This is an optimization exercise on Yosys and OpenROAD, whose aim is small area, not a production implementation.
Where RTL was checked, it was by simulation tests only, not by an equivalence proof against the original.
Some runs may be left out. An edit can pass the tests and still lose a function that they never use.
No functional check of the RTL was part of runs 2 and 5 to 7.
Power figures rest on the tool's default switching activity, not on a simulated workload.

`design/flow/run.sh`:
```
#!/bin/bash
# synth_recipe.tcl (not shown) runs the flow's synth.tcl, then flattens the netlist and writes it again
# the make line also repeats each setting of config.mk as NAME=value (left out here)
make -C /OpenROAD-flow-scripts/flow DESIGN_CONFIG=/design/flow/config.mk WORK_HOME=/design/flow/orfs CLKGATE_MAP_FILE= SYNTH_SCRIPT=/design/flow/synth_recipe.tcl finish
```
`design/flow/config.mk`:
```
export PLATFORM = sky130hd
export DESIGN_NAME = reaction_game_top
export DESIGN_NICKNAME = reaction_game_top
export VERILOG_FILES = /design/flow/design.v
export SDC_FILE = /design/flow/constraint.sdc
export NUM_CORES = 4
export LEC_CHECK = 0
export CAP_MARGIN = 20
export CORE_MARGIN = 2
export CORE_UTILIZATION = 40
export SLEW_MARGIN = 20
```
`design/flow/constraint.sdc`:
```
create_clock -name core_clock -period 100.0 [get_ports {CLK100MHZ}]
set_input_delay 20.0000 -clock core_clock [delete_from_list [all_inputs] [get_ports {CLK100MHZ}]]
set_output_delay 20.0000 -clock core_clock [all_outputs]
set_load 0.01 [all_outputs]
```
`design/flow/design.v`:
```
module seg_decoder(
    input [3:0] digit,
    output reg [6:0] seg
    );
    always @(*) begin
        case(digit)
            4'd0: seg = 7'b1000000;  
            4'd1: seg = 7'b1111001;  
            4'd2: seg = 7'b0100100;  
            4'd3: seg = 7'b0110000;  
            4'd4: seg = 7'b0011001;  
            4'd5: seg = 7'b0010010;  
            4'd6: seg = 7'b0000010;  
            4'd7: seg = 7'b1111000;  
            4'd8: seg = 7'b0000000;  
            4'd9: seg = 7'b0010000;  
            4'ha: seg = 7'b0001000;  
            4'hb: seg = 7'b1000111;  
            4'hc: seg = 7'b1111001;  
            4'hd: seg = 7'b0001110;  
            4'he: seg = 7'b0111111;  
            default: seg = 7'b1111111;  
        endcase
    end
endmodule
module seven_seg_display #(
    parameter SCAN_MSB = 19  
    )(
    input clk,
    input rst,         
    input fail,
    input [15:0] current_time,
    input [15:0] best_time,
    output reg [7:0] an,
    output reg [6:0] seg,
    output dp
    );
    reg dp_reg;
    assign dp = dp_reg;
    reg [SCAN_MSB:0] clkdiv;
    always @(posedge clk) begin
        if (rst) clkdiv <= 0;
        else clkdiv <= clkdiv + 1;
    end
    wire no_record = (best_time == 16'hFFFF);
    wire [3:0] cur_thousands = current_time / 1000;
    wire [3:0] cur_hundreds  = (current_time % 1000) / 100;
    wire [3:0] cur_tens      = (current_time % 100) / 10;
    wire [3:0] cur_ones      = current_time % 10;
    wire [3:0] bst_thousands = no_record ? 4'he : best_time / 1000; 
    wire [3:0] bst_hundreds  = no_record ? 4'he : (best_time % 1000) / 100;
    wire [3:0] bst_tens      = no_record ? 4'he : (best_time % 100) / 10;
    wire [3:0] bst_ones      = no_record ? 4'he : best_time % 10;
    reg [3:0] cur_digit[3:0];
    always @(*) begin
        if(fail) begin
            cur_digit[3] = 4'hd;  
            cur_digit[2] = 4'ha;  
            cur_digit[1] = 4'hc;  
            cur_digit[0] = 4'hb;  
        end else begin
            cur_digit[3] = cur_thousands;
            cur_digit[2] = cur_hundreds;
            cur_digit[1] = cur_tens;
            cur_digit[0] = cur_ones;
        end
    end
    reg [3:0] bst_digit[3:0];
    always @(*) begin
        bst_digit[3] = bst_thousands;
        bst_digit[2] = bst_hundreds;
        bst_digit[1] = bst_tens;
        bst_digit[0] = bst_ones;
    end
    reg [3:0] digit;
    wire [6:0] seg_out;
    seg_decoder decoder(.digit(digit), .seg(seg_out));
    always @(*) begin
        case(clkdiv[SCAN_MSB:SCAN_MSB-2])
            3'b000: begin an = 8'b11111110; digit = cur_digit[0]; end
            3'b001: begin an = 8'b11111101; digit = cur_digit[1]; end
            3'b010: begin an = 8'b11111011; digit = cur_digit[2]; end
            3'b011: begin an = 8'b11110111; digit = cur_digit[3]; end  
            3'b100: begin an = 8'b11101111; digit = bst_digit[0]; end
            3'b101: begin an = 8'b11011111; digit = bst_digit[1]; end
            3'b110: begin an = 8'b10111111; digit = bst_digit[2]; end
            3'b111: begin an = 8'b01111111; digit = bst_digit[3]; end  
        endcase
    end
    always @(*) seg = seg_out;
    always @(*) begin
        case(clkdiv[SCAN_MSB:SCAN_MSB-2])
            3'b011: begin
                if(fail)
                    dp_reg = 1;  
                else
                    dp_reg = 0;  
            end
            3'b111: begin
                if(no_record)
                    dp_reg = 1;  
                else
                    dp_reg = 0;  
            end
            default:
                dp_reg = 1;  
        endcase
    end
endmodule
module clock_divider #(
    parameter TICK_CYCLES = 100000  
    )(
    input clk,          
    input rst,          
    output reg tick_1ms  
    );
    reg [$clog2(TICK_CYCLES)-1:0] count;  
    always @(posedge clk) begin
        if (rst) begin
            count <= 0;
            tick_1ms <= 0;
        end else if (count == TICK_CYCLES - 1) begin
            count <= 0;        
            tick_1ms <= 1;     
        end else begin
            count <= count + 1;  
            tick_1ms <= 0;       
        end
    end
endmodule
module debouncer #(
    parameter STABLE_CYCLES = 1000000  
    )(
    input clk,      
    input rst,      
    input I,        
    output reg O    
    );
    reg [$clog2(STABLE_CYCLES)-1:0] cnt;  
    reg Iv;          
    always @(posedge clk) begin
        if (rst) begin
            cnt <= 0;
            Iv <= 0;
            O <= 0;
        end else if (I == Iv) begin
            if (cnt < STABLE_CYCLES - 1) begin 
                cnt <= cnt + 1;
            end else begin
                O <= I;
            end
        end else begin
            cnt <= 0;
            Iv <= I;
        end
    end
endmodule
module lfsr_random(
    input clk,           
    input rst,           
    input reset,         
    output reg [11:0] random_value  
    );
    reg [11:0] lfsr_reg;  
    wire feedback = lfsr_reg[11] ^ lfsr_reg[3] ^ lfsr_reg[2] ^ lfsr_reg[0]; 
    always @(posedge clk or posedge reset) begin
        if(reset) begin
            lfsr_reg <= 12'hACE;
        end else if(rst) begin
            lfsr_reg <= 12'hACE;
        end else begin
            lfsr_reg <= {lfsr_reg[10:0], feedback};
        end
    end
    always @(*) begin
        random_value = (lfsr_reg % 3001) + 500; 
    end
endmodule
module reaction_timer(
    input clk,          
    input tick_1ms,     
    input start,        
    input stop,         
    input reset,        
    input rst,          
    output reg [15:0] time_ms
    );
    reg running;  
    always @(posedge clk or posedge reset) begin
        if(reset) begin
            time_ms <= 0;        
            running <= 0;        
        end else if(rst) begin
            time_ms <= 0;
            running <= 0;
        end else begin
            if(start) begin
                running <= 1;    
                time_ms <= 0;    
            end else if(stop) begin
                running <= 0;    
            end else if(running && tick_1ms) begin
                time_ms <= time_ms + 1;  
            end
        end
    end
endmodule
module max_record_tracker(
    input clk,
    input rst,
    input sync_rst,    
    input update,
    input [15:0] current_time,
    output reg [15:0] best_time
    );
    always @(posedge clk or posedge rst) begin
        if(rst) begin
            best_time <= 16'hFFFF;  
        end else if(sync_rst) begin
            best_time <= 16'hFFFF;
        end else if(update) begin
            if(current_time < best_time)
                best_time <= current_time;  
        end
    end
endmodule
module reaction_game_top(
    input CLK100MHZ,    
    input RST,          
    input BTNC,         
    input BTNL,         
    input BTNR,         
    output [6:0] SEG,   
    output [7:0] AN,    
    output DP,          
    output LED15        
    );
    localparam TICK_CYCLES   = 100;
    localparam STABLE_CYCLES = 1000;
    localparam SCAN_MSB      = 9;
    wire btnc_deb, btnl_deb, btnr_deb;
    debouncer #(.STABLE_CYCLES(STABLE_CYCLES)) db_start(.clk(CLK100MHZ), .rst(RST), .I(BTNC), .O(btnc_deb));
    debouncer #(.STABLE_CYCLES(STABLE_CYCLES)) db_react(.clk(CLK100MHZ), .rst(RST), .I(BTNL), .O(btnl_deb));
    debouncer #(.STABLE_CYCLES(STABLE_CYCLES)) db_reset(.clk(CLK100MHZ), .rst(RST), .I(BTNR), .O(btnr_deb));
    wire tick_1ms;
    clock_divider #(.TICK_CYCLES(TICK_CYCLES)) clkdiv(.clk(CLK100MHZ), .rst(RST), .tick_1ms(tick_1ms));
    wire [11:0] random_delay;
    lfsr_random lfsr(
        .clk(CLK100MHZ),
        .rst(RST),
        .reset(btnr_deb),           
        .random_value(random_delay)
    );
    wire [15:0] reaction_time;
    reg timer_start;
    reg timer_stop;
    reg timer_reset;
    reaction_timer rt(
        .clk(CLK100MHZ),
        .tick_1ms(tick_1ms),
        .start(timer_start),
        .stop(timer_stop),
        .reset(timer_reset),
        .rst(RST),
        .time_ms(reaction_time)
    );
    wire [15:0] best_time;
    reg record_reset;
    reg fail;
    reg timer_stop_d;
    always @(posedge CLK100MHZ) begin
        if(RST) timer_stop_d <= 0;
        else timer_stop_d <= timer_stop;
    end
    wire update_record = (!fail && timer_stop && !timer_stop_d);
    max_record_tracker mr(
        .clk(CLK100MHZ),
        .rst(record_reset),
        .sync_rst(RST),
        .update(update_record),
        .current_time(reaction_time),
        .best_time(best_time)
    );
    reg [2:0] state;
    localparam S_IDLE=0, S_WAIT_RANDOM=1, S_LED_ON=2, S_WAIT_REACT=3, S_SHOW=4;
    reg [15:0] delay_counter;
    reg LED_reg;
    assign LED15 = LED_reg;
    always @(posedge CLK100MHZ) begin
        if(RST) begin
            state <= S_IDLE;
            record_reset <= 0;
            timer_reset <= 0;
            LED_reg <= 0;
            timer_start <= 0;
            timer_stop <= 0;
            fail <= 0;
            delay_counter <= 0;
        end else if(btnr_deb) begin
            state <= S_IDLE;
            record_reset <= 1;
            timer_reset <= 1;
            LED_reg <= 0;
            timer_start <= 0;
            timer_stop <= 0;
            fail <= 0;
        end else begin
            record_reset <= 0;
            timer_reset <= 0;
            case(state)
                S_IDLE: begin
                    LED_reg <= 0;
                    timer_start <= 0;
                    timer_stop <= 0;
                    fail <= 0;
                    if(btnc_deb) begin
                        state <= S_WAIT_RANDOM;
                    end
                end
                S_WAIT_RANDOM: begin
                    delay_counter <= random_delay; 
                    if(btnl_deb) begin
                        fail <= 1;
                        state <= S_SHOW;
                    end else begin
                        state <= S_LED_ON;
                    end
                end
                S_LED_ON: begin
                    if(btnl_deb) begin
                        fail <= 1;
                        state <= S_SHOW;
                    end else if(tick_1ms) begin
                        if(delay_counter > 0) begin
                            delay_counter <= delay_counter - 1;
                        end else begin
                            LED_reg <= 1;
                            timer_start <= 1; 
                            state <= S_WAIT_REACT;
                        end
                    end
                end
                S_WAIT_REACT: begin
                    timer_start <= 0;  
                    if(btnl_deb) begin
                        timer_stop <= 1;  
                        LED_reg <= 0;
                        state <= S_SHOW;
                    end else begin
                        timer_stop <= 0;
                        if(reaction_time >= 16'd10000) begin
                            fail <= 1;
                            LED_reg <= 0;
                            state <= S_SHOW;
                        end
                    end
                end
                S_SHOW: begin
                    timer_start <= 0;
                    timer_stop <= 0;
                    if(btnc_deb) begin
                        timer_reset <= 1;
                        fail <= 0;
                        state <= S_WAIT_RANDOM;
                    end
                end
                default: state <= S_IDLE;
            endcase
        end
    end
    seven_seg_display #(.SCAN_MSB(SCAN_MSB)) ssd(
        .clk(CLK100MHZ),
        .rst(RST),
        .fail(fail),
        .current_time(reaction_time),
        .best_time(best_time),
        .an(AN),
        .seg(SEG),
        .dp(DP)
    );
endmodule
```
==> results.py, run 1 <==
metrics = {
    "logic_synthesis": {
        "yosysUniqueCellTypes": 162,
        "synth-async-reset-ratio": 0.360,
        "avgSynthCellArea_um2": 6.83,
        "synth_seq_area_share": 0.0977,
        "syn_area_um2": 28200,
        "yosys_warnings": 10,
        "synth_edf_count": 0,
        "synth-seq-cells": 125,
    },
    "power_and_ir_drop": {
        "vdd_drop_max_uv": 9.03,
        "comb_power_share": 0.248,
        "p_per_area_nw_per_um2": 5.46,
        "p_sw_frac": 0.341,
        "p_int_mw": 0.106,
        "p_clk_frac": 0.387,
        "leakage_nw": 10.5,
    },
    "floorplan": {
        "dieArea_um2": 72600,
        "core_um2": 69900,
        "die_w_um": 270,
        "ios": 22,
        "die_h_um": 270,
    },
    "setup_path": {
        "r2r_slack_ps": 95160,
        "r2r-start": "mr.best_time[1]",
        "critical_path_class": "register to primary output",
        "crit_start": "rt.time_ms[13]",
        "cp_max_fo": 40,
        "slowest_delay_ps": 710,
        "crit_path_end_kind": "primary output",
        "crit_path_top_delay_cell": "a2111oi_2",
    },
    "timing": {
        "rsz0062_at_grt": "no",
        "tightestPinTransition_ps": 1030,
        "layout_setup_ws_ps": 64960,
        "maxSlewViolCount": 0,
        "hold_violations": 0,
        "slew_headroom": 0.312,
        "fmax_mhz": 28.5,
        "holdWs_ps": 290,
    },
    "drt": {
        "antenna_left": 0,
        "wl_per_cell_um": 17.0,
        "routed_wl_mm": 83.6,
        "dr.first_iter.drc_count": 2723,
        "drc": 0,
        "routed_via_density": 6.39,
    },
    "clocking": {
        "cts_buffer_depth": 2,
        "worstSkewPairLatency_ps": 440,
        "cts_sinks": 125,
        "root_buffer": "clkbuf_16",
        "post_cts_buffers": 0,
        "cts_hold_buf": 0,
        "cts_tree": "yes",
        "cts-htree-levels": 4,
        "clkTransAtPathRegs_ps": 60,
    },
    "place": {
        "pre_cts_slack_ps": 65690,
        "routabilityCongestion": 0.932,
    },
    "grt": {
        "grt_pass1_vias": 28192,
        "track_usage": 0.218,
        "overflow": 0,
        "antenna_found_initial": 0,
    },
    "final_layout": {
        "reg_top3": "delay_counter: 16 flops, mr.best_time: 16 flops, rt.time_ms: 16 flops",
        "fin_util": 0.420,
        "design_area_um2": 29400,
        "final_common_cell": "nor2_1",
        "n_fill_cell": 7381,
        "diodes": 0,
    },
    "run_status": {
        "status": "finished clean",
    },
    "run": {
        "maxCapViolCount": 0,
    },
}
==> run 1: cells in the mapped netlist (20+ instances only) <==
master | n | area [µm²]
nand4_1 | 70 | 438
o31ai_1 | 43 | 323
clkbuf_1 | 140 | 526
a22oi_1 | 23 | 173
inv_1 | 88 | 330
a211oi_1 | 89 | 668
buf_2 | 55 | 275
mux2_2 | 26 | 293
or3_1 | 53 | 332
dfstp_2 | 23 | 604
xor2_1 | 62 | 543
nor2_1 | 442 | 1660
a2111oi_0 | 20 | 175
o21ai_1 | 42 | 210
o21a_1 | 48 | 360
ha_1 | 41 | 513
maj3_1 | 24 | 240
a311oi_1 | 20 | 175
nor4_1 | 40 | 250
and2_1 | 54 | 338
nand2b_1 | 46 | 288
nand3_1 | 172 | 861
a211o_1 | 26 | 228
or2_2 | 43 | 269
o31a_1 | 26 | 228
nor3_1 | 158 | 791
and3_1 | 71 | 444
a21oi_1 | 269 | 1350
xnor2_1 | 178 | 1560
a21o_1 | 37 | 278
dfrtp_1 | 22 | 551
nor2b_1 | 43 | 269
buf_4 | 20 | 150
o22ai_1 | 38 | 238
o211ai_1 | 90 | 676
dfxtp_1 | 80 | 1600
nand2_1 | 406 | 1520
a31oi_1 | 60 | 375
mux2i_1 | 75 | 751
o21ai_0 | 233 | 1170
o2111ai_1 | 32 | 280
a221oi_1 | 20 | 175
==> run 1: power by group through the flow <==
stage | Combinational [mW] | Clock [mW] | Sequential, mW
floorplan | 0.0314 | 0 | 0.0570
global placement | 0.0394 | 0 | 0.0594
detailed placement | 0.0394 | 0 | 0.0593
CTS | 0.0397 | 0.0635 | 0.0584
global route | 0.0446 | 0.0658 | 0.0590
finish | 0.0398 | 0.0621 | 0.0584
==> run 1: kinds of logic after synthesis <==
group                    synth area share
flip-flops                         0.0977
XOR/XNOR                           0.0796
buffers and inverters              0.0516
adder cells (fa/ha/maj)            0.0275
AO/OA/AOI/OAI                       0.391
AND/OR/NAND/NOR                     0.313
multiplexers                       0.0403
==> run 1: final timing paths <==
kind,cells past startpoint,to
worst max-delay path,40,SEG[0]
worst min-delay path,1,rt.running
worst max register to register,24,mr.best_time[0]
worst min register to register,1,rt.running
max in group asynchronous,1,rt.time_ms[1]
min in group core_clock,1,ssd.clkdiv[0]
==> run 1: layer usage <==
metal | GRT usage | up-vias | routed length [µm] | part of all wire
met5 | 0 | - | 0 | 0
li1 | - | 15582 | - | -
met2 | 0.373 | 882 | 39300 | 0.47
met4 | 0.0639 | 0 | 1840 | 0.022
met3 | 0.0152 | 118 | 3610 | 0.043
met1 | 0.293 | 14846 | 38900 | 0.47
==> run 1: layout make-up <==
cell class | count | area (µm²) | area share
clock inverter | 15 | 174 | 0.00592
sequential | 125 | 2760 | 0.0938
clock buffer | 17 | 425 | 0.0145
multi-input combinational | 3666 | 24000 | 0.817
tap | 940 | 1180 | 0.0400
timing repair buffer | 58 | 483 | 0.0164
inverter | 99 | 372 | 0.0126
==> run 1: metrics by stage <==
step | instances | power (mW)
finish | 4920 | 0.160
global route | 4920 | 0.169
CTS | 4920 | 0.162
detailed placement | 4888 | 0.0987
global placement | 4888 | 0.0987
floorplan | 4129 | 0.0884
==> run 1: critical path, delay by kind of cell (launching register included) <==
| family | cells | cell delay (ps) |
|---|---|---|
| and+or+nand+nor | 17 | 5790 |
| AOI/OAI and AO/OA | 15 | 4960 |
| muxes | 5 | 2160 |
| adders and majority gates | 1 | 410 |
| buffers and inverters | 2 | 780 |
| DFF | 1 | 450 |
**Run 1: clock network drawn from the DEF**

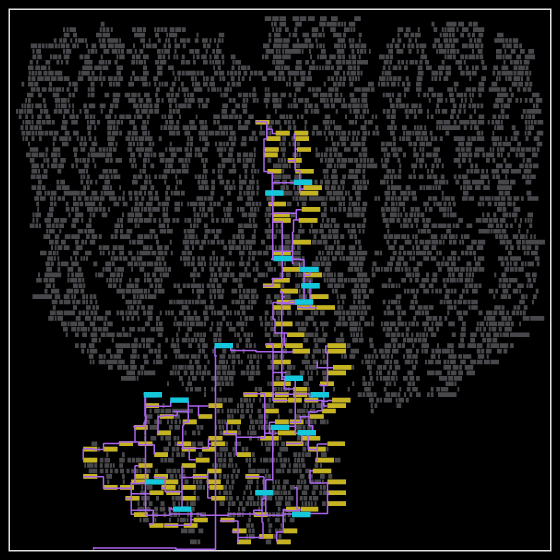
Yellow stands for flip-flops, count 125. Purple stands for clock wires, length 1820 µm. Cyan stands for clock drivers, count 17.
There are 18 routed clock nets.
clock skew: 15.9 ps
clock-net power: 0.0621 mW

**Run 1: signal wires on met1**

Scale bar: 100 µm. Supply wires on this layer in grey.
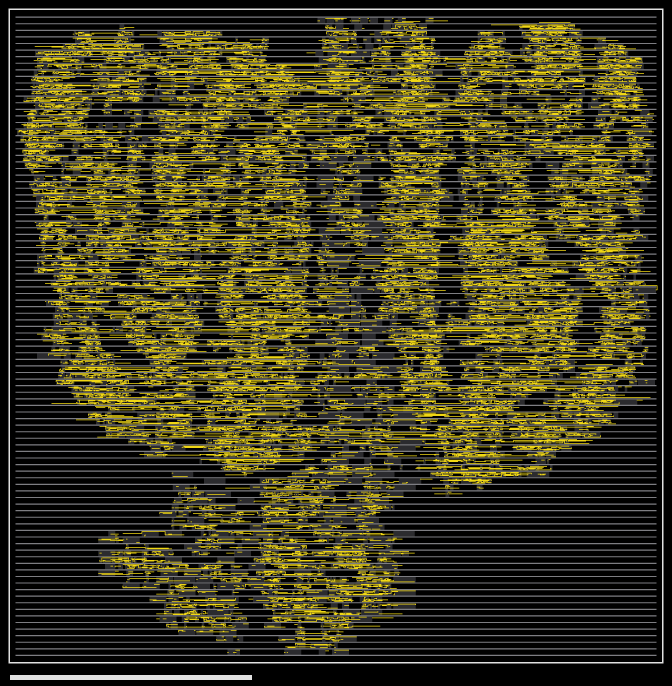
3840 nets have wire on it. The layer carries 38.9 mm of wire. The wires run mostly horizontal. The longest straight run is 46.9 µm. The layer holds 47% of the routed length.

**Run 1: placed standard cells**

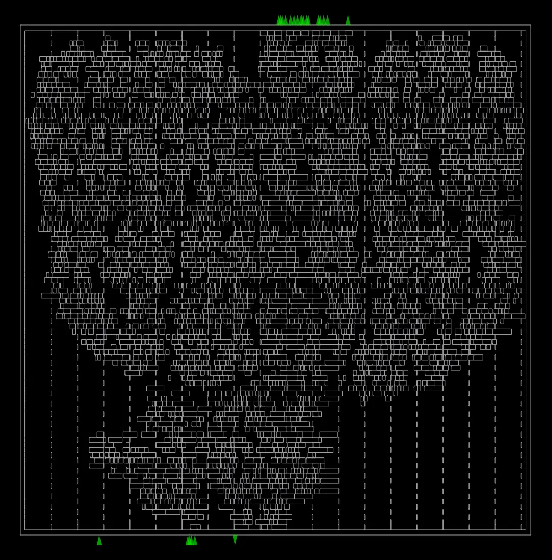
sequential cells: 125
row count: 97
Seq/total area: 0.0938

## Run 2: files that changed since run 1, shown whole
==> design/flow/design.v <==
module seg_decoder (
    input      [3:0] digit,
    output reg [6:0] seg
    );
    always @(*) begin
        case (digit)
            4'd0: seg = 7'b1000000;
            4'd1: seg = 7'b1111001;
            4'd2: seg = 7'b0100100;
            4'd3: seg = 7'b0110000;
            4'd4: seg = 7'b0011001;
            4'd5: seg = 7'b0010010;
            4'd6: seg = 7'b0000010;
            4'd7: seg = 7'b1111000;
            4'd8: seg = 7'b0000000;
            4'd9: seg = 7'b0010000;
            4'ha: seg = 7'b0001000;
            4'hb: seg = 7'b1000111;
            4'hc: seg = 7'b1111001;
            4'hd: seg = 7'b0001110;
            4'he: seg = 7'b0111111;
            default: seg = 7'b1111111;
        endcase
    end
endmodule
module seven_seg_display (
    input  [2:0]  sel,
    input         blank,
    input  [15:0] cur,
    input  [15:0] best,
    output [7:0]  an,
    output [6:0]  seg,
    output        dp
    );
    wire [15:0] w = sel[2] ? best : cur;
    reg  [3:0]  d;
    always @(*) begin
        case (sel[1:0])
            2'd0: d = w[3:0];
            2'd1: d = w[7:4];
            2'd2: d = w[11:8];
            default: d = w[15:12];
        endcase
    end
    wire [3:0] digit = (blank & ~sel[2]) ? 4'd0 : d;
    seg_decoder dec (.digit(digit), .seg(seg));
    assign an = ~(8'd1 << sel);
    assign dp = ~(sel[1] & sel[0]) | (digit[3] & digit[2]);
endmodule
module clock_divider (
    input            clk,
    input            rst,
    output reg [9:0] scan,
    output           tick
    );
    reg [4:0] c25;
    wire wrap = c25[4] & c25[3];           
    always @(posedge clk) begin
        scan <= rst ? 10'd0 : scan + 10'd1;
        c25  <= rst ? 5'd31 : (wrap ? 5'd0 : c25 + 5'd1);
    end
    assign tick = wrap & ~c25[0] & ~scan[1] & ~scan[0];
endmodule
module debouncer (
    input      clk,
    input      rst,    
    input      I,      
    output reg O       
    );
    localparam [9:0] HIT = 10'd127;
    reg       Iv;      
    reg [9:0] q;       
    wire clr = rst | (I ^ Iv);
    always @(posedge clk) begin
        Iv <= I & ~rst;
        q  <= clr ? 10'd0 : {~q[8:0], q[2] ^ q[9]};
        if (rst)
            O <= 1'b0;
        else if (!clr && q == HIT)
            O <= Iv;
    end
endmodule
module lfsr_random (
    input         clk,
    input         load,    
    output [11:0] lfsr
    );
    localparam [11:0] SEED = 12'hACE;
    localparam [11:0] POL  = 12'hAAA;
    reg  [11:0] s;
    assign lfsr = s ^ POL;
    wire fb = lfsr[11] ^ lfsr[3] ^ lfsr[2] ^ lfsr[0];
    always @(posedge clk)
        s <= load ? (SEED ^ POL) : ({lfsr[10:0], fb} ^ POL);
endmodule
module reaction_timer (
    input             clk,
    input             clear,
    input             fail,
    input             load,
    input      [15:0] load_val,
    input             inc,
    input             bcd,
    output reg [15:0] t
    );
    wire c0 = 1'b1;
    wire w0 = bcd & t[3]  & t[0];
    wire w1 = bcd & t[7]  & t[4];
    wire w2 = bcd & t[11] & t[8];
    wire c1 = w0 | (&t[3:0]);
    wire c2 = c1 & (w1 | (&t[7:4]));
    wire c3 = c2 & (w2 | (&t[11:8]));
    wire [15:0] nx;
    assign nx[3:0]   = w0 ? 4'd0 : t[3:0] + 4'd1;
    assign nx[7:4]   = c1 ? (w1 ? 4'd0 : t[7:4] + 4'd1) : t[7:4];
    assign nx[11:8]  = c2 ? (w2 ? 4'd0 : t[11:8] + 4'd1) : t[11:8];
    assign nx[15:12] = c3 ? t[15:12] + 4'd1 : t[15:12];
    always @(posedge clk) begin
        if (clear)     t <= 16'h0000;
        else if (fail) t <= 16'hDACB;
        else if (load) t <= load_val;
        else if (inc)  t <= nx;
    end
endmodule
module max_record_tracker (
    input             clk,
    input             clear,
    input             update,
    input      [15:0] cur,
    output reg [15:0] best
    );
    always @(posedge clk) begin
        if (clear)                      best <= 16'hEEEE;
        else if (update && cur < best)  best <= cur;
    end
endmodule
module reaction_game_top(
    input        CLK100MHZ,
    input        RST,
    input        BTNC,
    input        BTNL,
    input        BTNR,
    output [6:0] SEG,
    output [7:0] AN,
    output       DP,
    output       LED15
    );
    wire btnc, btnl, btnr;
    debouncer db_start(.clk(CLK100MHZ), .rst(RST), .I(BTNC), .O(btnc));
    debouncer db_react(.clk(CLK100MHZ), .rst(RST), .I(BTNL), .O(btnl));
    debouncer db_reset(.clk(CLK100MHZ), .rst(RST), .I(BTNR), .O(btnr));
    wire [9:0] scan;
    wire tick;
    clock_divider tbase(.clk(CLK100MHZ), .rst(RST), .scan(scan), .tick(tick));
    wire [11:0] lfsr;
    lfsr_random rnd(.clk(CLK100MHZ), .load(RST | btnr), .lfsr(lfsr));
    localparam [2:0] S_SHOW  = 3'b000,
                     S_SHOW1 = 3'b001,
                     S_WAIT  = 3'b011,
                     S_DELAY = 3'b010,
                     S_REACT = 3'b100;
    reg [2:0] state;
    wire [15:0] t;
    wire [15:0] best;
    wire big = (lfsr >= 12'd3001);
    wire end_big    = ~t[12] & t[10] & t[9] & t[5] & t[4] & t[3] & t[1];
    wire end_nonbig = t[13] & t[8] & t[7] & t[6] & t[5] & t[4] & t[1] & t[0];
    wire delay_end  = end_big | end_nonbig;
    wire timeout = t[15] & t[13];                     
    wire go   = ~RST & ~btnr;
    wire in_show = (state == S_SHOW) | (state == S_SHOW1);
    reg [2:0] nstate;
    always @(*) begin
        nstate = state;
        case (state)
            S_SHOW, S_SHOW1: nstate = btnc ? S_WAIT : S_SHOW;
            S_WAIT:  nstate = btnl ? S_SHOW : S_DELAY;
            S_DELAY: if (btnl) nstate = S_SHOW;
                     else if (tick & delay_end) nstate = S_REACT;
            S_REACT: if (btnl) nstate = S_SHOW1;
                     else if (timeout) nstate = S_SHOW;
            default: nstate = S_SHOW;
        endcase
    end
    always @(posedge CLK100MHZ)
        state <= go ? nstate : S_SHOW;
    wire t_clear = ~go | (in_show & btnc) | ((state == S_DELAY) & tick & delay_end & ~btnl);
    wire t_fail  = ((state == S_WAIT) | (state == S_DELAY)) & btnl
                 | (state == S_REACT) & ~btnl & timeout;
    wire t_load  = (state == S_WAIT);
    wire t_inc   = tick & ((state == S_DELAY) | (state == S_REACT));
    reaction_timer tm(.clk(CLK100MHZ), .clear(t_clear), .fail(t_fail),
        .load(t_load), .load_val({3'b000, ~big, ~lfsr}),
        .inc(t_inc), .bcd(state == S_REACT), .t(t));
    max_record_tracker mr(.clk(CLK100MHZ), .clear(~go), .update(state == S_SHOW1),
        .cur(t), .best(best));
    seven_seg_display disp(.sel(scan[9:7]), .blank(state == S_DELAY),
        .cur(t), .best(best), .an(AN), .seg(SEG), .dp(DP));
    assign LED15 = (state == S_REACT);
endmodule
**Run 2: signal wires on met1**

Scale bar: 20 µm. Supply wires on this layer in grey.
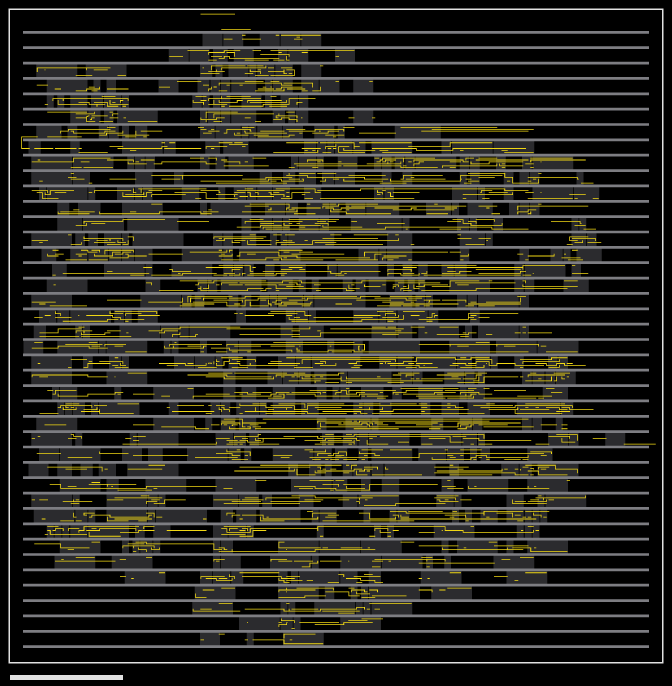
575 nets have wire on it. The longest straight run is 46.9 µm.
met1 Use GR: 0.265
DR vias: 4143
routed wire length: 11.6 mm

**Run 2: clock network drawn from the DEF**

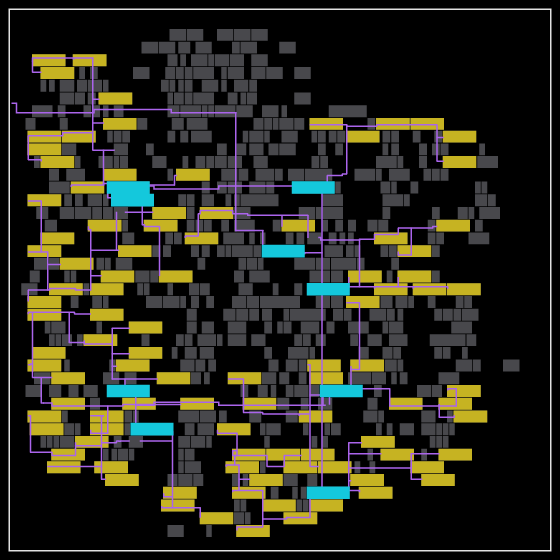
clock skew: 11.6 ps
clock-net power: 0.0335 mW
clk latency of the worst-skew pair: 340 ps

==> run 2 against run 1 <==
Sequential power fell by 27%. Wire length is 86% lower. Hold slack improved by 110 ps. Non-clock buffer count decreased by 35. Core utilization is 3.7 points higher. Via count is 87% lower. Clock-buffer cell count is 8 lower. Critical endpoint is now SEG[1]. Synthesized cell count shrank 86%. Die area down 82%. Sequential share of layout area up 26 points. Synthesized area shrank 82%. Combinational power fell by 91%.
==> results.py, run 2 <==
metrics = {
    "run_status": {
        "status": "finished clean",
    },
    "run": {
        "maxCapViolCount": 0,
    },
    "logic_synthesis": {
        "synth_area_leaders": "dfxtp_1 39%, ha_1 6.8%, nor2_1 5.4%",
        "synth-seq-cells": 98,
        "synth_seq_area_share": 0.395,
        "yosys_warnings": 8,
        "synth_ff_type": "dfxtp_1",
        "synth_edf_count": 0,
        "synth_common_cells": "98 x dfxtp_1, 72 x nor2_1, 46 x nand3_1, 33 x o21ai_0, 31 x a21oi_1",
        "avgSynthCellArea_um2": 8.66,
        "yosysTopAreaCell": "dfxtp_1",
        "syn_area_um2": 4970,
        "synth_nets": 606,
        "yosysMostFrequentCell": "dfxtp_1",
        "netlist.area_leader.share": 0.395,
        "synth-async-reset-ratio": 0,
        "yosysUniqueCellTypes": 75,
    },
    "timing": {
        "maxSlewViolCount": 0,
        "slew_headroom": 0.276,
        "hold_violations": 0,
        "setup_violations": 0,
        "fmax_mhz": 42.5,
        "fin_setup_tns_ps": 0,
        "layout_setup_ws_ps": 76450,
        "rsz0062_at_grt": "no",
        "tightestPinTransition_ps": 1080,
        "fin_crit_ps": 23550,
    },
    "place": {
        "routabilityCongestion": 0.883,
        "pre_cts_slack_ps": 76840,
        "hpwl_mm": 8.35,
    },
    "clocking": {
        "post_cts_buffers": 0,
        "clkTransAtPathRegs_ps": 70,
        "cts_tree": "yes",
        "cts-resized-gates": 0,
        "cts_buffer_depth": 2,
        "cts_hold_buf": 0,
        "cts_sinks": 98,
        "cts_buffers": 9,
        "root_buffer": "clkbuf_16",
        "cts-htree-levels": 3,
    },
    "drt": {
        "antenna_left": 0,
        "routed_via_density": 5.54,
        "dr.first_iter.drc_count": 296,
        "wl_per_cell_um": 15.5,
        "drc": 0,
    },
    "grt": {
        "track_usage": 0.185,
        "antenna_found_initial": 0,
        "overflow": 0,
        "grt_pass1_vias": 3944,
    },
    "setup_path": {
        "critical_path_class": "register to primary output",
        "r2r_end": "mr.best[0]",
        "crit_start": "tbase.scan[9]",
        "cp_max_fo": 18,
        "endpoint": "SEG[1]",
        "slowest_delay_ps": 790,
        "crit_path_top_delay_cell": "mux2i_1",
        "crit_path_end_kind": "primary output",
        "required_ps": 80000,
        "r2r-start": "tm.t[13]",
        "r2r_slack_ps": 97340,
        "reg2regPathDepth": 6,
    },
    "floorplan": {
        "ios": 22,
        "start_util": 0.412,
        "die_w_um": 115,
        "dieArea_um2": 13300,
        "die_h_um": 115,
        "core_um2": 12100,
        "num_rows": 40,
    },
    "final_layout": {
        "multiInputGateArea_um2": 2730,
        "n_fill_cell": 1190,
        "diodes": 0,
        "reg_top3": "mr.best: 16 flops, tm.t: 16 flops, rnd.s: 12 flops",
        "nNetsFinal": 607,
        "seq_area_um2": 1960,
    },
    "power_and_ir_drop": {
        "vdd_drop_max_uv": 15.0,
        "leakage_nw": 2.13,
        "p_per_area_nw_per_um2": 14.4,
        "power.total_mw": 0.0797,
    },
    "worst_hold_path": {
        "hold_class": "register to register",
    },
}
**Run 2: metal 2**

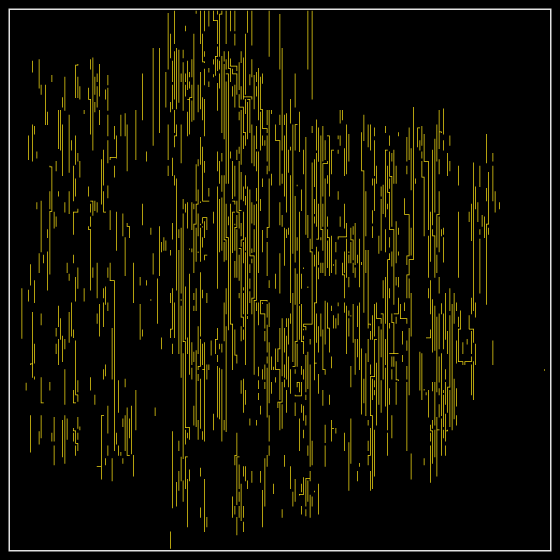
The layer carries 5270 µm of wire. The wires run mostly vertical. 504 nets have wire on it.
M2 GR Usage: 0.289

**Run 2: gate families picked out**

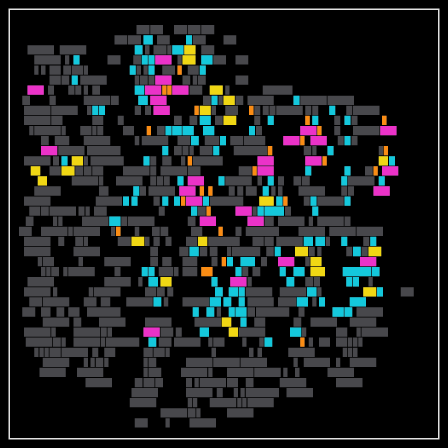
Cyan stands for aoi and oai cells, cells 103. Yellow stands for non-inverting ao/oa cells, cells 22. Magenta stands for fa/ha/maj cells, cells 27. Orange stands for inv cells, cells 26.
most common cell after layout, fill and taps aside: dfxtp_1
final non-filler cell total: 748
fraction of area in multi-input gates: 0.494

-- run 2: final cells by class --
cell class | instances | area share
Clock inverter | 7 | 0.0122
Tap cell | 168 | 0.0381
Sequential cell | 98 | 0.355
Timing Repair Buffer | 23 | 0.0408
Inverter | 26 | 0.0186
Clock buffer | 9 | 0.0408
Multi-Input combinational cell | 417 | 0.494
-- run 2: worst min path at each step --
stage,from,endpoint,cells after the start,slack (ps)
floorplan,rnd.s[1],rnd.s[2],1,370
global placement,rnd.s[1],rnd.s[2],1,380
detailed placement,rnd.s[1],rnd.s[2],1,390
CTS,rnd.s[1],rnd.s[2],1,400
global route,rnd.s[1],rnd.s[2],1,420
finish,rnd.s[5],rnd.s[6],1,400
-- run 2: worst max-delay path: cells and delay by family (launching register included) --
family                 cells  cell delay, ps
AND/OR/NAND/NOR            1             320
buffers and inverters      1             530
flip-flops                 1             760
multiplexers               2            1390
AO/OA/AOI/OAI              1             210
-- run 2: kinds of logic (layout without fill, tap and decap cells) --
group,Yosys count,count (layout),share of synthesized area
AOI/OAI and AO/OA,125,125,0.168
xor gates and xnor gates,19,19,0.0335
adders and majority gates,27,27,0.0680
buffers and inverters,59,65,0.0581
DFF,98,98,0.395
muxes,18,18,0.0418
and+or+nand+nor,228,228,0.236
-- run 2: routing by layer --
metal | wire [µm] | vias up | GRT usage | part of all wire
met5 | 0 | - | 0 | 0
met4 | 93 | 0 | 0.0426 | 0.0080
met3 | 470 | 9 | 0.0356 | 0.040
met2 | 5270 | 72 | 0.289 | 0.45
met1 | 5770 | 2002 | 0.265 | 0.50
li1 | - | 2060 | - | -
-- run 2: power breakdown --
| group | switching [mW] | internal, mW | leakage [nW] |
|---|---|---|---|
| Sequential | 0.00145 | 0.0410 | 0.803 |
| Clock | 0.0160 | 0.0175 | 0.140 |
| Combinational | 0.00204 | 0.00173 | 1.18 |
| Total | 0.0195 | 0.0602 | 2.13 |
-- run 2: through the flow --
stage / hold WS, ps / utilization / instance area, µm² / cells
detailed placement: 389 / 0.433 / 5220 / 732
CTS: 404 / 0.457 / 5510 / 748
finish: 404 / 0.458 / 5520 / 748
global route: 419 / 0.458 / 5520 / 748
global placement: 382 / 0.433 / 5220 / 732
floorplan: 371 / - / 4970 / 574
==> run 3: a larger rewrite; changed files in full <==
==> design/flow/design.v <==
module seg_decoder (
    input      [3:0] digit,
    output reg [6:0] seg
    );
    always @(*) begin
        case (digit)
            4'd0: seg = 7'b1000000;
            4'd1: seg = 7'b1111001;
            4'd2: seg = 7'b0100100;
            4'd3: seg = 7'b0110000;
            4'd4: seg = 7'b0011001;
            4'd5: seg = 7'b0010010;
            4'd6: seg = 7'b0000010;
            4'd7: seg = 7'b1111000;
            4'd8: seg = 7'b0000000;
            4'd9: seg = 7'b0010000;
            4'ha: seg = 7'b0001000;
            4'hb: seg = 7'b1000111;
            4'hc: seg = 7'b1111001;
            4'hd: seg = 7'b0001110;
            4'he: seg = 7'b0111111;
            default: seg = 7'b1111111;
        endcase
    end
endmodule
module seven_seg_display (
    input  [2:0]  sel,
    input         blank,
    input  [15:0] cur,
    input  [15:0] best,
    output [7:0]  an,
    output [6:0]  seg,
    output        dp
    );
    function [3:0] pick;
        input [15:0] v;
        input [1:0] s;
        case (s)
            2'd0: pick = v[3:0];
            2'd1: pick = v[7:4];
            2'd2: pick = v[11:8];
            default: pick = v[15:12];
        endcase
    endfunction
    wire [3:0] dc = pick(cur, sel[1:0]) & {4{~blank}};
    wire [3:0] db = pick(best, sel[1:0]);
    wire [3:0] digit = sel[2] ? db : dc;
    seg_decoder dec (.digit(digit), .seg(seg));
    assign an = ~(8'd1 << sel);
    assign dp = ~(sel[1] & sel[0]) | (digit[3] & digit[2]);
endmodule
module clock_divider (
    input            clk,
    input            rst,
    output reg [9:0] scan,
    output           tick
    );
    reg  [4:0] c25;
    wire [10:0] cy;                        
    assign cy[0] = 1'b1;
    genvar i;
    generate for (i = 0; i < 10; i = i + 1) begin : g_scan
        assign cy[i+1] = cy[i] & scan[i];
    end endgenerate
    wire wrap = c25[4] & c25[3];           
    wire [4:0] c25_inc = {c25[4] ^ (&c25[3:0]), c25[3] ^ (&c25[2:0]),
                          c25[2] ^ (&c25[1:0]), c25[1] ^ c25[0], ~c25[0]};
    always @(posedge clk) begin
        scan <= rst ? 10'd0 : (scan ^ cy[9:0]);
        c25  <= rst ? 5'd31 : (wrap ? 5'd0 : c25_inc);
    end
    assign tick = wrap & ~c25[0] & ~scan[1] & ~scan[0];
endmodule
module debouncer (
    input      clk,
    input      rst,    
    input      I,      
    output reg O       
    );
    localparam [9:0] HIT = 10'd127;
    reg       Iv;
    reg [9:0] q;
    wire same = ~(I ^ Iv);
    wire clr  = rst | ~same;
    always @(posedge clk) begin
        Iv <= I & ~rst;
        q  <= clr ? 10'd0 : {~q[8:0], q[2] ^ q[9]};
        O  <= ~rst & ((same & (q == HIT)) ? Iv : O);
    end
endmodule
module lfsr_random (
    input         clk,
    input         load,    
    output [11:0] lfsr
    );
    localparam [11:0] SEED = 12'hACE;
    localparam [11:0] POL  = 12'hAAA;
    reg  [11:0] s;
    assign lfsr = s ^ POL;
    wire fb = lfsr[11] ^ lfsr[3] ^ lfsr[2] ^ lfsr[0];
    always @(posedge clk)
        s <= load ? (SEED ^ POL) : ({lfsr[10:0], fb} ^ POL);
endmodule
module reaction_timer (
    input             clk,
    input             clear,
    input             fail,
    input             load,        
    input      [15:0] load_val,
    input             inc,
    input             bcd,
    output reg [15:0] t
    );
    function [4:0] dig;            
        input [3:0] d;
        input c, dec;
        reg w, c1, c2, c3;
        begin
            c1 = c & d[0];
            c2 = c1 & d[1];
            c3 = c2 & d[2];
            w  = c & dec & d[3] & d[0];             
            dig = {c & d[3] & d[0] & (dec | (d[1] & d[2])),
                   (d[3] ^ c3) & ~w, d[2] ^ c2, (d[1] ^ c1) & ~w, d[0] ^ c};
        end
    endfunction
    wire [4:0] n0 = dig(t[3:0],   inc,   bcd);
    wire [4:0] n1 = dig(t[7:4],   n0[4], bcd);
    wire [4:0] n2 = dig(t[11:8],  n1[4], bcd);
    wire [4:0] n3 = dig(t[15:12], n2[4], 1'b0);
    wire [15:0] nx = {n3[3:0], n2[3:0], n1[3:0], n0[3:0]};
    localparam [15:0] FAILV = 16'hDACB;
    always @(posedge clk)
        t <= clear ? 16'h0000 : fail ? FAILV : (nx | (load_val & {16{load}}));
endmodule
module max_record_tracker (
    input             clk,
    input             clear,
    input             update,
    input      [15:0] cur,
    output reg [15:0] best
    );
    wire [16:0] br;
    assign br[0] = 1'b0;
    genvar i;
    generate for (i = 0; i < 16; i = i + 1) begin : g_cmp
        assign br[i+1] = (~cur[i] & best[i]) | (~cur[i] & br[i]) | (best[i] & br[i]);
    end endgenerate
    wire take = update & br[16];
    always @(posedge clk)
        best <= clear ? 16'hEEEE : (take ? cur : best);
endmodule
module reaction_game_top(
    input        CLK100MHZ,
    input        RST,
    input        BTNC,
    input        BTNL,
    input        BTNR,
    output [6:0] SEG,
    output [7:0] AN,
    output       DP,
    output       LED15
    );
    wire btnc, btnl, btnr;
    debouncer db_start(.clk(CLK100MHZ), .rst(RST), .I(BTNC), .O(btnc));
    debouncer db_react(.clk(CLK100MHZ), .rst(RST), .I(BTNL), .O(btnl));
    debouncer db_reset(.clk(CLK100MHZ), .rst(RST), .I(BTNR), .O(btnr));
    wire [9:0] scan;
    wire tick;
    clock_divider tbase(.clk(CLK100MHZ), .rst(RST), .scan(scan), .tick(tick));
    wire [11:0] lfsr;
    lfsr_random rnd(.clk(CLK100MHZ), .load(RST | btnr), .lfsr(lfsr));
    localparam [2:0] S_SHOW  = 3'b000,
                     S_SHOW1 = 3'b001,
                     S_WAIT  = 3'b011,
                     S_DELAY = 3'b010,
                     S_REACT = 3'b100;
    reg [2:0] state;
    wire [15:0] t;
    wire [15:0] best;
    wire big = (lfsr >= 12'd3001);
    wire end_big    = ~t[12] & t[10] & t[9] & t[5] & t[4] & t[3] & t[1];
    wire end_nonbig = t[13] & t[8] & t[7] & t[6] & t[5] & t[4] & t[1] & t[0];
    wire delay_end  = end_big | end_nonbig;
    wire timeout = t[15] & t[13];                     
    wire go   = ~RST & ~btnr;
    wire in_show = (state == S_SHOW) | (state == S_SHOW1);
    reg [2:0] nstate;
    always @(*) begin
        nstate = state;
        case (state)
            S_SHOW, S_SHOW1: nstate = btnc ? S_WAIT : S_SHOW;
            S_WAIT:  nstate = btnl ? S_SHOW : S_DELAY;
            S_DELAY: if (btnl) nstate = S_SHOW;
                     else if (tick & delay_end) nstate = S_REACT;
            S_REACT: if (btnl) nstate = S_SHOW1;
                     else if (timeout) nstate = S_SHOW;
            default: nstate = S_SHOW;
        endcase
    end
    always @(posedge CLK100MHZ)
        state <= go ? nstate : S_SHOW;
    wire t_clear = ~go | (in_show & btnc) | ((state == S_DELAY) & tick & delay_end & ~btnl);
    wire t_fail  = ((state == S_WAIT) | (state == S_DELAY)) & btnl
                 | (state == S_REACT) & ~btnl & timeout;
    wire t_load  = (state == S_WAIT);
    wire t_inc   = tick & ((state == S_DELAY) | (state == S_REACT));
    reaction_timer tm(.clk(CLK100MHZ), .clear(t_clear), .fail(t_fail),
        .load(t_load), .load_val({3'b000, ~big, ~lfsr}),
        .inc(t_inc), .bcd(state[2]), .t(t));
    max_record_tracker mr(.clk(CLK100MHZ), .clear(~go), .update(state == S_SHOW1),
        .cur(t), .best(best));
    seven_seg_display disp(.sel(scan[9:7]), .blank(state == S_DELAY),
        .cur(t), .best(best), .an(AN), .seg(SEG), .dp(DP));
    assign LED15 = (state == S_REACT);
endmodule
==> design/flow/config.mk <==
export PLATFORM = sky130hd
export DESIGN_NAME = reaction_game_top
export DESIGN_NICKNAME = reaction_game_top
export VERILOG_FILES = /design/flow/design.v
export SDC_FILE = /design/flow/constraint.sdc
export NUM_CORES = 4
export LEC_CHECK = 0
export CAP_MARGIN = 20
export CORE_MARGIN = 2
export CORE_UTILIZATION = 40
export CTS_BUF_LIST = sky130_fd_sc_hd__clkbuf_4 sky130_fd_sc_hd__clkbuf_8
export SLEW_MARGIN = 20
**Run 3: metal 2**

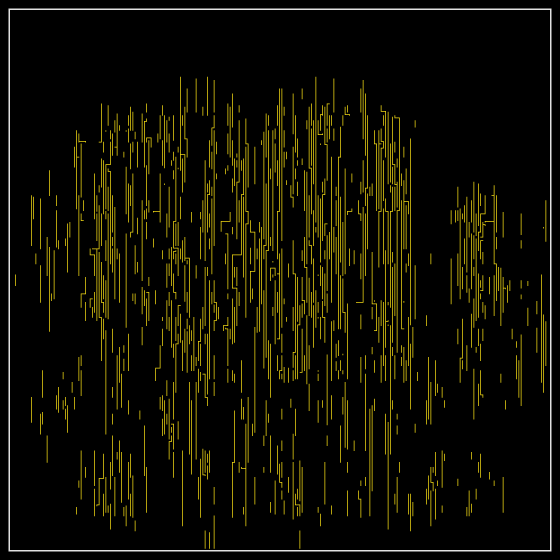
432 nets have wire on it. The layer holds 47% of the routed length. The wires run mostly vertical.

**Run 3: gate families picked out**

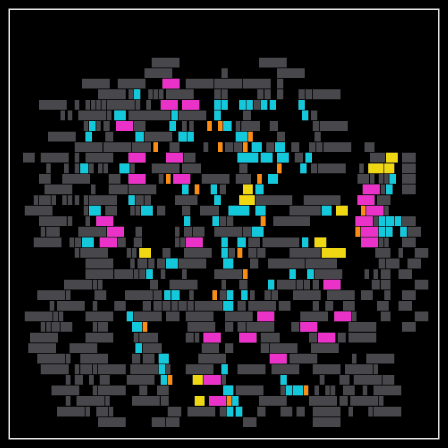
Yellow stands for non-inverting ao/oa cells, cells 11. Cyan stands for aoi and oai cells, cells 81. Orange stands for inv cells, cells 20. Magenta stands for fa/ha/maj cells, cells 28.
final non-filler cell total: 648
fraction of area in multi-input gates: 0.470

**Run 3: placed standard cells**

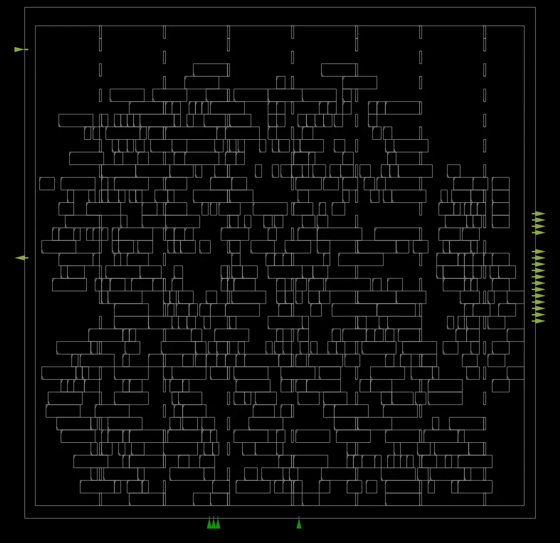
Well Taps: 140
sequential cells: 98

**Run 3: signal wires on met1**

Scale bar: 20 µm. Supply wires on this layer in grey.
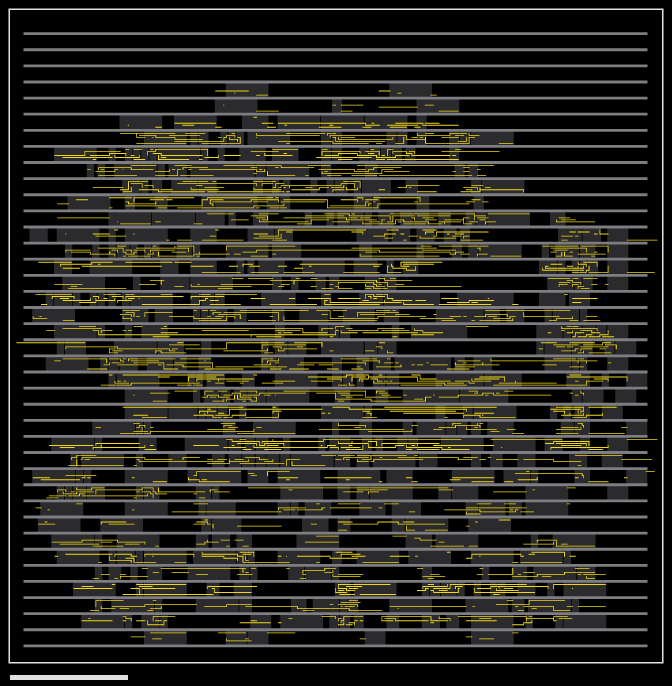
The layer holds 47% of the routed length. 502 nets have wire on it.
met1 Use GR: 0.214
DR vias: 3517

==> run 3 against run 2 <==
Worst setup slack gained 51 ps. Critical path depth grew 3. Sequential share of layout area grew 3.8 points. Design area shrank 9.7%. Synthesized cell count shrank 14%. Wire length shrank 15%. Core utilization is essentially flat. Power shrank 7.8%. Sequential cell count is the same. Synthesized area shrank 9.5%. Critical path type unchanged.
==> results.py, run 3 <==
metrics = {
    "run_status": {
        "status": "finished clean",
    },
    "drt": {
        "dr.first_iter.drc_count": 184,
        "wl_per_cell_um": 15.2,
        "routed_via_density": 5.43,
    },
    "logic_synthesis": {
        "yosysMostFrequentCell": "dfxtp_1",
        "avgSynthCellArea_um2": 9.09,
        "synth_ff_type": "dfxtp_1",
        "yosys_warnings": 8,
        "yosysUniqueCellTypes": 51,
        "syn_area_um2": 4500,
        "synth-seq-cells": 98,
        "netlist.area_leader.share": 0.436,
        "synth_seq_area_share": 0.436,
        "yosysTopAreaCell": "dfxtp_1",
        "synth_nets": 528,
        "synth_common_cells": "98 x dfxtp_1, 82 x nor2_1, 31 x nand3_1, 28 x ha_1, 25 x o21ai_0",
        "synth_area_leaders": "dfxtp_1 44%, ha_1 7.8%, nor2_1 6.8%",
        "synth-async-reset-ratio": 0,
    },
    "grt": {
        "track_usage": 0.173,
        "antenna_found_initial": 0,
        "use_met3": 0.0364,
    },
    "setup_path": {
        "r2r_slack_ps": 97260,
        "crit_path_end_kind": "primary output",
        "r2r-start": "tbase.c25[4]",
        "r2r_end": "tm.t[15]",
    },
    "clocking": {
        "cts-htree-levels": 3,
        "post_cts_buffers": 0,
        "cts_sinks": 98,
        "cts_buffer_depth": 2,
        "cts_buffers": 9,
        "cts-resized-gates": 0,
        "cts_tree": "yes",
        "root_buffer": "clkbuf_8",
    },
    "final_layout": {
        "n_fill_cell": 1098,
        "diodes": 0,
        "nNetsFinal": 536,
        "seq_area_um2": 1960,
        "reg_top3": "mr.best: 16 flops, tm.t: 16 flops, rnd.s: 12 flops",
        "multiInputGateArea_um2": 2340,
        "final_common_cell": "dfxtp_1",
    },
    "floorplan": {
        "dieArea_um2": 12100,
        "num_rows": 38,
        "start_util": 0.413,
        "ios": 22,
        "die_w_um": 110,
        "die_h_um": 110,
    },
    "timing": {
        "slew_headroom": 0.400,
        "fin_crit_ps": 23500,
        "fmax_mhz": 42.6,
        "setup_violations": 0,
        "tightestPinTransition_ps": 898,
        "fin_setup_tns_ps": 0,
        "rsz0062_at_grt": "no",
        "skew_ps": 15.1,
    },
    "run": {
        "maxCapViolCount": 0,
    },
    "worst_hold_path": {
        "min_to": "db_reset.q[9]",
    },
    "place": {
        "routabilityCongestion": 0.865,
        "hpwl_mm": 6.89,
    },
    "power_and_ir_drop": {
        "vdd_drop_max_uv": 8.22,
        "p_per_area_nw_per_um2": 14.7,
        "power.total_mw": 0.0735,
    },
}
run 3: power by group:
group	switching [mW]	total, mW	internal (mW)
registers	0.00137	0.0424	0.0410
clock network	0.0148	0.0276	0.0128
logic	0.00185	0.00343	0.00158
total	0.0180	0.0735	0.0554
run 3: worst max-delay path: stages (launching register included):
cell             delay (ps)
dfxtp_1                 770
mux4_1                  640
a22oi_1                 410
inv_1                   150
ha_1                    250
mux2_2                  270
nor2_1                   90
a21oi_1                  50
clkdlybuf4s50_1         500
run 3: worst max path at each step:
stage | from | to | slack [ps]
6_report | tbase.scan[7] | SEG[0] | 76500
2_1_floorplan | tbase.scan[7] | SEG[3] | 77800
4_1_cts | tbase.scan[7] | SEG[0] | 76480
3_5_place_dp | tbase.scan[7] | SEG[0] | 76890
5_1_grt | tbase.scan[7] | SEG[0] | 76250
3_3_place_gp | tbase.scan[7] | SEG[0] | 76980
run 3: per-stage QoR:
stage	utilization	instances	instance area [µm²]	hold WS [ps]	worst slack [ps]
floorplan	-	495	4500	371	77800
global placement	0.437	632	4760	384	76980
detailed placement	0.437	632	4760	384	76890
CTS	0.458	648	4980	408	76480
global route	0.458	648	4980	419	76250
finish	0.458	648	4980	400	76500
run 3: kinds of logic (layout without fill, tap and decap cells):
group | Yosys count | in the layout | share of synthesized area
flops | 98 | 98 | 0.436
simple gates | 207 | 207 | 0.227
compound gates | 92 | 92 | 0.134
fa+ha+maj | 28 | 28 | 0.0778
xor+xnor | 14 | 14 | 0.0272
buf+inv | 44 | 57 | 0.0445
mux | 12 | 12 | 0.0537
run 3: layout make-up:
class	count	share of cell area
clock buffers	10	0.0276
clock inverters	6	0.0168
inverters	20	0.0151
multi-input cells	353	0.470
flip-flops and latches	98	0.394
well taps	140	0.0351
repair buffers	21	0.0422
run 3: layer usage:
layer	up-vias	wire [µm]
met1	1675	4600
met3	12	477
met4	0	108
met5	-	0
met2	71	4650
li1	1759	-
==> run 4, diff against run 3 <==
--- a/design/flow/config.mk
+++ b/design/flow/config.mk
@@ -8,5 +8,4 @@
 export CAP_MARGIN = 20
 export CORE_MARGIN = 2
 export CORE_UTILIZATION = 40
-export CTS_BUF_LIST = sky130_fd_sc_hd__clkbuf_4 sky130_fd_sc_hd__clkbuf_8
 export SLEW_MARGIN = 20
**Run 4: clock network drawn from the DEF**

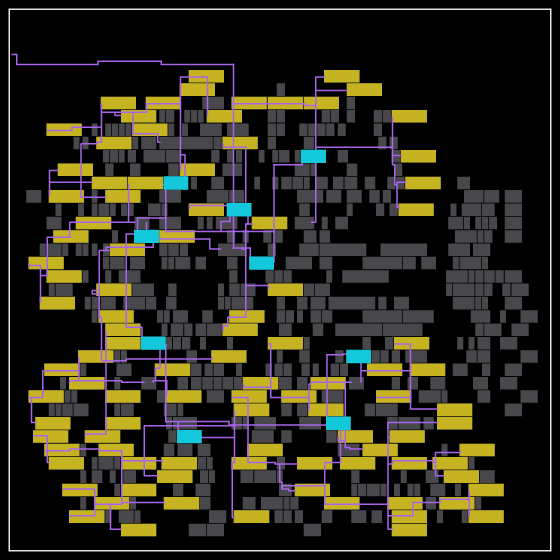
Cyan stands for clock drivers, count 9. Yellow stands for flip-flops, count 98. Purple stands for clock wires, length 1190 µm.
There are 10 routed clock nets. Position of the flops: all over the die.
Clock Power Share: 0.376
clk latency of the worst-skew pair: 370 ps
clock-net power: 0.0276 mW

**Run 4: clock routing**

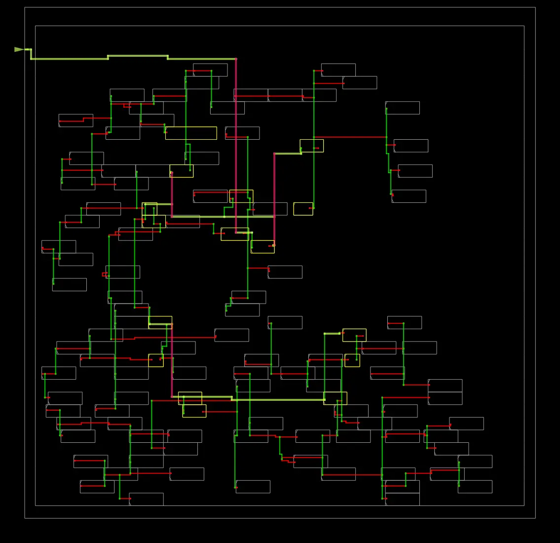
Clock Buffer Count: 10
CTS Sinks: 98
clock skew: 15.1 ps
CTS Buf Count: 9

==> run 4 against run 3 <==
Sequential cell count unchanged. Hold slack unchanged. Critical endpoint unchanged. Combinational power about the same. Critical path type unchanged. Maximum frequency unchanged. Highest routed layer unchanged. Power unchanged. Still clean on timing, DRC and antenna.
==> results.py, run 4 <==
metrics = {
    "final_layout": {
        "multiInputGateArea_um2": 2340,
        "diodes": 0,
        "final_common_cell": "dfxtp_1",
        "n_fill_cell": 1098,
        "fin_util": 0.458,
        "reg_top3": "mr.best: 16 flops, tm.t: 16 flops, rnd.s: 12 flops",
    },
    "logic_synthesis": {
        "synth-seq-cells": 98,
        "synth_area_leaders": "dfxtp_1 44%, ha_1 7.8%, nor2_1 6.8%",
        "avgSynthCellArea_um2": 9.09,
        "synth_common_cells": "98 x dfxtp_1, 82 x nor2_1, 31 x nand3_1, 28 x ha_1, 25 x o21ai_0",
        "syn_area_um2": 4500,
        "synth_nets": 528,
        "synth-async-reset-ratio": 0,
        "synth_ff_type": "dfxtp_1",
        "yosys_warnings": 8,
        "netlist.area_leader.share": 0.436,
        "synth_seq_area_share": 0.436,
        "yosysTopAreaCell": "dfxtp_1",
        "yosysUniqueCellTypes": 51,
    },
    "setup_path": {
        "crit_path_top_delay_cell": "dfxtp_1",
        "crit_path_end_kind": "primary output",
        "path_cells": "mux4_1, a22oi_1, inv_1, ha_1, mux2_2, nor2_1, a21oi_1, clkdlybuf4s50_1",
        "slowest_delay_ps": 770,
        "critical_path_depth": 8,
        "cp_num_buf_inv": 2,
        "crit_family": "multiplexers",
    },
    "place": {
        "hpwl_mm": 6.89,
        "routabilityCongestion": 0.865,
    },
    "grt": {
        "track_usage": 0.173,
    },
    "clocking": {
        "cts-resized-gates": 0,
        "cts_tree": "yes",
        "cts-htree-levels": 3,
        "root_buffer": "clkbuf_8",
    },
    "timing": {
        "slew_headroom": 0.400,
        "tightestPinTransition_ps": 898,
        "fin_setup_tns_ps": 0,
        "fin_crit_ps": 23500,
        "rsz0062_at_grt": "no",
        "setup_violations": 0,
        "fmax_mhz": 42.6,
    },
    "floorplan": {
        "die_w_um": 110,
        "dieArea_um2": 12100,
        "start_util": 0.413,
        "die_h_um": 110,
        "ios": 22,
        "num_rows": 38,
    },
    "drt": {
        "num_vias": 3517,
        "wl_per_cell_um": 15.2,
        "routed_via_density": 5.43,
        "dr.first_iter.drc_count": 184,
    },
    "run_status": {
        "status": "finished clean",
    },
    "power_and_ir_drop": {
        "p_per_area_nw_per_um2": 14.7,
        "vdd_drop_max_uv": 8.22,
    },
    "run": {
        "maxCapViolCount": 0,
    },
}
## run 4: worst paths after layout
path                            slack (ps)       endpoint           from
worst max register to register       97260       tm.t[15]   tbase.c25[4]
worst min register to register         400  db_reset.q[9]  db_reset.q[8]
worst min-delay path                   400  db_reset.q[9]  db_reset.q[8]
worst max-delay path                 76500         SEG[0]  tbase.scan[7]
## run 4: stage by stage
step | hold WS, ps | power, mW | setup slack, ps | cell area [µm²] | std cells
4_1_cts | 408 | 0.0746 | 76480 | 4980 | 648
2_1_floorplan | 371 | 0.0458 | 77800 | 4500 | 495
3_3_place_gp | 384 | 0.0466 | 76980 | 4760 | 632
5_1_grt | 419 | 0.0766 | 76250 | 4980 | 648
6_report | 400 | 0.0735 | 76500 | 4980 | 648
3_5_place_dp | 384 | 0.0468 | 76890 | 4760 | 632
## run 4: cells by family (layout without fill, tap and decap cells)
family / count (synthesis) / in the layout / share of synthesized area
AO/OA/AOI/OAI: 92 / 92 / 0.134
AND/OR/NAND/NOR: 207 / 207 / 0.227
buffers and inverters: 44 / 57 / 0.0445
flip-flops: 98 / 98 / 0.436
multiplexers: 12 / 12 / 0.0537
XOR/XNOR: 14 / 14 / 0.0272
adder cells (fa/ha/maj): 28 / 28 / 0.0778
## run 4: layout make-up
class,count,share of cell area
multi-input cells,353,0.470
flip-flops and latches,98,0.394
repair buffers,21,0.0422
well taps,140,0.0351
clock buffers,10,0.0276
clock inverters,6,0.0168
inverters,20,0.0151
## run 4: layer usage
| layer | global-route usage | up-vias | part of all wire |
|---|---|---|---|
| li1 | - | 1759 | - |
| met1 | 0.214 | 1675 | 0.47 |
| met2 | 0.295 | 71 | 0.47 |
| met3 | 0.0364 | 12 | 0.048 |
| met4 | 0.0633 | 0 | 0.011 |
| met5 | 0 | - | 0 |
## run 4: power by group
part | switching, mW | total [mW] | internal (mW)
registers | 0.00137 | 0.0424 | 0.0410
clock network | 0.0148 | 0.0276 | 0.0128
logic | 0.00185 | 0.00343 | 0.00158
total | 0.0180 | 0.0735 | 0.0554
==> run 5, diff against run 4 <==
--- a/design/flow/design.v
+++ b/design/flow/design.v
@@ -1,27 +1,15 @@
 module seg_decoder (
-    input      [3:0] digit,
-    output reg [6:0] seg
-    );
-    always @(*) begin
-        case (digit)
-            4'd0: seg = 7'b1000000;
-            4'd1: seg = 7'b1111001;
-            4'd2: seg = 7'b0100100;
-            4'd3: seg = 7'b0110000;
-            4'd4: seg = 7'b0011001;
-            4'd5: seg = 7'b0010010;
-            4'd6: seg = 7'b0000010;
-            4'd7: seg = 7'b1111000;
-            4'd8: seg = 7'b0000000;
-            4'd9: seg = 7'b0010000;
-            4'ha: seg = 7'b0001000;
-            4'hb: seg = 7'b1000111;
-            4'hc: seg = 7'b1111001;
-            4'hd: seg = 7'b0001110;
-            4'he: seg = 7'b0111111;
-            default: seg = 7'b1111111;
-        endcase
-    end
+    input  [3:0] digit,
+    output [6:0] seg
+    );
+    wire [3:0] d = digit;
+    assign seg[0] = (d[2]&~d[1]&~d[0]) | (d[3]&d[1]&d[0]) | (~d[3]&~d[2]&~d[1]&d[0]);
+    assign seg[1] = ~((~d[2]) | (~d[3]&~d[1]&~d[0]) | (~d[3]&d[1]&d[0]));
+    assign seg[2] = (d[3]&d[2]) | (~d[3]&~d[2]&d[1]&~d[0]);
+    assign seg[3] = (d[2]&d[1]&d[0]) | (d[3]&d[1]) | (~d[3]&~d[2]&~d[1]&d[0]) | (~d[3]&d[2]&~d[1]&~d[0]);
+    assign seg[4] = d[0] | (~d[3]&d[2]&~d[1]);
+    assign seg[5] = (d[1]&d[0]) | (~d[3]&~d[2]&d[0]) | (~d[3]&~d[2]&d[1]);
+    assign seg[6] = (~d[3]&~d[2]&~d[1]) | (d[3]&d[2]&~d[1]) | (~d[3]&d[2]&d[1]&d[0]);
 endmodule
 module seven_seg_display (
     input  [2:0]  sel,
@@ -77,15 +65,18 @@
     input      I,      
     output reg O       
     );
-    localparam [9:0] HIT = 10'd127;
+    localparam [9:0] CLR   = 10'd97;
+    localparam [9:0] HMASK = 10'b1101111110;
+    localparam [9:0] HIT   = 10'b0101010100;
     reg       Iv;
     reg [9:0] q;
     wire same = ~(I ^ Iv);
     wire clr  = rst | ~same;
+    wire hit  = ((q & HMASK) == HIT);
     always @(posedge clk) begin
         Iv <= I & ~rst;
-        q  <= clr ? 10'd0 : {~q[8:0], q[2] ^ q[9]};
-        O  <= ~rst & ((same & (q == HIT)) ? Iv : O);
+        q  <= clr ? CLR : {~q[8:0], q[2] ^ q[9]};
+        O  <= ~rst & ((same & hit) ? Iv : O);
     end
 endmodule
 module lfsr_random (
@@ -129,7 +120,7 @@
     wire [4:0] n2 = dig(t[11:8],  n1[4], bcd);
     wire [4:0] n3 = dig(t[15:12], n2[4], 1'b0);
     wire [15:0] nx = {n3[3:0], n2[3:0], n1[3:0], n0[3:0]};
-    localparam [15:0] FAILV = 16'hDACB;
+    localparam [15:0] FAILV = 16'hEA1C;
     always @(posedge clk)
         t <= clear ? 16'h0000 : fail ? FAILV : (nx | (load_val & {16{load}}));
 endmodule
@@ -148,7 +139,7 @@
     end endgenerate
     wire take = update & br[16];
     always @(posedge clk)
-        best <= clear ? 16'hEEEE : (take ? cur : best);
+        best <= clear ? 16'hFFFF : (take ? cur : best);
 endmodule
 module reaction_game_top(
     input        CLK100MHZ,
--- a/design/flow/config.mk
+++ b/design/flow/config.mk
@@ -8,4 +8,7 @@
 export CAP_MARGIN = 20
 export CORE_MARGIN = 2
 export CORE_UTILIZATION = 40
+export CTS_BUF_LIST = sky130_fd_sc_hd__clkbuf_8
+export CTS_CLUSTER_DIAMETER = 100
+export CTS_CLUSTER_SIZE = 30
 export SLEW_MARGIN = 20
**Run 5: signal wires on met1**

Scale bar: 20 µm. Supply wires on this layer in grey.
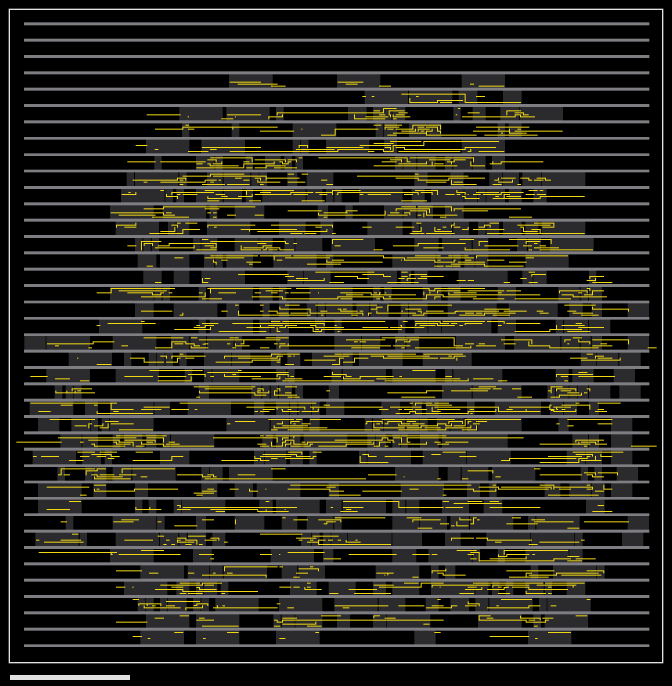
The layer carries 4240 µm of wire. The layer holds 46% of the routed length.

**Run 5: clock network drawn from the DEF**

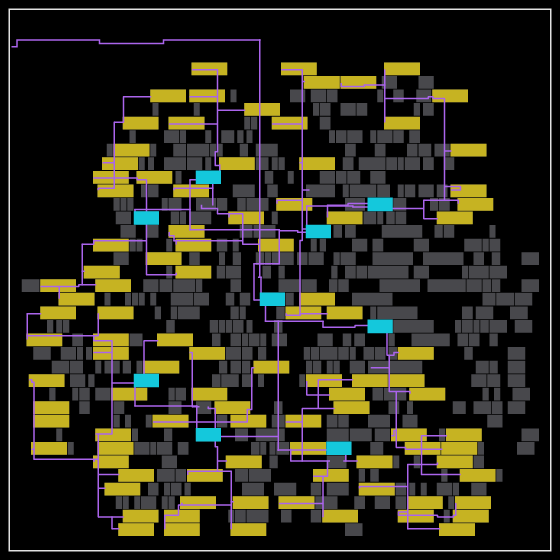
clock-net power: 0.0273 mW
Clock Power Share: 0.375
clock skew: 9.14 ps

**Run 5: metal 2**

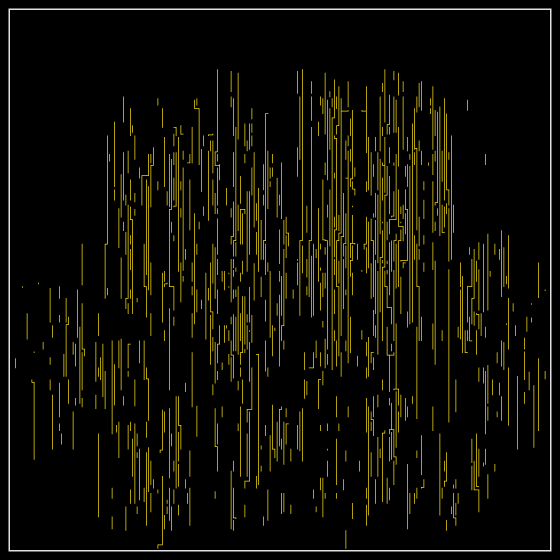
414 nets have wire on it. The layer carries 4310 µm of wire. The longest straight run is 50.5 µm. The layer holds 47% of the routed length.

**Run 5: placed standard cells**

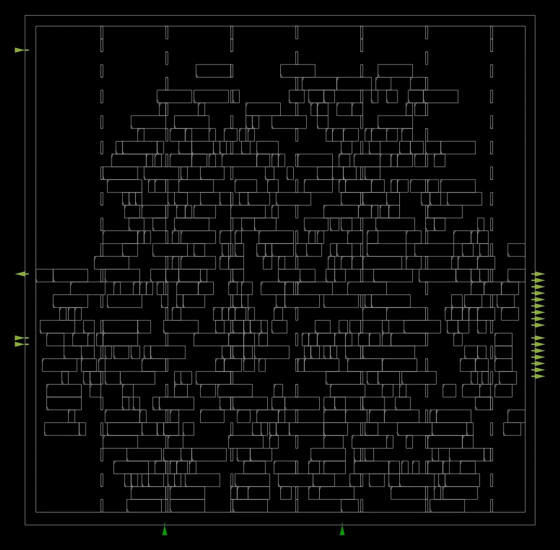
core area: 10700 µm²
fin util: 0.453

==> run 5 against run 4 <==
Still clean. Sequential cell count did not move. Die area fell by 3.1%. Design area fell by 2.3%. Synthesized area fell by 3.2%. Clock power barely moved. Core utilization fell by 0.45 points. Maximum frequency rose by 1.7%. Non-clock buffer count rose by 1. Clock skew fell by 6.0 ps. Critical path type unchanged. Largest cell class unchanged.
==> results.py, run 5 <==
metrics = {
    "final_layout": {
        "reg_top3": "mr.best: 16 flops, tm.t: 16 flops, rnd.s: 12 flops",
        "n_fill_cell": 1101,
        "final_common_cell": "dfxtp_1",
        "layout_common_cells": "98 x dfxtp_1, 67 x nor2_1, 33 x nand2_1",
        "diodes": 0,
        "areaGrowthSynthToFinish_pct": 11.8,
        "seq_area_um2": 1960,
        "multiInputGateArea_um2": 2220,
    },
    "place": {
        "portBuffers": 21,
        "routabilityCongestion": 0.938,
        "hpwl_mm": 6.63,
        "pre_cts_slack_ps": 77280,
    },
    "floorplan": {
        "die_w_um": 108,
        "ios": 22,
        "die_h_um": 108,
        "dieArea_um2": 11700,
        "start_util": 0.405,
        "num_rows": 38,
    },
    "grt": {
        "grt_pass1_vias": 3182,
        "track_usage": 0.168,
    },
    "drt": {
        "wl_met3_um": 439,
        "highest_layer": "met4",
        "wl_met2_mm": 4.31,
        "dr.first_iter.drc_count": 195,
        "routed_via_density": 5.34,
        "num_vias": 3322,
        "wl_per_cell_um": 14.7,
    },
    "logic_synthesis": {
        "yosysMostFrequentCell": "dfxtp_1",
        "yosysTopAreaCell": "dfxtp_1",
        "netlist.area_leader.share": 0.450,
        "yosysUniqueCellTypes": 58,
        "synth_common_cells": "98 x dfxtp_1, 67 x nor2_1, 33 x nand2_1, 26 x nor2b_1, 22 x ha_1",
        "yosys_warnings": 7,
        "syn_area_um2": 4360,
        "synth_area_leaders": "dfxtp_1 45%, ha_1 6.3%, nor2_1 5.8%",
        "synth_ff_type": "dfxtp_1",
        "synth_seq_area_share": 0.450,
        "synth-async-reset-ratio": 0,
        "synth-seq-cells": 98,
        "synth_nets": 488,
    },
    "run_status": {
        "status": "finished clean",
    },
    "setup_path": {
        "crit_path_top_delay_cell": "dfxtp_1",
        "crit_path_end_kind": "primary output",
        "slowest_delay_ps": 830,
        "path_cells": "mux4_2, a22o_1, nor2_1, nor2_1, a21oi_1, clkdlybuf4s50_1",
        "critical_path_class": "register to primary output",
    },
    "clocking": {
        "cts_tree": "yes",
        "cts_sinks": 98,
        "cts-resized-gates": 0,
        "root_buffer": "clkbuf_8",
        "worstSkewPairLatency_ps": 370,
        "cts_buffers": 9,
        "cts-htree-levels": 3,
        "clkTransAtPathRegs_ps": 100,
    },
    "timing": {
        "rsz0062_at_grt": "no",
        "slew_headroom": 0.433,
        "layout_setup_ws_ps": 76900,
        "fin_crit_ps": 23100,
        "fin_setup_tns_ps": 0,
        "tightestPinTransition_ps": 851,
    },
    "power_and_ir_drop": {
        "p_int_mw": 0.0548,
        "p_sw_mw": 0.0180,
        "p_sw_frac": 0.247,
        "vdd_drop_max_uv": 6.98,
        "comb_power_share": 0.048,
        "p_per_area_nw_per_um2": 14.9,
        "power_frac_seq": 0.578,
    },
    "run": {
        "maxCapViolCount": 0,
    },
}
## run 5: power groups by stage
stage	Sequential, mW	Clock [mW]	Combinational, mW
after CTS	0.0421	0.0283	0.00353
after global placement	0.0430	0	0.00341
after floorplan	0.0426	0	0.00274
after global routing	0.0423	0.0300	0.00400
final	0.0421	0.0273	0.00346
after detailed placement	0.0430	0	0.00352
## run 5: cell families after synthesis
logic type,Yosys count,synth area share
and+or+nand+nor,175,0.198
AOI/OAI and AO/OA,101,0.167
DFF,98,0.450
buffers and inverters,38,0.0408
adders and majority gates,23,0.0655
xor gates and xnor gates,14,0.0281
muxes,12,0.0508
## run 5: area by class of cell
| type | instances | area share |
|---|---|---|
| Tap cell | 140 | 0.0360 |
| Clock inverter | 7 | 0.0198 |
| Multi-Input combinational cell | 325 | 0.455 |
| Sequential cell | 98 | 0.403 |
| Inverter | 21 | 0.0162 |
| Clock buffer | 9 | 0.0254 |
| Timing Repair Buffer | 22 | 0.0447 |
## run 5: metrics by stage
step	instances	util	power, mW	cell area [µm²]	hold WS (ps)
floorplan	461	-	0.0454	4360	354
global placement	606	0.433	0.0464	4650	365
detailed placement	606	0.433	0.0465	4650	366
CTS	622	0.453	0.0739	4870	391
global route	622	0.453	0.0764	4870	400
finish	622	0.453	0.0728	4870	387
## run 5: worst paths after layout
path / slack (ps) / startpoint / to
setup / recovery: 76900 / tbase.scan[7] / SEG[6]
setup reg to reg: 97400 / tbase.c25[4] / tm.t[15]
hold / removal: 390 / db_start.q[4] / db_start.q[5]
hold reg to reg: 390 / db_start.q[4] / db_start.q[5]
## run 5: critical path: cells and delay by family (launching register included)
| family | cells | cell delay [ps] |
|---|---|---|
| buffers and inverters | 1 | 540 |
| and+or+nand+nor | 2 | 300 |
| DFF | 1 | 830 |
| muxes | 1 | 590 |
| AOI/OAI and AO/OA | 2 | 470 |
## run 5: metal layers
| layer | vias up | track usage |
|---|---|---|
| met5 | - | 0 |
| met4 | 0 | 0.0549 |
| met2 | 70 | 0.279 |
| met1 | 1584 | 0.211 |
| met3 | 11 | 0.0458 |
| li1 | 1657 | - |
==> run 6, diff against run 5 <==
--- a/design/flow/design.v
+++ b/design/flow/design.v
@@ -20,22 +20,18 @@
     output [6:0]  seg,
     output        dp
     );
-    function [3:0] pick;
-        input [15:0] v;
-        input [1:0] s;
-        case (s)
-            2'd0: pick = v[3:0];
-            2'd1: pick = v[7:4];
-            2'd2: pick = v[11:8];
-            default: pick = v[15:12];
-        endcase
-    endfunction
-    wire [3:0] dc = pick(cur, sel[1:0]) & {4{~blank}};
-    wire [3:0] db = pick(best, sel[1:0]);
-    wire [3:0] digit = sel[2] ? db : dc;
+    wire [7:0] on = 8'd1 << sel;                     
+    wire [31:0] v = {best, cur & {16{~blank}}};
+    reg  [3:0] digit;
+    integer j;
+    always @(*) begin
+        digit = 4'd0;
+        for (j = 0; j < 8; j = j + 1)
+            digit = digit | (v[4*j +: 4] & {4{on[j]}});
+    end
     seg_decoder dec (.digit(digit), .seg(seg));
-    assign an = ~(8'd1 << sel);
-    assign dp = ~(sel[1] & sel[0]) | (digit[3] & digit[2]);
+    assign an = ~on;
+    assign dp = ~(on[3] | on[7]) | (digit[3] & digit[2]);
 endmodule
 module clock_divider (
     input            clk,
==> design/flow/flow/run.sh (new file) <==
#!/bin/bash
# Own layout flow: the standard synthesis, then an area-oriented re-mapping
# of the combinational logic (registers kept as the standard synthesis made
# them, same instances and names), then the standard layout steps.
set -euo pipefail
W=$PWD
F=$W/flow
R=$W/orfs/results/$FLOW_PLATFORM/reaction_game_top/base
LIB=$FLOW_HOME/platforms/$FLOW_PLATFORM/lib/sky130_fd_sc_hd__tt_025C_1v80.lib

# 1. standard synthesis
bash standard.sh synth > $W/log_1_synth.txt 2>&1

# 2. re-map the combinational logic for area
cp $R/1_2_yosys.v $W/std_1_2_yosys.v
sed -e "s#@LIB@#$LIB#g" -e "s#@IN@#$W/std_1_2_yosys.v#g" -e "s#@OUT@#$W/remap_1_2_yosys.v#g" \
    -e "s#@ABC@#$F/area.abc#g" $F/remap.ys > $W/remap.ys
yosys -s $W/remap.ys > $W/log_2_remap.txt 2>&1
cp $W/remap_1_2_yosys.v $R/1_2_yosys.v
rm -f $R/1_synth.odb $R/1_synth.sdc

# 3. standard layout from the re-mapped netlist
export BUFFER_PORTS_ARGS="-buffer_cell sky130_fd_sc_hd__buf_1"
bash standard.sh finish > $W/log_3_layout.txt 2>&1
==> design/flow/flow/area.abc (new file) <==
strash
dch
map -a
&get -n
&st
&dch
&nf -R 1000
&put
==> design/flow/flow/remap.ys (new file) <==
# Re-map the combinational logic of the standard synthesis netlist for area.
# Register cells are kept as they are (same instances, names and types).
read_liberty -ignore_miss_func @LIB@
read_verilog -sv @IN@
hierarchy -top reaction_game_top
setattr -mod -set keep_hierarchy 1 sky130_fd_sc_hd__df* sky130_fd_sc_hd__edf* sky130_fd_sc_hd__sdf* sky130_fd_sc_hd__sedf* sky130_fd_sc_hd__dl*
flatten
opt_clean -purge
techmap
opt -fast
abc -liberty @LIB@ -dont_use sky130_fd_sc_hd__probe_p_8 -dont_use sky130_fd_sc_hd__probec_p_8 -dont_use sky130_fd_sc_hd__lpflow_bleeder_1 -dont_use sky130_fd_sc_hd__lpflow_clkbufkapwr_1 -dont_use sky130_fd_sc_hd__lpflow_clkbufkapwr_16 -dont_use sky130_fd_sc_hd__lpflow_clkbufkapwr_2 -dont_use sky130_fd_sc_hd__lpflow_clkbufkapwr_4 -dont_use sky130_fd_sc_hd__lpflow_clkbufkapwr_8 -dont_use sky130_fd_sc_hd__lpflow_clkinvkapwr_1 -dont_use sky130_fd_sc_hd__lpflow_clkinvkapwr_16 -dont_use sky130_fd_sc_hd__lpflow_clkinvkapwr_2 -dont_use sky130_fd_sc_hd__lpflow_clkinvkapwr_4 -dont_use sky130_fd_sc_hd__lpflow_clkinvkapwr_8 -dont_use sky130_fd_sc_hd__lpflow_decapkapwr_12 -dont_use sky130_fd_sc_hd__lpflow_decapkapwr_3 -dont_use sky130_fd_sc_hd__lpflow_decapkapwr_4 -dont_use sky130_fd_sc_hd__lpflow_decapkapwr_6 -dont_use sky130_fd_sc_hd__lpflow_decapkapwr_8 -dont_use sky130_fd_sc_hd__lpflow_inputiso0n_1 -dont_use sky130_fd_sc_hd__lpflow_inputiso0p_1 -dont_use sky130_fd_sc_hd__lpflow_inputiso1n_1 -dont_use sky130_fd_sc_hd__lpflow_inputiso1p_1 -dont_use sky130_fd_sc_hd__lpflow_inputisolatch_1 -dont_use sky130_fd_sc_hd__lpflow_isobufsrc_1 -dont_use sky130_fd_sc_hd__lpflow_isobufsrc_16 -dont_use sky130_fd_sc_hd__lpflow_isobufsrc_2 -dont_use sky130_fd_sc_hd__lpflow_isobufsrc_4 -dont_use sky130_fd_sc_hd__lpflow_isobufsrc_8 -dont_use sky130_fd_sc_hd__lpflow_isobufsrckapwr_16 -dont_use sky130_fd_sc_hd__lpflow_lsbuf_lh_hl_isowell_tap_1 -dont_use sky130_fd_sc_hd__lpflow_lsbuf_lh_hl_isowell_tap_2 -dont_use sky130_fd_sc_hd__lpflow_lsbuf_lh_hl_isowell_tap_4 -dont_use sky130_fd_sc_hd__lpflow_lsbuf_lh_isowell_4 -dont_use sky130_fd_sc_hd__lpflow_lsbuf_lh_isowell_tap_1 -dont_use sky130_fd_sc_hd__lpflow_lsbuf_lh_isowell_tap_2 -dont_use sky130_fd_sc_hd__lpflow_lsbuf_lh_isowell_tap_4 -script @ABC@
opt_clean -purge
splitnets
opt_clean -purge
hilomap -singleton -hicell sky130_fd_sc_hd__conb_1 HI -locell sky130_fd_sc_hd__conb_1 LO
insbuf -buf sky130_fd_sc_hd__buf_1 A X
check
tee -o @OUT@.stat stat -liberty @LIB@
select reaction_game_top
write_verilog -noattr -nohex -nodec -selected @OUT@
==> design/flow/standard.sh (new file) <==
#!/bin/bash
# synth_recipe.tcl (not shown) runs the flow's synth.tcl, then flattens the netlist and writes it again
# the make line also repeats each setting of config.mk as NAME=value (left out here)
make -C /OpenROAD-flow-scripts/flow DESIGN_CONFIG=/design/flow/config.mk WORK_HOME=/design/flow/orfs CLKGATE_MAP_FILE= SYNTH_SCRIPT=/design/flow/synth_recipe.tcl "${@:-finish}"
--- a/design/flow/config.mk
+++ b/design/flow/config.mk
@@ -9,6 +9,4 @@
 export CORE_MARGIN = 2
 export CORE_UTILIZATION = 40
 export CTS_BUF_LIST = sky130_fd_sc_hd__clkbuf_8
-export CTS_CLUSTER_DIAMETER = 100
-export CTS_CLUSTER_SIZE = 30
 export SLEW_MARGIN = 20
removed: design/flow/run.sh
**Run 6: clock routing**

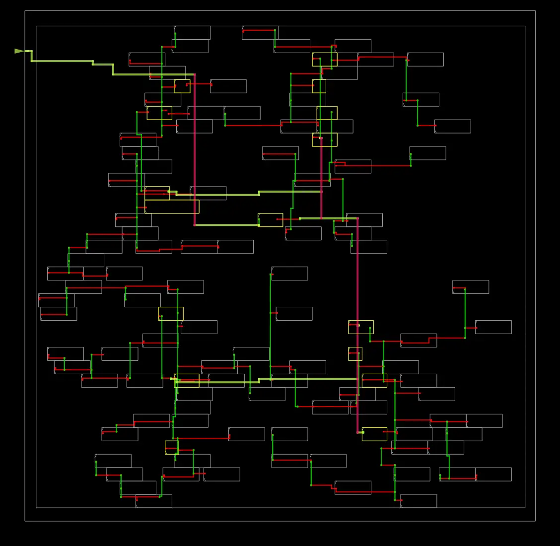
clock skew: 14.9 ps
clock-net power: 0.0267 mW

**Run 6: clock network drawn from the DEF**

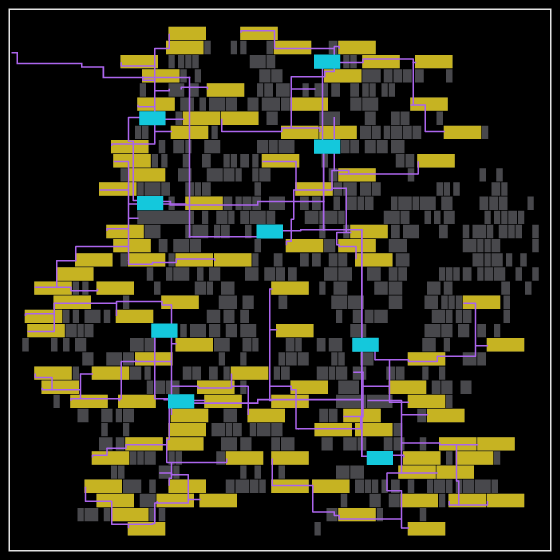
Yellow stands for flip-flops, count 98. Cyan stands for clock drivers, count 9. Purple stands for clock wires, length 1140 µm.
There are 10 routed clock nets.
Clock Power Share: 0.374

**Run 6: signal wires on met1**

Scale bar: 20 µm. Supply wires on this layer in grey.
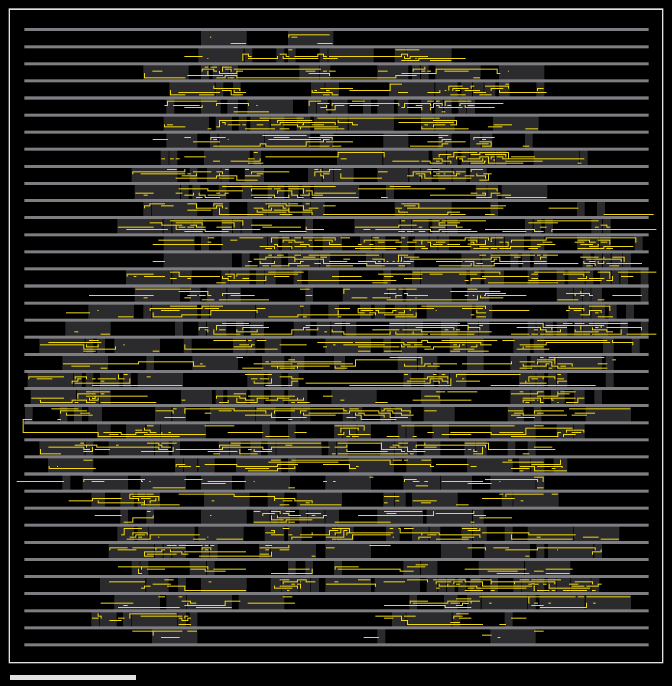
490 nets have wire on it. The layer carries 4340 µm of wire. The layer holds 48% of the routed length.
met1 Use GR: 0.224
DR vias: 3458
routed wire length: 9.07 mm

**Run 6: placed standard cells**

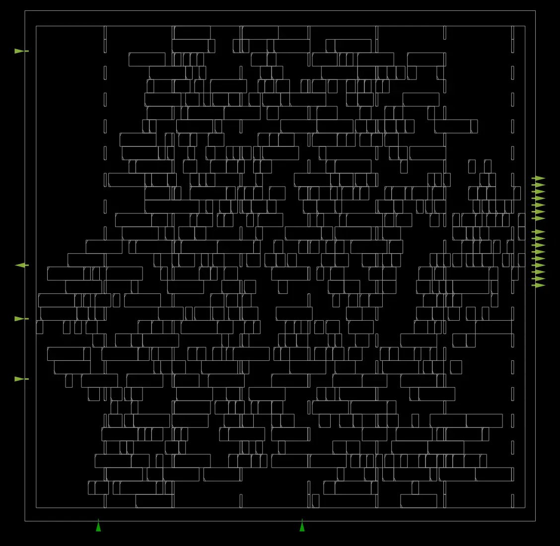
# fillers: 1008
final non-filler cell total: 652
Well Taps: 133
row count: 36
fin util: 0.460

==> run 6 against run 5 <==
Still clean. Final cell count is 4.8% higher. Worst setup slack better by 450 ps. Wire length down 0.58%. Sequential share of layout area grew 3.6 points. Clock skew grew 5.7 ps. Synthesized area is 8.6% lower. Via count increased by 4.1%. Non-clock buffer count increased by 3. Die area is 8.3% lower. Synthesized cell count grew 3.7%. Combinational power shrank 15%. Design area decreased by 8.1%.
==> results.py, run 6 <==
metrics = {
    "logic_synthesis": {
        "syn_inst": 478,
        "yosys_warnings": 7,
        "avgSynthCellArea_um2": 8.33,
        "synth_nets": 483,
        "syn_area_um2": 3980,
    },
    "worst_hold_path": {
        "hold_class": "register to register",
        "min_to": "db_start.q[1]",
        "hp-start": "db_start.q[0]",
        "holdPathStages": 1,
    },
    "setup_path": {
        "required_ps": 80000,
        "critical_path_class": "register to primary output",
        "critPathArrivalTime_ps": 2660,
        "crit_path_end_kind": "primary output",
        "r2r_end": "tm.t[15]",
        "cp_max_fo": 13,
        "reg2regPathDepth": 11,
        "r2r_slack_ps": 96800,
        "r2r-start": "tbase.c25[3]",
        "start_kind": "register",
    },
    "floorplan": {
        "die_h_um": 104,
        "core_um2": 9730,
        "start_util": 0.409,
        "die_w_um": 104,
        "ios": 22,
        "dieArea_um2": 10800,
    },
    "place": {
        "portBuffers": 21,
        "dpl_cell_area_um2": 4260,
        "hpwl_mm": 6.56,
        "routabilityCongestion": 0.843,
    },
    "clocking": {
        "cts_buffer_depth": 2,
        "worstSkewPairLatency_ps": 370,
        "cts_buffers": 9,
        "cts_hold_buf": 0,
        "cts_sinks": 98,
        "clkTransAtPathRegs_ps": 100,
        "root_buffer": "clkbuf_8",
        "cts-resized-gates": 0,
        "post_cts_buffers": 0,
        "cts_tree": "yes",
        "cts-htree-levels": 3,
    },
    "drt": {
        "antenna_left": 0,
        "wl_per_cell_um": 13.9,
        "drc": 0,
        "dr.pass1.iters": 5,
        "routed_via_density": 5.30,
        "dr.first_iter.drc_count": 174,
    },
    "final_layout": {
        "design_area_um2": 4470,
        "nNetsFinal": 519,
        "drive_above_1_share": 0.0405,
        "areaGrowthSynthToFinish_pct": 12.4,
        "final_common_cell": "dfxtp_1",
        "reg_top3": "mr.best: 16 flops, tm.t: 16 flops, rnd.s: 12 flops",
        "layout_common_cells": "98 x dfxtp_1, 79 x nor2_1, 44 x nand2_1",
        "diodes": 0,
    },
    "timing": {
        "setup_violations": 0,
        "maxSlewViolCount": 0,
        "hold_violations": 0,
        "tightestPinTransition_ps": 778,
        "fmax_mhz": 44.1,
        "rsz0062_at_grt": "no",
        "fin_crit_ps": 22660,
        "fin_crit_sh": 0.227,
        "slew_headroom": 0.482,
        "fin_setup_tns_ps": 0,
    },
    "power_and_ir_drop": {
        "p_per_area_nw_per_um2": 16.0,
        "vdd_drop_max_uv": 7.33,
        "leakage_nw": 1.64,
    },
    "grt": {
        "track_usage": 0.173,
        "antenna_found_initial": 0,
        "use_met3": 0.0327,
        "grt_pass1_wl_mm": 15.1,
        "use_met2": 0.277,
        "grt_max_degree": 30,
        "overflow": 0,
        "grt_pass1_vias": 3165,
        "busiest_layer": "met2",
    },
    "run_status": {
        "status": "finished clean",
    },
    "run": {
        "maxCapViolCount": 0,
    },
}
run 6: cell type report:
class | instances | area (µm²)
clock inverter | 6 | 72.6
sequential | 98 | 1960
multi-input combinational | 349 | 1910
clock buffer | 10 | 138
inverter | 31 | 116
timing repair buffer | 25 | 109
fill | 1008 | 5260
tap | 133 | 166
run 6: worst max-delay path by stage:
stage,start,end,cells past startpoint
after floorplan,tbase.scan[7],SEG[3],5
after global placement,tbase.scan[7],SEG[6],9
after detailed placement,tbase.scan[7],SEG[1],9
after CTS,tbase.scan[7],SEG[1],9
after global routing,tbase.scan[7],SEG[3],9
final,tbase.scan[7],SEG[1],9
run 6: per-stage QoR:
step           hold slack (ps)  cells  setup slack [ps]  total power, mW
6_report                   377    652             77340           0.0714
5_1_grt                    390    652             77120           0.0741
4_1_cts                    380    652             77320           0.0723
3_5_place_dp               363    636             77740           0.0456
3_3_place_gp               361    636             77930           0.0455
2_1_floorplan              353    478             77600           0.0445
run 6: where the power goes:
group          total [mW]  internal [mW]  switching (mW)
registers          0.0418         0.0406         0.00118
clock network      0.0267         0.0125          0.0142
logic             0.00294        0.00119         0.00175
run 6: per-layer routing:
layer / vias up / routed length (µm) / part of all wire
met1: 1601 / 4340 / 0.48
met5: - / 0 / 0
met4: 0 / 125 / 0.014
met3: 11 / 447 / 0.049
met2: 65 / 4160 / 0.46
li1: 1781 / - / -
run 6: worst max-delay path, cell delays in order (launching register included):
cell,delay (ps)
dfxtp_1,550
nor3b_1,550
a22oi_1,200
a21oi_1,170
a2111oi_0,80
buf_4,200
nor2_1,140
nor3_1,80
a21oi_1,160
buf_1,170
==> run 7, diff against run 6 <==
--- a/design/flow/design.v
+++ b/design/flow/design.v
@@ -121,21 +121,23 @@
         t <= clear ? 16'h0000 : fail ? FAILV : (nx | (load_val & {16{load}}));
 endmodule
 module max_record_tracker (
-    input             clk,
-    input             clear,
-    input             update,
-    input      [15:0] cur,
-    output reg [15:0] best
-    );
-    wire [16:0] br;
-    assign br[0] = 1'b0;
+    input         clk,
+    input         clear,
+    input         update,
+    input  [15:0] cur,
+    output [15:0] best
+    );
+    reg  [15:0] bn;
+    assign best = ~bn;
+    wire [16:0] y;
+    assign y[0] = 1'b1;
     genvar i;
     generate for (i = 0; i < 16; i = i + 1) begin : g_cmp
-        assign br[i+1] = (~cur[i] & best[i]) | (~cur[i] & br[i]) | (best[i] & br[i]);
+        assign y[i+1] = (cur[i] & bn[i]) | (cur[i] & y[i]) | (bn[i] & y[i]);
     end endgenerate
-    wire take = update & br[16];
+    wire take = update & ~y[16];
     always @(posedge clk)
-        best <= clear ? 16'hFFFF : (take ? cur : best);
+        bn <= clear ? 16'h0000 : (take ? ~cur : bn);
 endmodule
 module reaction_game_top(
     input        CLK100MHZ,
--- a/design/flow/flow/run.sh
+++ b/design/flow/flow/run.sh
@@ -21,4 +21,5 @@
 
 # 3. standard layout from the re-mapped netlist
 export BUFFER_PORTS_ARGS="-buffer_cell sky130_fd_sc_hd__buf_1"
+export CTS_ARGS="-sink_clustering_enable -repair_clock_nets -dont_use_dummy_load -buf_list sky130_fd_sc_hd__clkbuf_8 -root_buf sky130_fd_sc_hd__clkbuf_8 -sink_clustering_size 25 -sink_clustering_max_diameter 100"
 bash standard.sh finish > $W/log_3_layout.txt 2>&1
--- a/design/flow/config.mk
+++ b/design/flow/config.mk
@@ -8,5 +8,4 @@
 export CAP_MARGIN = 20
 export CORE_MARGIN = 2
 export CORE_UTILIZATION = 40
-export CTS_BUF_LIST = sky130_fd_sc_hd__clkbuf_8
 export SLEW_MARGIN = 20
==> run 7 against run 6 <==
Power shrank 10%. Wire length down 3.1%. Via count fell by 0.95%. Largest cell class unchanged. Clock skew up 22 ps. Still clean. Hold slack worse by 1.6 ps. Final cell count down 4.3%. Worst setup slack got worse by 44 ps. Sequential cell count stayed put. Sequential power about the same.
==> results.py, run 7 <==
metrics = {
    "floorplan": {
        "start_util": 0.416,
        "dieArea_um2": 10500,
        "die_w_um": 103,
        "ios": 22,
        "core_um2": 9330,
        "die_h_um": 103,
    },
    "clocking": {
        "worstSkewPairLatency_ps": 370,
        "cts_hold_buf": 0,
        "post_cts_buffers": 0,
        "cts_sinks": 98,
        "cts-resized-gates": 0,
        "cts-htree-levels": 3,
        "root_buffer": "clkbuf_8",
        "cts_buffers": 9,
        "cts_tree": "yes",
        "cts_buffer_depth": 2,
        "clkTransAtPathRegs_ps": 110,
    },
    "worst_hold_path": {
        "holdPathStages": 1,
        "hold_class": "register to register",
        "min_to": "db_start.q[5]",
        "hp-start": "db_start.q[4]",
    },
    "logic_synthesis": {
        "syn_inst": 462,
        "avgSynthCellArea_um2": 8.41,
        "synth_nets": 467,
        "syn_area_um2": 3880,
        "yosys_warnings": 7,
    },
    "power_and_ir_drop": {
        "p_sw_mw": 0.0144,
        "p_clk_frac": 0.305,
        "p_sw_frac": 0.223,
        "comb_power_share": 0.044,
        "vdd_drop_max_uv": 6.20,
        "power.total_mw": 0.0642,
        "power_frac_seq": 0.651,
        "p_per_area_nw_per_um2": 15.0,
        "leakage_nw": 1.60,
        "p_int_mw": 0.0499,
    },
    "final_layout": {
        "diodes": 0,
        "areaGrowthSynthToFinish_pct": 10.1,
        "final_common_cell": "dfxtp_1",
        "drive_above_1_share": 0.0263,
        "seq_area_um2": 1960,
        "design_area_um2": 4280,
        "fin_util": 0.458,
        "nNetsFinal": 502,
        "layout_common_cells": "98 x dfxtp_1, 80 x nor2_1, 49 x a21oi_1",
        "multiInputGateArea_um2": 1890,
        "reg_top3": "mr.bn: 16 flops, tm.t: 16 flops, rnd.s: 12 flops",
    },
    "place": {
        "routabilityCongestion": 0.827,
        "hpwl_mm": 6.35,
        "dpl_cell_area_um2": 4150,
        "portBuffers": 21,
    },
    "drt": {
        "antenna_left": 0,
        "routed_wl_mm": 8.79,
        "wl_per_cell_um": 14.1,
        "dr.first_iter.drc_count": 158,
        "routed_via_density": 5.49,
        "drc": 0,
        "num_vias": 3425,
        "dr.pass1.iters": 5,
    },
    "setup_path": {
        "r2r_end": "tm.t[15]",
        "required_ps": 80000,
        "reg2regPathDepth": 9,
        "critPathArrivalTime_ps": 2700,
        "start_kind": "register",
        "critical_path_class": "register to primary output",
        "r2r-start": "tbase.c25[4]",
        "cp_max_fo": 13,
        "r2r_slack_ps": 97090,
        "crit_path_end_kind": "primary output",
    },
    "timing": {
        "tightestPinTransition_ps": 843,
        "fin_crit_sh": 0.227,
        "maxSlewViolCount": 0,
        "slew_headroom": 0.438,
        "fmax_mhz": 44.1,
        "fin_setup_tns_ps": 0,
        "fin_crit_ps": 22700,
        "rsz0062_at_grt": "no",
        "setup_violations": 0,
        "hold_violations": 0,
    },
    "grt": {
        "overflow": 0,
        "grt_max_degree": 31,
        "antenna_found_initial": 0,
        "track_usage": 0.183,
        "grt_pass1_wl_mm": 15.2,
        "grt_pass1_vias": 3234,
    },
    "run": {
        "maxCapViolCount": 0,
    },
    "run_status": {
        "status": "finished clean",
    },
}
## run 7: final cells by class
cell class              instances  share of cell area
inverters                      11             0.00965
repair buffers                 24              0.0237
multi-input cells             353               0.441
flip-flops and latches         98               0.459
well taps                     129              0.0377
clock buffers                   9              0.0290
## run 7: worst max path at each step
stage	startpoint	endpoint	slack [ps]	depth (start not counted)
finish	tbase.scan[7]	SEG[6]	77300	9
global route	tbase.scan[7]	SEG[6]	77000	9
CTS	tbase.scan[7]	SEG[6]	77330	9
detailed placement	tbase.scan[7]	SEG[6]	77750	9
global placement	tbase.scan[7]	SEG[6]	77890	9
floorplan	tbase.scan[7]	SEG[6]	78120	8
## run 7: worst max-delay path: stages (launching register included)
cell and delay, ps:
dfxtp_1 550, nor3b_1 560, a22oi_1 140, a21oi_1 190, or3_1 220, clkinv_1 100
nor2_1 190, nand2_1 100, o22ai_1 130, buf_1 170
## run 7: power groups by stage
| stage | Clock, mW | Sequential (mW) | Combinational [mW] |
|---|---|---|---|
| floorplan | 0 | 0.0424 | 0.00206 |
| global placement | 0 | 0.0427 | 0.00276 |
| detailed placement | 0 | 0.0427 | 0.00289 |
| CTS | 0.0204 | 0.0418 | 0.00289 |
| global route | 0.0221 | 0.0421 | 0.00332 |
| finish | 0.0196 | 0.0418 | 0.00285 |
## run 7: routing by layer
metal,vias up,wire (µm),GRT usage
li1,1725,-,-
met1,1613,4170,0.236
met2,73,4020,0.305
met3,14,413,0.0393
met4,0,180,0.0626
met5,-,0,0
## run 7: through the flow
step / hold WS, ps / instances / worst slack, ps
final: 375 / 624 / 77300
after global routing: 399 / 624 / 77000
after CTS: 376 / 624 / 77330
after detailed placement: 368 / 615 / 77750
after global placement: 361 / 615 / 77890
after floorplan: 353 / 462 / 78120
**Run 7: clock routing**

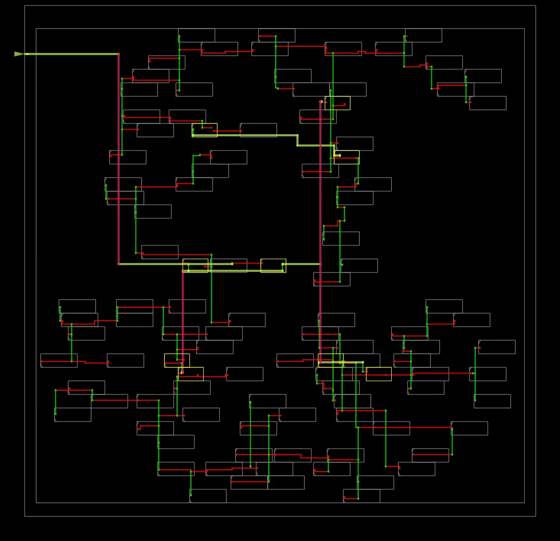
clock skew: 37.0 ps
Clock Buffer Count: 9

**Run 7: placed standard cells**

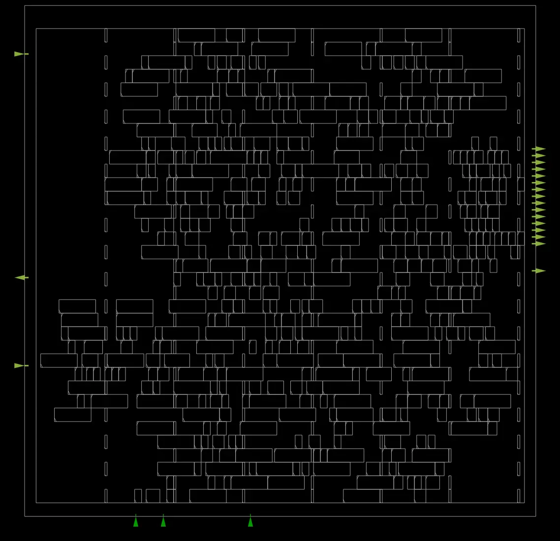
Well Taps: 129
Seq/total area: 0.459
row count: 35
# fillers: 944
final non-filler cell total: 624

**Run 7: gate families picked out**

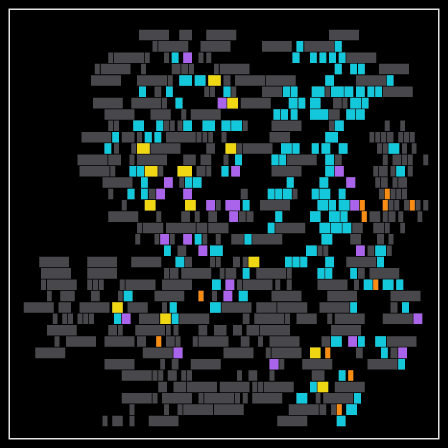
Cyan stands for aoi and oai cells, cells 130. Yellow stands for non-inverting ao/oa cells, cells 13. Orange stands for inv cells, cells 11. Purple stands for and/or cells, cells 24, where middle.

**Run 7: signal wires on met1**

Scale bar: 20 µm. Supply wires on this layer in grey.
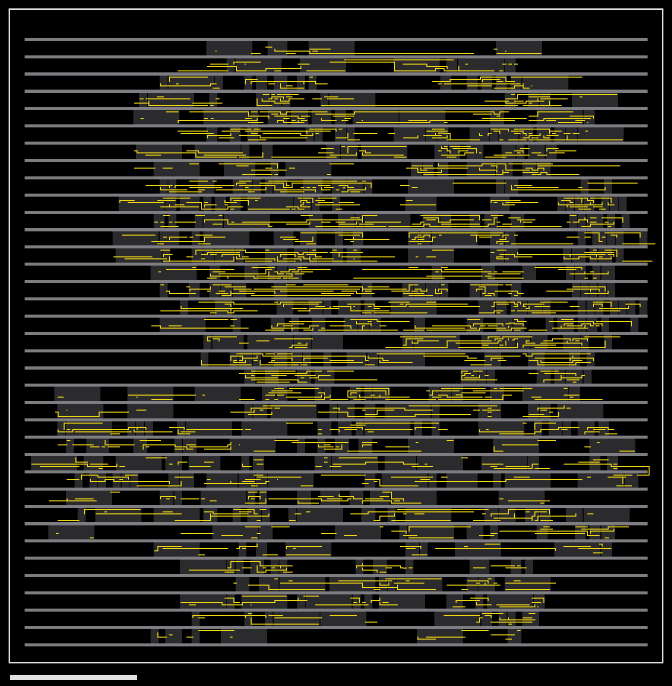
The layer carries 4170 µm of wire. 460 nets have wire on it. The layer holds 47% of the routed length.

==> run 8, diff against run 7 <==
--- a/design/flow/design.v
+++ b/design/flow/design.v
@@ -62,17 +62,15 @@
     output reg O       
     );
     localparam [9:0] CLR   = 10'd97;
-    localparam [9:0] HMASK = 10'b1101111110;
-    localparam [9:0] HIT   = 10'b0101010100;
-    reg       Iv;
-    reg [9:0] q;
-    wire same = ~(I ^ Iv);
-    wire clr  = rst | ~same;
+    localparam [9:0] HMASK = 10'b1011111101;
+    localparam [9:0] HIT   = 10'b0001010101;
+    reg  [9:0] q;
+    wire diff = I ^ O;
     wire hit  = ((q & HMASK) == HIT);
+    wire clr  = rst | ~diff | hit;            
     always @(posedge clk) begin
-        Iv <= I & ~rst;
-        q  <= clr ? CLR : {~q[8:0], q[2] ^ q[9]};
-        O  <= ~rst & ((same & hit) ? Iv : O);
+        q <= clr ? CLR : {~q[8:0], q[2] ^ q[9]};
+        O <= ~rst & (O ^ (diff & hit));
     end
 endmodule
 module lfsr_random (
**Run 8: signal wires on met1**

Scale bar: 20 µm. Supply wires on this layer in grey.
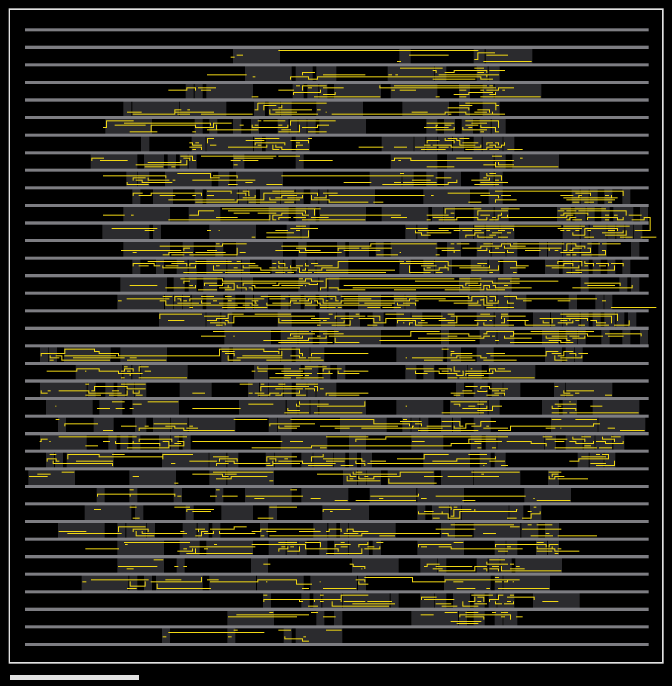
The layer carries 4250 µm of wire. The longest straight run is 30.8 µm.

**Run 8: metal 2**

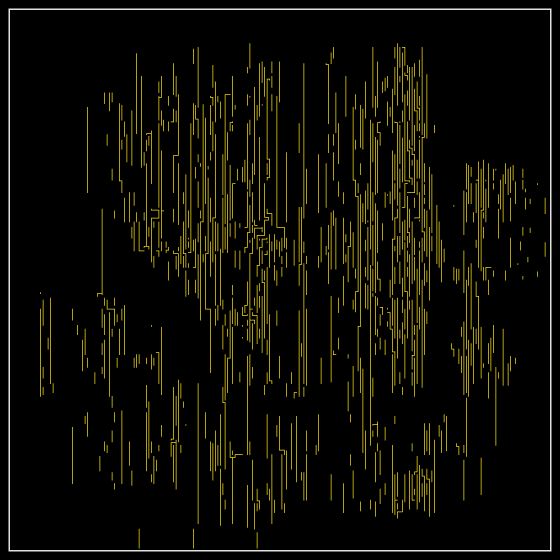
routed wire length: 8.47 mm
DR vias: 3345
M2 GR Usage: 0.265

**Run 8: clock network drawn from the DEF**

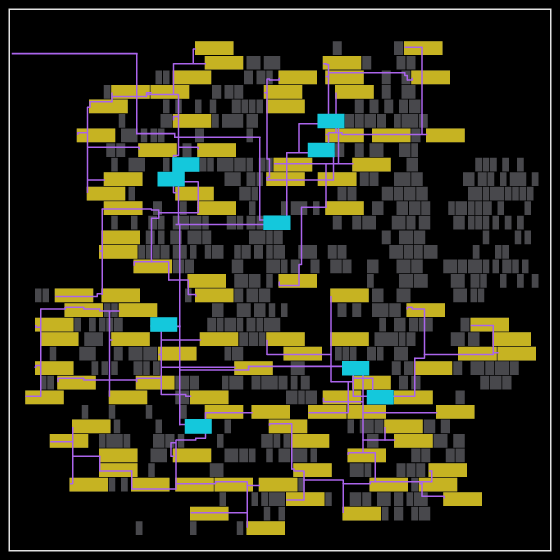
Cyan stands for clock drivers, count 9. Yellow stands for flip-flops, count 95. Purple stands for clock wires, length 1040 µm.
There are 10 routed clock nets.
Clock Power Share: 0.312
clock-net power: 0.0193 mW
clock skew: 21.1 ps
clk latency of the worst-skew pair: 350 ps

**Run 8: placed standard cells**

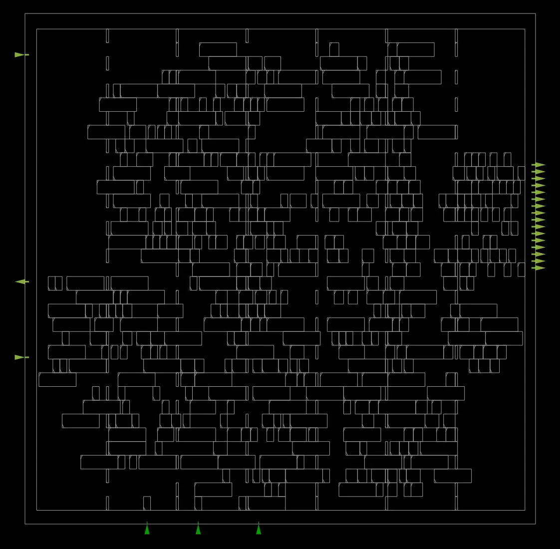
sequential cells: 95
Seq/total area: 0.461
# fillers: 934

==> run 8 against run 7 <==
Highest routed layer unchanged. Design area down 3.6%. Sequential share of layout area grew 0.24 points. Wire length is 3.7% lower. Die area down 3.0%. Sequential power down 4%. Clock power about the same.
==> results.py, run 8 <==
metrics = {
    "setup_path": {
        "cp_max_fo": 13,
        "critical_path_class": "register to primary output",
        "required_ps": 80000,
        "critPathArrivalTime_ps": 2710,
        "start_kind": "register",
    },
    "final_layout": {
        "nNetsFinal": 490,
        "diodes": 0,
        "seq_area_um2": 1900,
        "reg_top3": "mr.bn: 16 flops, tm.t: 16 flops, rnd.s: 12 flops",
        "areaGrowthSynthToFinish_pct": 9.61,
        "design_area_um2": 4120,
    },
    "drt": {
        "dr.pass1.iters": 5,
        "wl_per_cell_um": 14.3,
        "dr.first_iter.drc_count": 208,
    },
    "logic_synthesis": {
        "syn_area_um2": 3760,
        "synth_nets": 456,
        "avgSynthCellArea_um2": 8.34,
    },
    "timing": {
        "fin_setup_tns_ps": 0,
        "slew_headroom": 0.400,
        "setup_violations": 0,
        "fin_crit_sh": 0.227,
        "fin_crit_ps": 22710,
    },
    "place": {
        "hpwl_mm": 5.90,
        "routabilityCongestion": 0.905,
    },
    "grt": {
        "busiest_layer": "met2",
        "overflow": 0,
        "grt_pass1_vias": 3037,
        "antenna_found_initial": 0,
        "track_usage": 0.173,
    },
    "run_status": {
        "status": "finished clean",
    },
    "clocking": {
        "cts_sinks": 95,
        "post_cts_buffers": 0,
        "cts_hold_buf": 0,
        "cts_buffer_depth": 2,
    },
    "floorplan": {
        "core_um2": 9200,
        "die_w_um": 101,
    },
    "power_and_ir_drop": {
        "leakage_nw": 1.52,
        "comb_power_share": 0.039,
        "p_sw_frac": 0.222,
    },
    "worst_hold_path": {
        "hold_class": "register to register",
    },
}
-- run 8: cell types whose count changed in the layout (fill, tap and decap cells not counted), sizes merged, moves of 4 or more --
| cell | change |
|---|---|
| o21bai | +4 |
| xnor2 | -4 |
| nor2b | -8 |
| nor2 | -4 |
| clkinv | +5 |
-- run 8: worst max-delay path, stage by stage (launching register included) --
cell      delay (ps)
dfxtp_1          550
nor3b_1          570
a22oi_1          130
a21oi_1          210
nor3_1           140
nor2_1           290
clkinv_1         120
a21oi_1          170
buf_1            180
-- run 8: final timing paths --
kind | endpoint | slack, ps | cells past startpoint | from
hold reg to reg | db_start.q[9] | 380 | 1 | db_start.q[8]
setup / recovery | SEG[5] | 77290 | 8 | tbase.scan[7]
hold / removal | db_start.q[9] | 380 | 1 | db_start.q[8]
setup reg to reg | tm.t[15] | 97060 | 9 | state[2]
-- run 8: area by class of cell --
class | count | area share
sequential | 95 | 0.461
multi-input combinational | 340 | 0.438
tap | 111 | 0.0337
clock buffer | 9 | 0.0300
timing repair buffer | 23 | 0.0228
inverter | 16 | 0.0146
-- run 8: metal layers --
| layer | share of wire | vias up |
|---|---|---|
| met2 | 0.44 | 81 |
| met5 | 0 | - |
| met3 | 0.040 | 14 |
| met4 | 0.019 | 0 |
| li1 | - | 1692 |
| met1 | 0.50 | 1558 |
-- run 8: power groups by stage --
stage / Clock (mW) / Combinational (mW) / Sequential, mW
final: 0.0193 / 0.00243 / 0.0402
after CTS: 0.0202 / 0.00247 / 0.0402
after global routing: 0.0216 / 0.00289 / 0.0405
after floorplan: 0 / 0.00179 / 0.0408
after global placement: 0 / 0.00238 / 0.0411
after detailed placement: 0 / 0.00247 / 0.0411
-- run 8: through the flow --
step | hold slack [ps] | setup WS [ps] | util | std cells
2_1_floorplan | 354 | 78150 | - | 451
3_3_place_gp | 366 | 77900 | 0.435 | 585
3_5_place_dp | 368 | 77750 | 0.435 | 585
4_1_cts | 374 | 77350 | 0.448 | 594
5_1_grt | 392 | 77020 | 0.448 | 594
6_report | 382 | 77290 | 0.448 | 594
==> run 9, diff against run 8 <==
==> design/flow/flow/area.abc (replaced) <==
&get -n
&st
&deepsyn -T 30
&put
dch
map -a
mfs
&get -n
&st
&dch
&nf -R 1000
&put
**Run 9: metal 2**

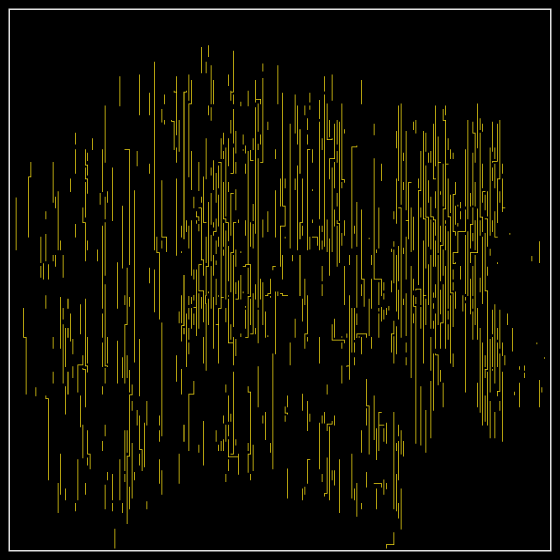
The wires run mostly vertical. The layer carries 3800 µm of wire. 390 nets have wire on it.

**Run 9: signal wires on met1**

Scale bar: 20 µm. Supply wires on this layer in grey.
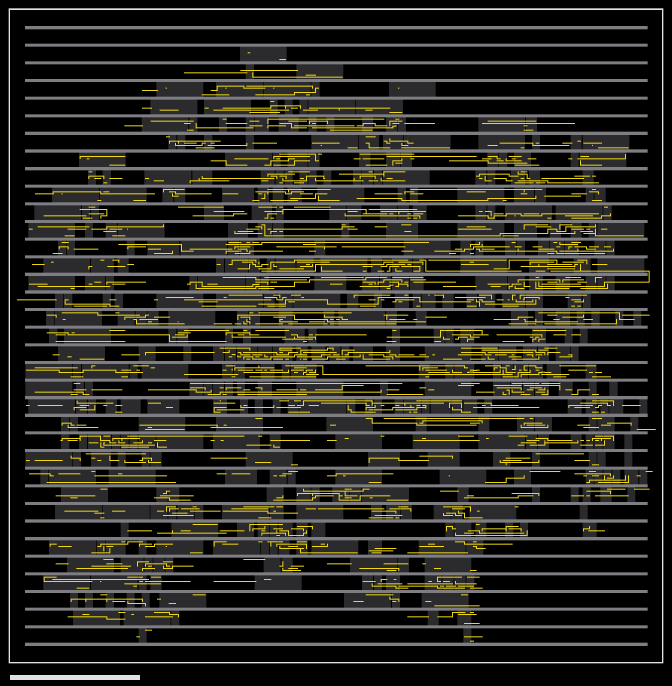
The layer holds 47% of the routed length. The wires run mostly horizontal. The layer carries 3810 µm of wire. 450 nets have wire on it.
met1 Use GR: 0.211
DR vias: 3252

==> run 9 against run 8 <==
Maximum frequency shrank 0.20%. Clock skew is 20 ps higher. Synthesized area is 0.70% lower. Hold slack about the same. Worst setup slack lost 46 ps. Via count shrank 2.8%. Clock-buffer cell count stayed put. Clock power decreased by 3%. Non-clock buffer count fell by 2. Synthesized cell count decreased by 1.6%. Final cell count shrank 1.5%. Critical endpoint is now SEG[0]. Largest power group unchanged. Highest routed layer unchanged.
==> results.py, run 9 <==
metrics = {
    "clocking": {
        "cts_sinks": 95,
        "root_buffer": "clkbuf_8",
        "cts-resized-gates": 0,
        "cts_hold_buf": 0,
        "cts_buffer_depth": 2,
        "worstSkewPairLatency_ps": 360,
        "post_cts_buffers": 0,
        "cts_buffers": 9,
    },
    "logic_synthesis": {
        "synth_nets": 449,
        "avgSynthCellArea_um2": 8.41,
        "yosys_warnings": 7,
        "syn_area_um2": 3740,
    },
    "final_layout": {
        "layout_common_cells": "95 x dfxtp_1, 63 x nor2_1, 59 x nand2_1",
        "n_fill_cell": 935,
        "seq_area_um2": 1900,
        "drive_above_1_share": 0.0190,
        "nNetsFinal": 481,
        "diodes": 0,
        "final_common_cell": "dfxtp_1",
        "reg_top3": "mr.bn: 16 flops, tm.t: 16 flops, rnd.s: 12 flops",
        "areaGrowthSynthToFinish_pct": 9.14,
    },
    "drt": {
        "dr.pass1.iters": 5,
        "routed_via_density": 5.56,
        "wl_per_cell_um": 14.0,
        "drc": 0,
        "dr.first_iter.drc_count": 170,
        "routed_wl_mm": 8.17,
    },
    "timing": {
        "tightestPinTransition_ps": 972,
        "slew_headroom": 0.350,
        "fin_crit_ps": 22760,
        "holdWs_ps": 382,
        "fmax_mhz": 43.9,
        "fin_crit_sh": 0.228,
        "setup_violations": 0,
        "maxSlewViolCount": 0,
        "fin_setup_tns_ps": 0,
    },
    "setup_path": {
        "path_cells": "nor3b_1, a222oi_1, a21oi_1, or3_1, o21ai_0, nor2_1, a21oi_1, o21ai_0, buf_1",
        "crit_family": "compound AO/OA/AOI/OAI gates",
        "cp_num_buf_inv": 1,
        "start_kind": "register",
        "critPathArrivalTime_ps": 2760,
        "crit_path_top_delay_cell": "dfxtp_1",
        "slowest_delay_ps": 540,
        "critical_path_class": "register to primary output",
        "required_ps": 80000,
        "cp_max_fo": 13,
    },
    "floorplan": {
        "die_h_um": 101,
        "die_w_um": 101,
        "core_um2": 9150,
        "ios": 22,
        "dieArea_um2": 10100,
    },
    "place": {
        "hpwl_mm": 6.07,
        "portBuffers": 21,
        "routabilityCongestion": 0.858,
    },
    "grt": {
        "grt_pass1_wl_mm": 13.5,
        "grt_pass1_vias": 2948,
        "grt_max_degree": 25,
        "antenna_found_initial": 0,
        "overflow": 0,
        "track_usage": 0.165,
    },
    "power_and_ir_drop": {
        "leakage_nw": 1.51,
        "p_per_area_nw_per_um2": 15.2,
    },
    "worst_hold_path": {
        "hold_class": "register to register",
    },
    "run_status": {
        "status": "finished clean",
    },
    "run": {
        "maxCapViolCount": 0,
    },
}
**Run 9: clock network drawn from the DEF**

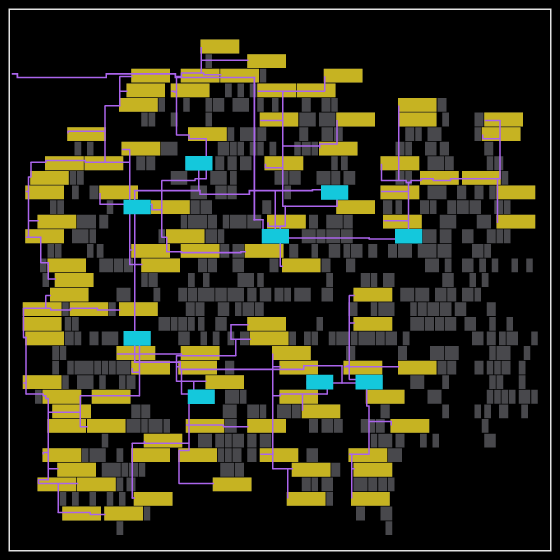
clock skew: 41.2 ps
clock-net power: 0.0188 mW
Clock Power Share: 0.304

**Run 9: gate families picked out**

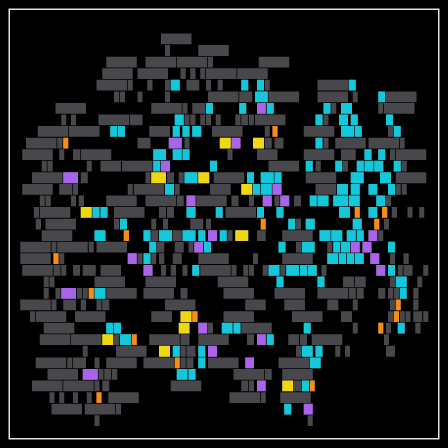
Purple stands for and/or cells, cells 26. Cyan stands for aoi and oai cells, cells 119. Yellow stands for non-inverting ao/oa cells, cells 12. Orange stands for inv cells, cells 17.
final non-filler cell total: 585
fraction of area in multi-input gates: 0.434

==> run 9: cell types whose count changed in the layout (fill, tap and decap cells not counted), moves of 4 or more <==
cell / delta
nor2_1: -13
a21oi_1: -19
o21bai_1: -6
nand2b_1: +4
o21ai_0: +9
o32ai_1: +4
nand2_1: +13
==> run 9: where the power goes <==
part / leakage, nW / internal, mW / switching [mW]
clock: 0.0647 / 0.00807 / 0.0107
sequential: 0.777 / 0.0393 / 0.00110
combinational: 0.670 / 0.00112 / 0.00161
total: 1.51 / 0.0485 / 0.0134
==> run 9: worst paths after layout <==
check	slack (ps)	end	cells past startpoint	start
hold / removal	380	db_reset.q[5]	1	db_reset.q[4]
hold reg to reg	380	db_reset.q[5]	1	db_reset.q[4]
setup / recovery	77240	SEG[0]	9	tbase.scan[7]
setup reg to reg	96730	tm.t[15]	12	tbase.c25[0]
==> run 9: worst reg2reg max path: cells and delay by family (launching register included) <==
| kind | cells | cell delay [ps] |
|---|---|---|
| flops | 1 | 360 |
| buf+inv | 1 | 70 |
| simple gates | 9 | 2470 |
| compound gates | 2 | 300 |
==> run 9: stage by stage <==
stage / instances / total power [mW] / utilization / setup WS, ps / cell area (µm²)
detailed placement: 576 / 0.0440 / 0.432 / 77590 / 3950
finish: 585 / 0.0619 / 0.446 / 77240 / 4080
global placement: 576 / 0.0440 / 0.432 / 77720 / 3950
CTS: 585 / 0.0630 / 0.446 / 77220 / 4080
floorplan: 444 / 0.0430 / - / 78010 / 3740
global route: 585 / 0.0648 / 0.446 / 76960 / 4080
==> run 9: layout make-up <==
class | count | area share
multi-input cells | 332 | 0.434
repair buffers | 21 | 0.0193
flip-flops and latches | 95 | 0.466
inverters | 17 | 0.0156
clock buffers | 9 | 0.0304
well taps | 111 | 0.0341
==> run 9: per-layer routing <==
| layer | track usage | vias to the layer above | wire (µm) |
|---|---|---|---|
| li1 | - | 1646 | - |
| met1 | 0.211 | 1485 | 3810 |
| met2 | 0.274 | 113 | 3800 |
| met3 | 0.0444 | 8 | 486 |
| met5 | 0 | - | 0 |
| met4 | 0.0464 | 0 | 76 |
==> run 10, diff against run 9 <==
==> design/flow/flow/area.abc (replaced) <==
strash
dch
map -a
&get -n
&st
&dch
&nf -R 1000
&put
==> design/flow/config.mk (replaced) <==
export PLATFORM = sky130hd
export DESIGN_NAME = reaction_game_top
export DESIGN_NICKNAME = reaction_game_top
export VERILOG_FILES = /design/flow/design.v
export SDC_FILE = /design/flow/constraint.sdc
export NUM_CORES = 4
export LEC_CHECK = 0
export CAP_MARGIN = 0
export CORE_MARGIN = 2
export CORE_UTILIZATION = 65
export PLACE_DENSITY = 0.8
export SLEW_MARGIN = 0
==> run 10 against run 9 <==
Still clean. Sequential power about the same. Global-route usage up 12 points. Core utilization up 29 points. Critical path type unchanged. Largest cell class unchanged. Largest power group unchanged. Highest routed layer unchanged.
==> results.py, run 10 <==
metrics = {
    "run_status": {
        "status": "finished clean",
    },
    "drt": {
        "antenna_left": 0,
        "drc": 0,
        "wl_per_cell_um": 15.3,
        "routed_via_density": 6.11,
        "dr.pass1.iters": 5,
        "dr.first_iter.drc_count": 307,
    },
    "clocking": {
        "root_buffer": "clkbuf_8",
        "cts_buffers": 9,
        "post_cts_buffers": 0,
        "cts-resized-gates": 0,
        "cts_sinks": 95,
        "cts_hold_buf": 0,
        "cts_buffer_depth": 2,
        "cts_tree": "yes",
        "cts-htree-levels": 3,
        "worstSkewPairLatency_ps": 360,
        "clkTransAtPathRegs_ps": 80,
    },
    "timing": {
        "tightestPinTransition_ps": 1210,
        "rsz0062_at_grt": "no",
        "setup_violations": 0,
        "maxSlewViolCount": 0,
        "skew_ps": 29.1,
        "fin_crit_ps": 22710,
        "hold_violations": 0,
        "fin_setup_tns_ps": 0,
        "fin_crit_sh": 0.227,
        "slew_headroom": 0.192,
        "fmax_mhz": 44.0,
    },
    "grt": {
        "overflow": 0,
        "grt_max_degree": 24,
        "grt_pass1_wl_mm": 14.3,
        "antenna_found_initial": 0,
        "grt_pass1_vias": 3106,
        "track_usage": 0.285,
    },
    "final_layout": {
        "multiInputGateArea_um2": 1810,
        "diodes": 0,
        "seq_area_um2": 1900,
        "reg_top3": "mr.bn: 16 flops, tm.t: 16 flops, rnd.s: 12 flops",
        "nNetsFinal": 491,
        "final_common_cell": "dfxtp_1",
        "layout_common_cells": "95 x dfxtp_1, 76 x nor2_1, 51 x a21oi_1",
        "areaGrowthSynthToFinish_pct": 8.51,
        "drive_above_1_share": 0.0269,
    },
    "place": {
        "routabilityCongestion": 0.903,
        "portBuffers": 21,
        "placed_cells": 547,
        "hpwl_mm": 5.99,
    },
    "logic_synthesis": {
        "synth_nets": 456,
        "avgSynthCellArea_um2": 8.34,
        "syn_area_um2": 3760,
        "syn_inst": 451,
        "yosys_warnings": 7,
    },
    "power_and_ir_drop": {
        "p_per_area_nw_per_um2": 15.2,
        "vdd_drop_max_uv": 13.2,
        "leakage_nw": 1.53,
    },
    "setup_path": {
        "required_ps": 80000,
        "critPathArrivalTime_ps": 2710,
        "r2r_slack_ps": 97010,
        "start_kind": "register",
        "crit_path_end_kind": "primary output",
        "cp_max_fo": 13,
        "critical_path_class": "register to primary output",
    },
    "floorplan": {
        "die_w_um": 80.1,
        "ios": 22,
        "start_util": 0.679,
        "num_rows": 27,
        "die_h_um": 80.1,
        "core_um2": 5540,
        "dieArea_um2": 6410,
    },
    "run": {
        "maxCapViolCount": 0,
    },
    "worst_hold_path": {
        "hold_class": "register to register",
    },
}
==> run 10: stage by stage <==
stage	instance area [µm²]	setup WS, ps	total power, mW	utilization	hold WS, ps
3_5_place_dp	3960	77770	0.0436	0.715	373
3_3_place_gp	3960	77910	0.0434	0.715	368
5_1_grt	4080	77080	0.0643	0.737	399
6_report	4080	77290	0.0623	0.737	391
2_1_floorplan	3760	78150	0.0426	-	354
4_1_cts	4080	77410	0.0624	0.737	392
==> run 10: area by class of cell <==
| class | count | share of cell area |
|---|---|---|
| clock buffers | 9 | 0.0303 |
| multi-input cells | 340 | 0.442 |
| well taps | 72 | 0.0221 |
| inverters | 16 | 0.0147 |
| flip-flops and latches | 95 | 0.466 |
| repair buffers | 24 | 0.0248 |
==> run 10: routing by layer <==
layer	up-vias	track usage	part of all wire
met3	28	0.0708	0.055
met2	103	0.447	0.45
li1	1693	-	-
met4	0	0.100	0.022
met5	-	0	0
met1	1573	0.385	0.47
==> run 10: critical path: stages, from the launching register on <==
cell and delay, ps:
dfxtp_1 530, nor3b_1 560, a22oi_1 160, a21oi_1 230, nor3_1 150, nor2_1 280, clkinv_1 120, a21oi_1 170
buf_1 170
==> run 10: final timing paths <==
path                 start            end  cells after the start
min reg2reg  db_reset.q[1]  db_reset.q[2]                      1
max          tbase.scan[7]         SEG[5]                      8
min          db_reset.q[1]  db_reset.q[2]                      1
max reg2reg        tm.t[1]       mr.bn[5]                     12
==> run 10: report_power, final <==
part	switching, mW	internal, mW
sequential	0.00104	0.0392
clock	0.0114	0.00809
combinational	0.00152	0.000958
total	0.0140	0.0482
**Run 10: placed standard cells**

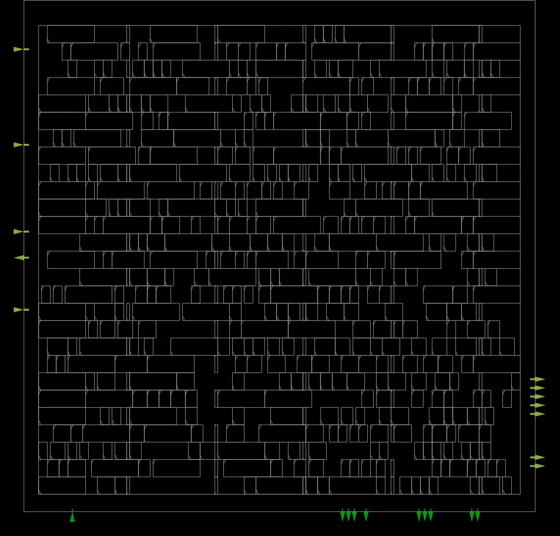
# fillers: 450
final non-filler cell total: 556
Well Taps: 72

**Run 10: metal 2**

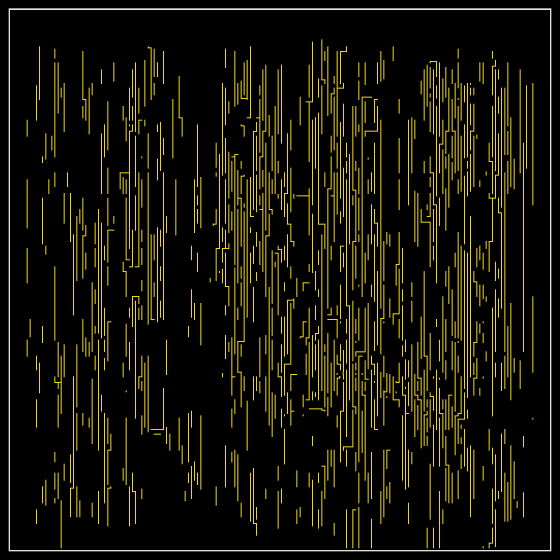
The layer carries 3840 µm of wire. 407 nets have wire on it. The wires run mostly vertical. The longest straight run is 30.9 µm. The layer holds 45% of the routed length.

**Run 10: gate families picked out**

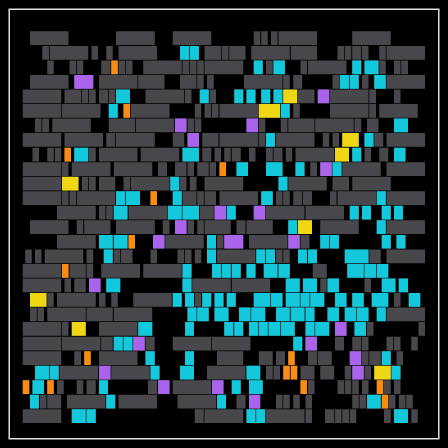
fraction of area in multi-input gates: 0.442

**Run 10: signal wires on met1**

Scale bar: 20 µm. Supply wires on this layer in grey.
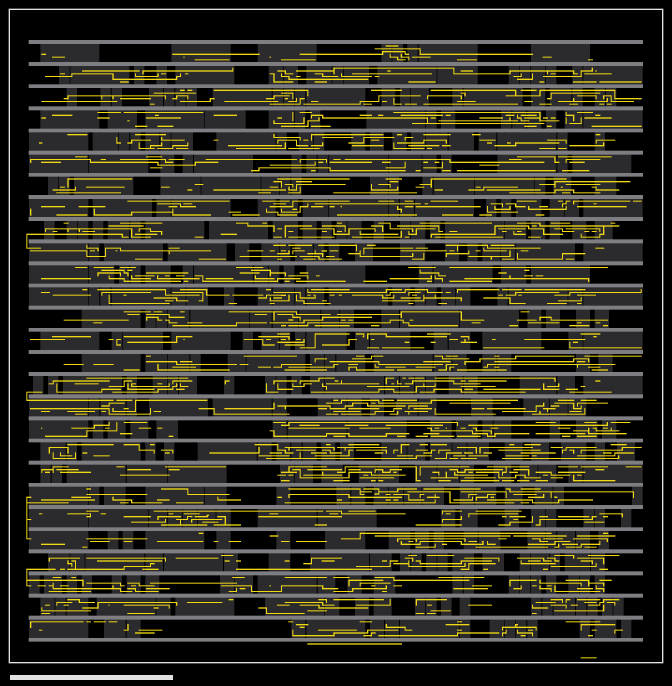
The longest straight run is 23.5 µm. The layer carries 4040 µm of wire. The wires run mostly horizontal. 456 nets have wire on it. The layer holds 47% of the routed length.
DR vias: 3397
met1 Use GR: 0.385
routed wire length: 8.52 mm

## what the ideal ports hide
No port has a modelled driver above. Below, the same layouts with a new extraction and two added sets of constraints. Step 1 sets driving cells, clkbuf_16 on the clock port and buf_2 on the other inputs (assumed; they add their load-dependent delay and slew). Step 2 also shifts input and output timing later by t, the mid clock arrival at the registers, as if the neighbouring blocks saw the same clock. Slacks: ideal ports / drivers / drivers and shift; pairs: ideal ports / drivers.
| run | shift t [ns] | setup WS [ns] | worst setup path after step 2 |
|---|---|---|---|
| run 1 | 0.480 | 64.959 / 64.912 / 65.393 | register to output |
| run 2 | 0.377 | 76.454 / 76.416 / 76.793 | register to output |
| run 3 | 0.395 | 76.504 / 76.472 / 76.867 | register to output |
| run 4 | 0.395 | 76.504 / 76.472 / 76.867 | register to output |
| run 5 | 0.394 | 76.897 / 76.864 / 77.258 | register to output |
| run 6 | 0.396 | 77.344 / 77.313 / 77.708 | register to output |
| run 7 | 0.378 | 77.301 / 77.270 / 77.647 | register to output |
| run 8 | 0.365 | 77.290 / 77.262 / 77.627 | register to output |
| run 9 | 0.367 | 77.245 / 77.215 / 77.582 | register to output |
| run 10 | 0.379 | 77.293 / 77.263 / 77.641 | register to output |
After both steps every run listed still meets setup and hold.
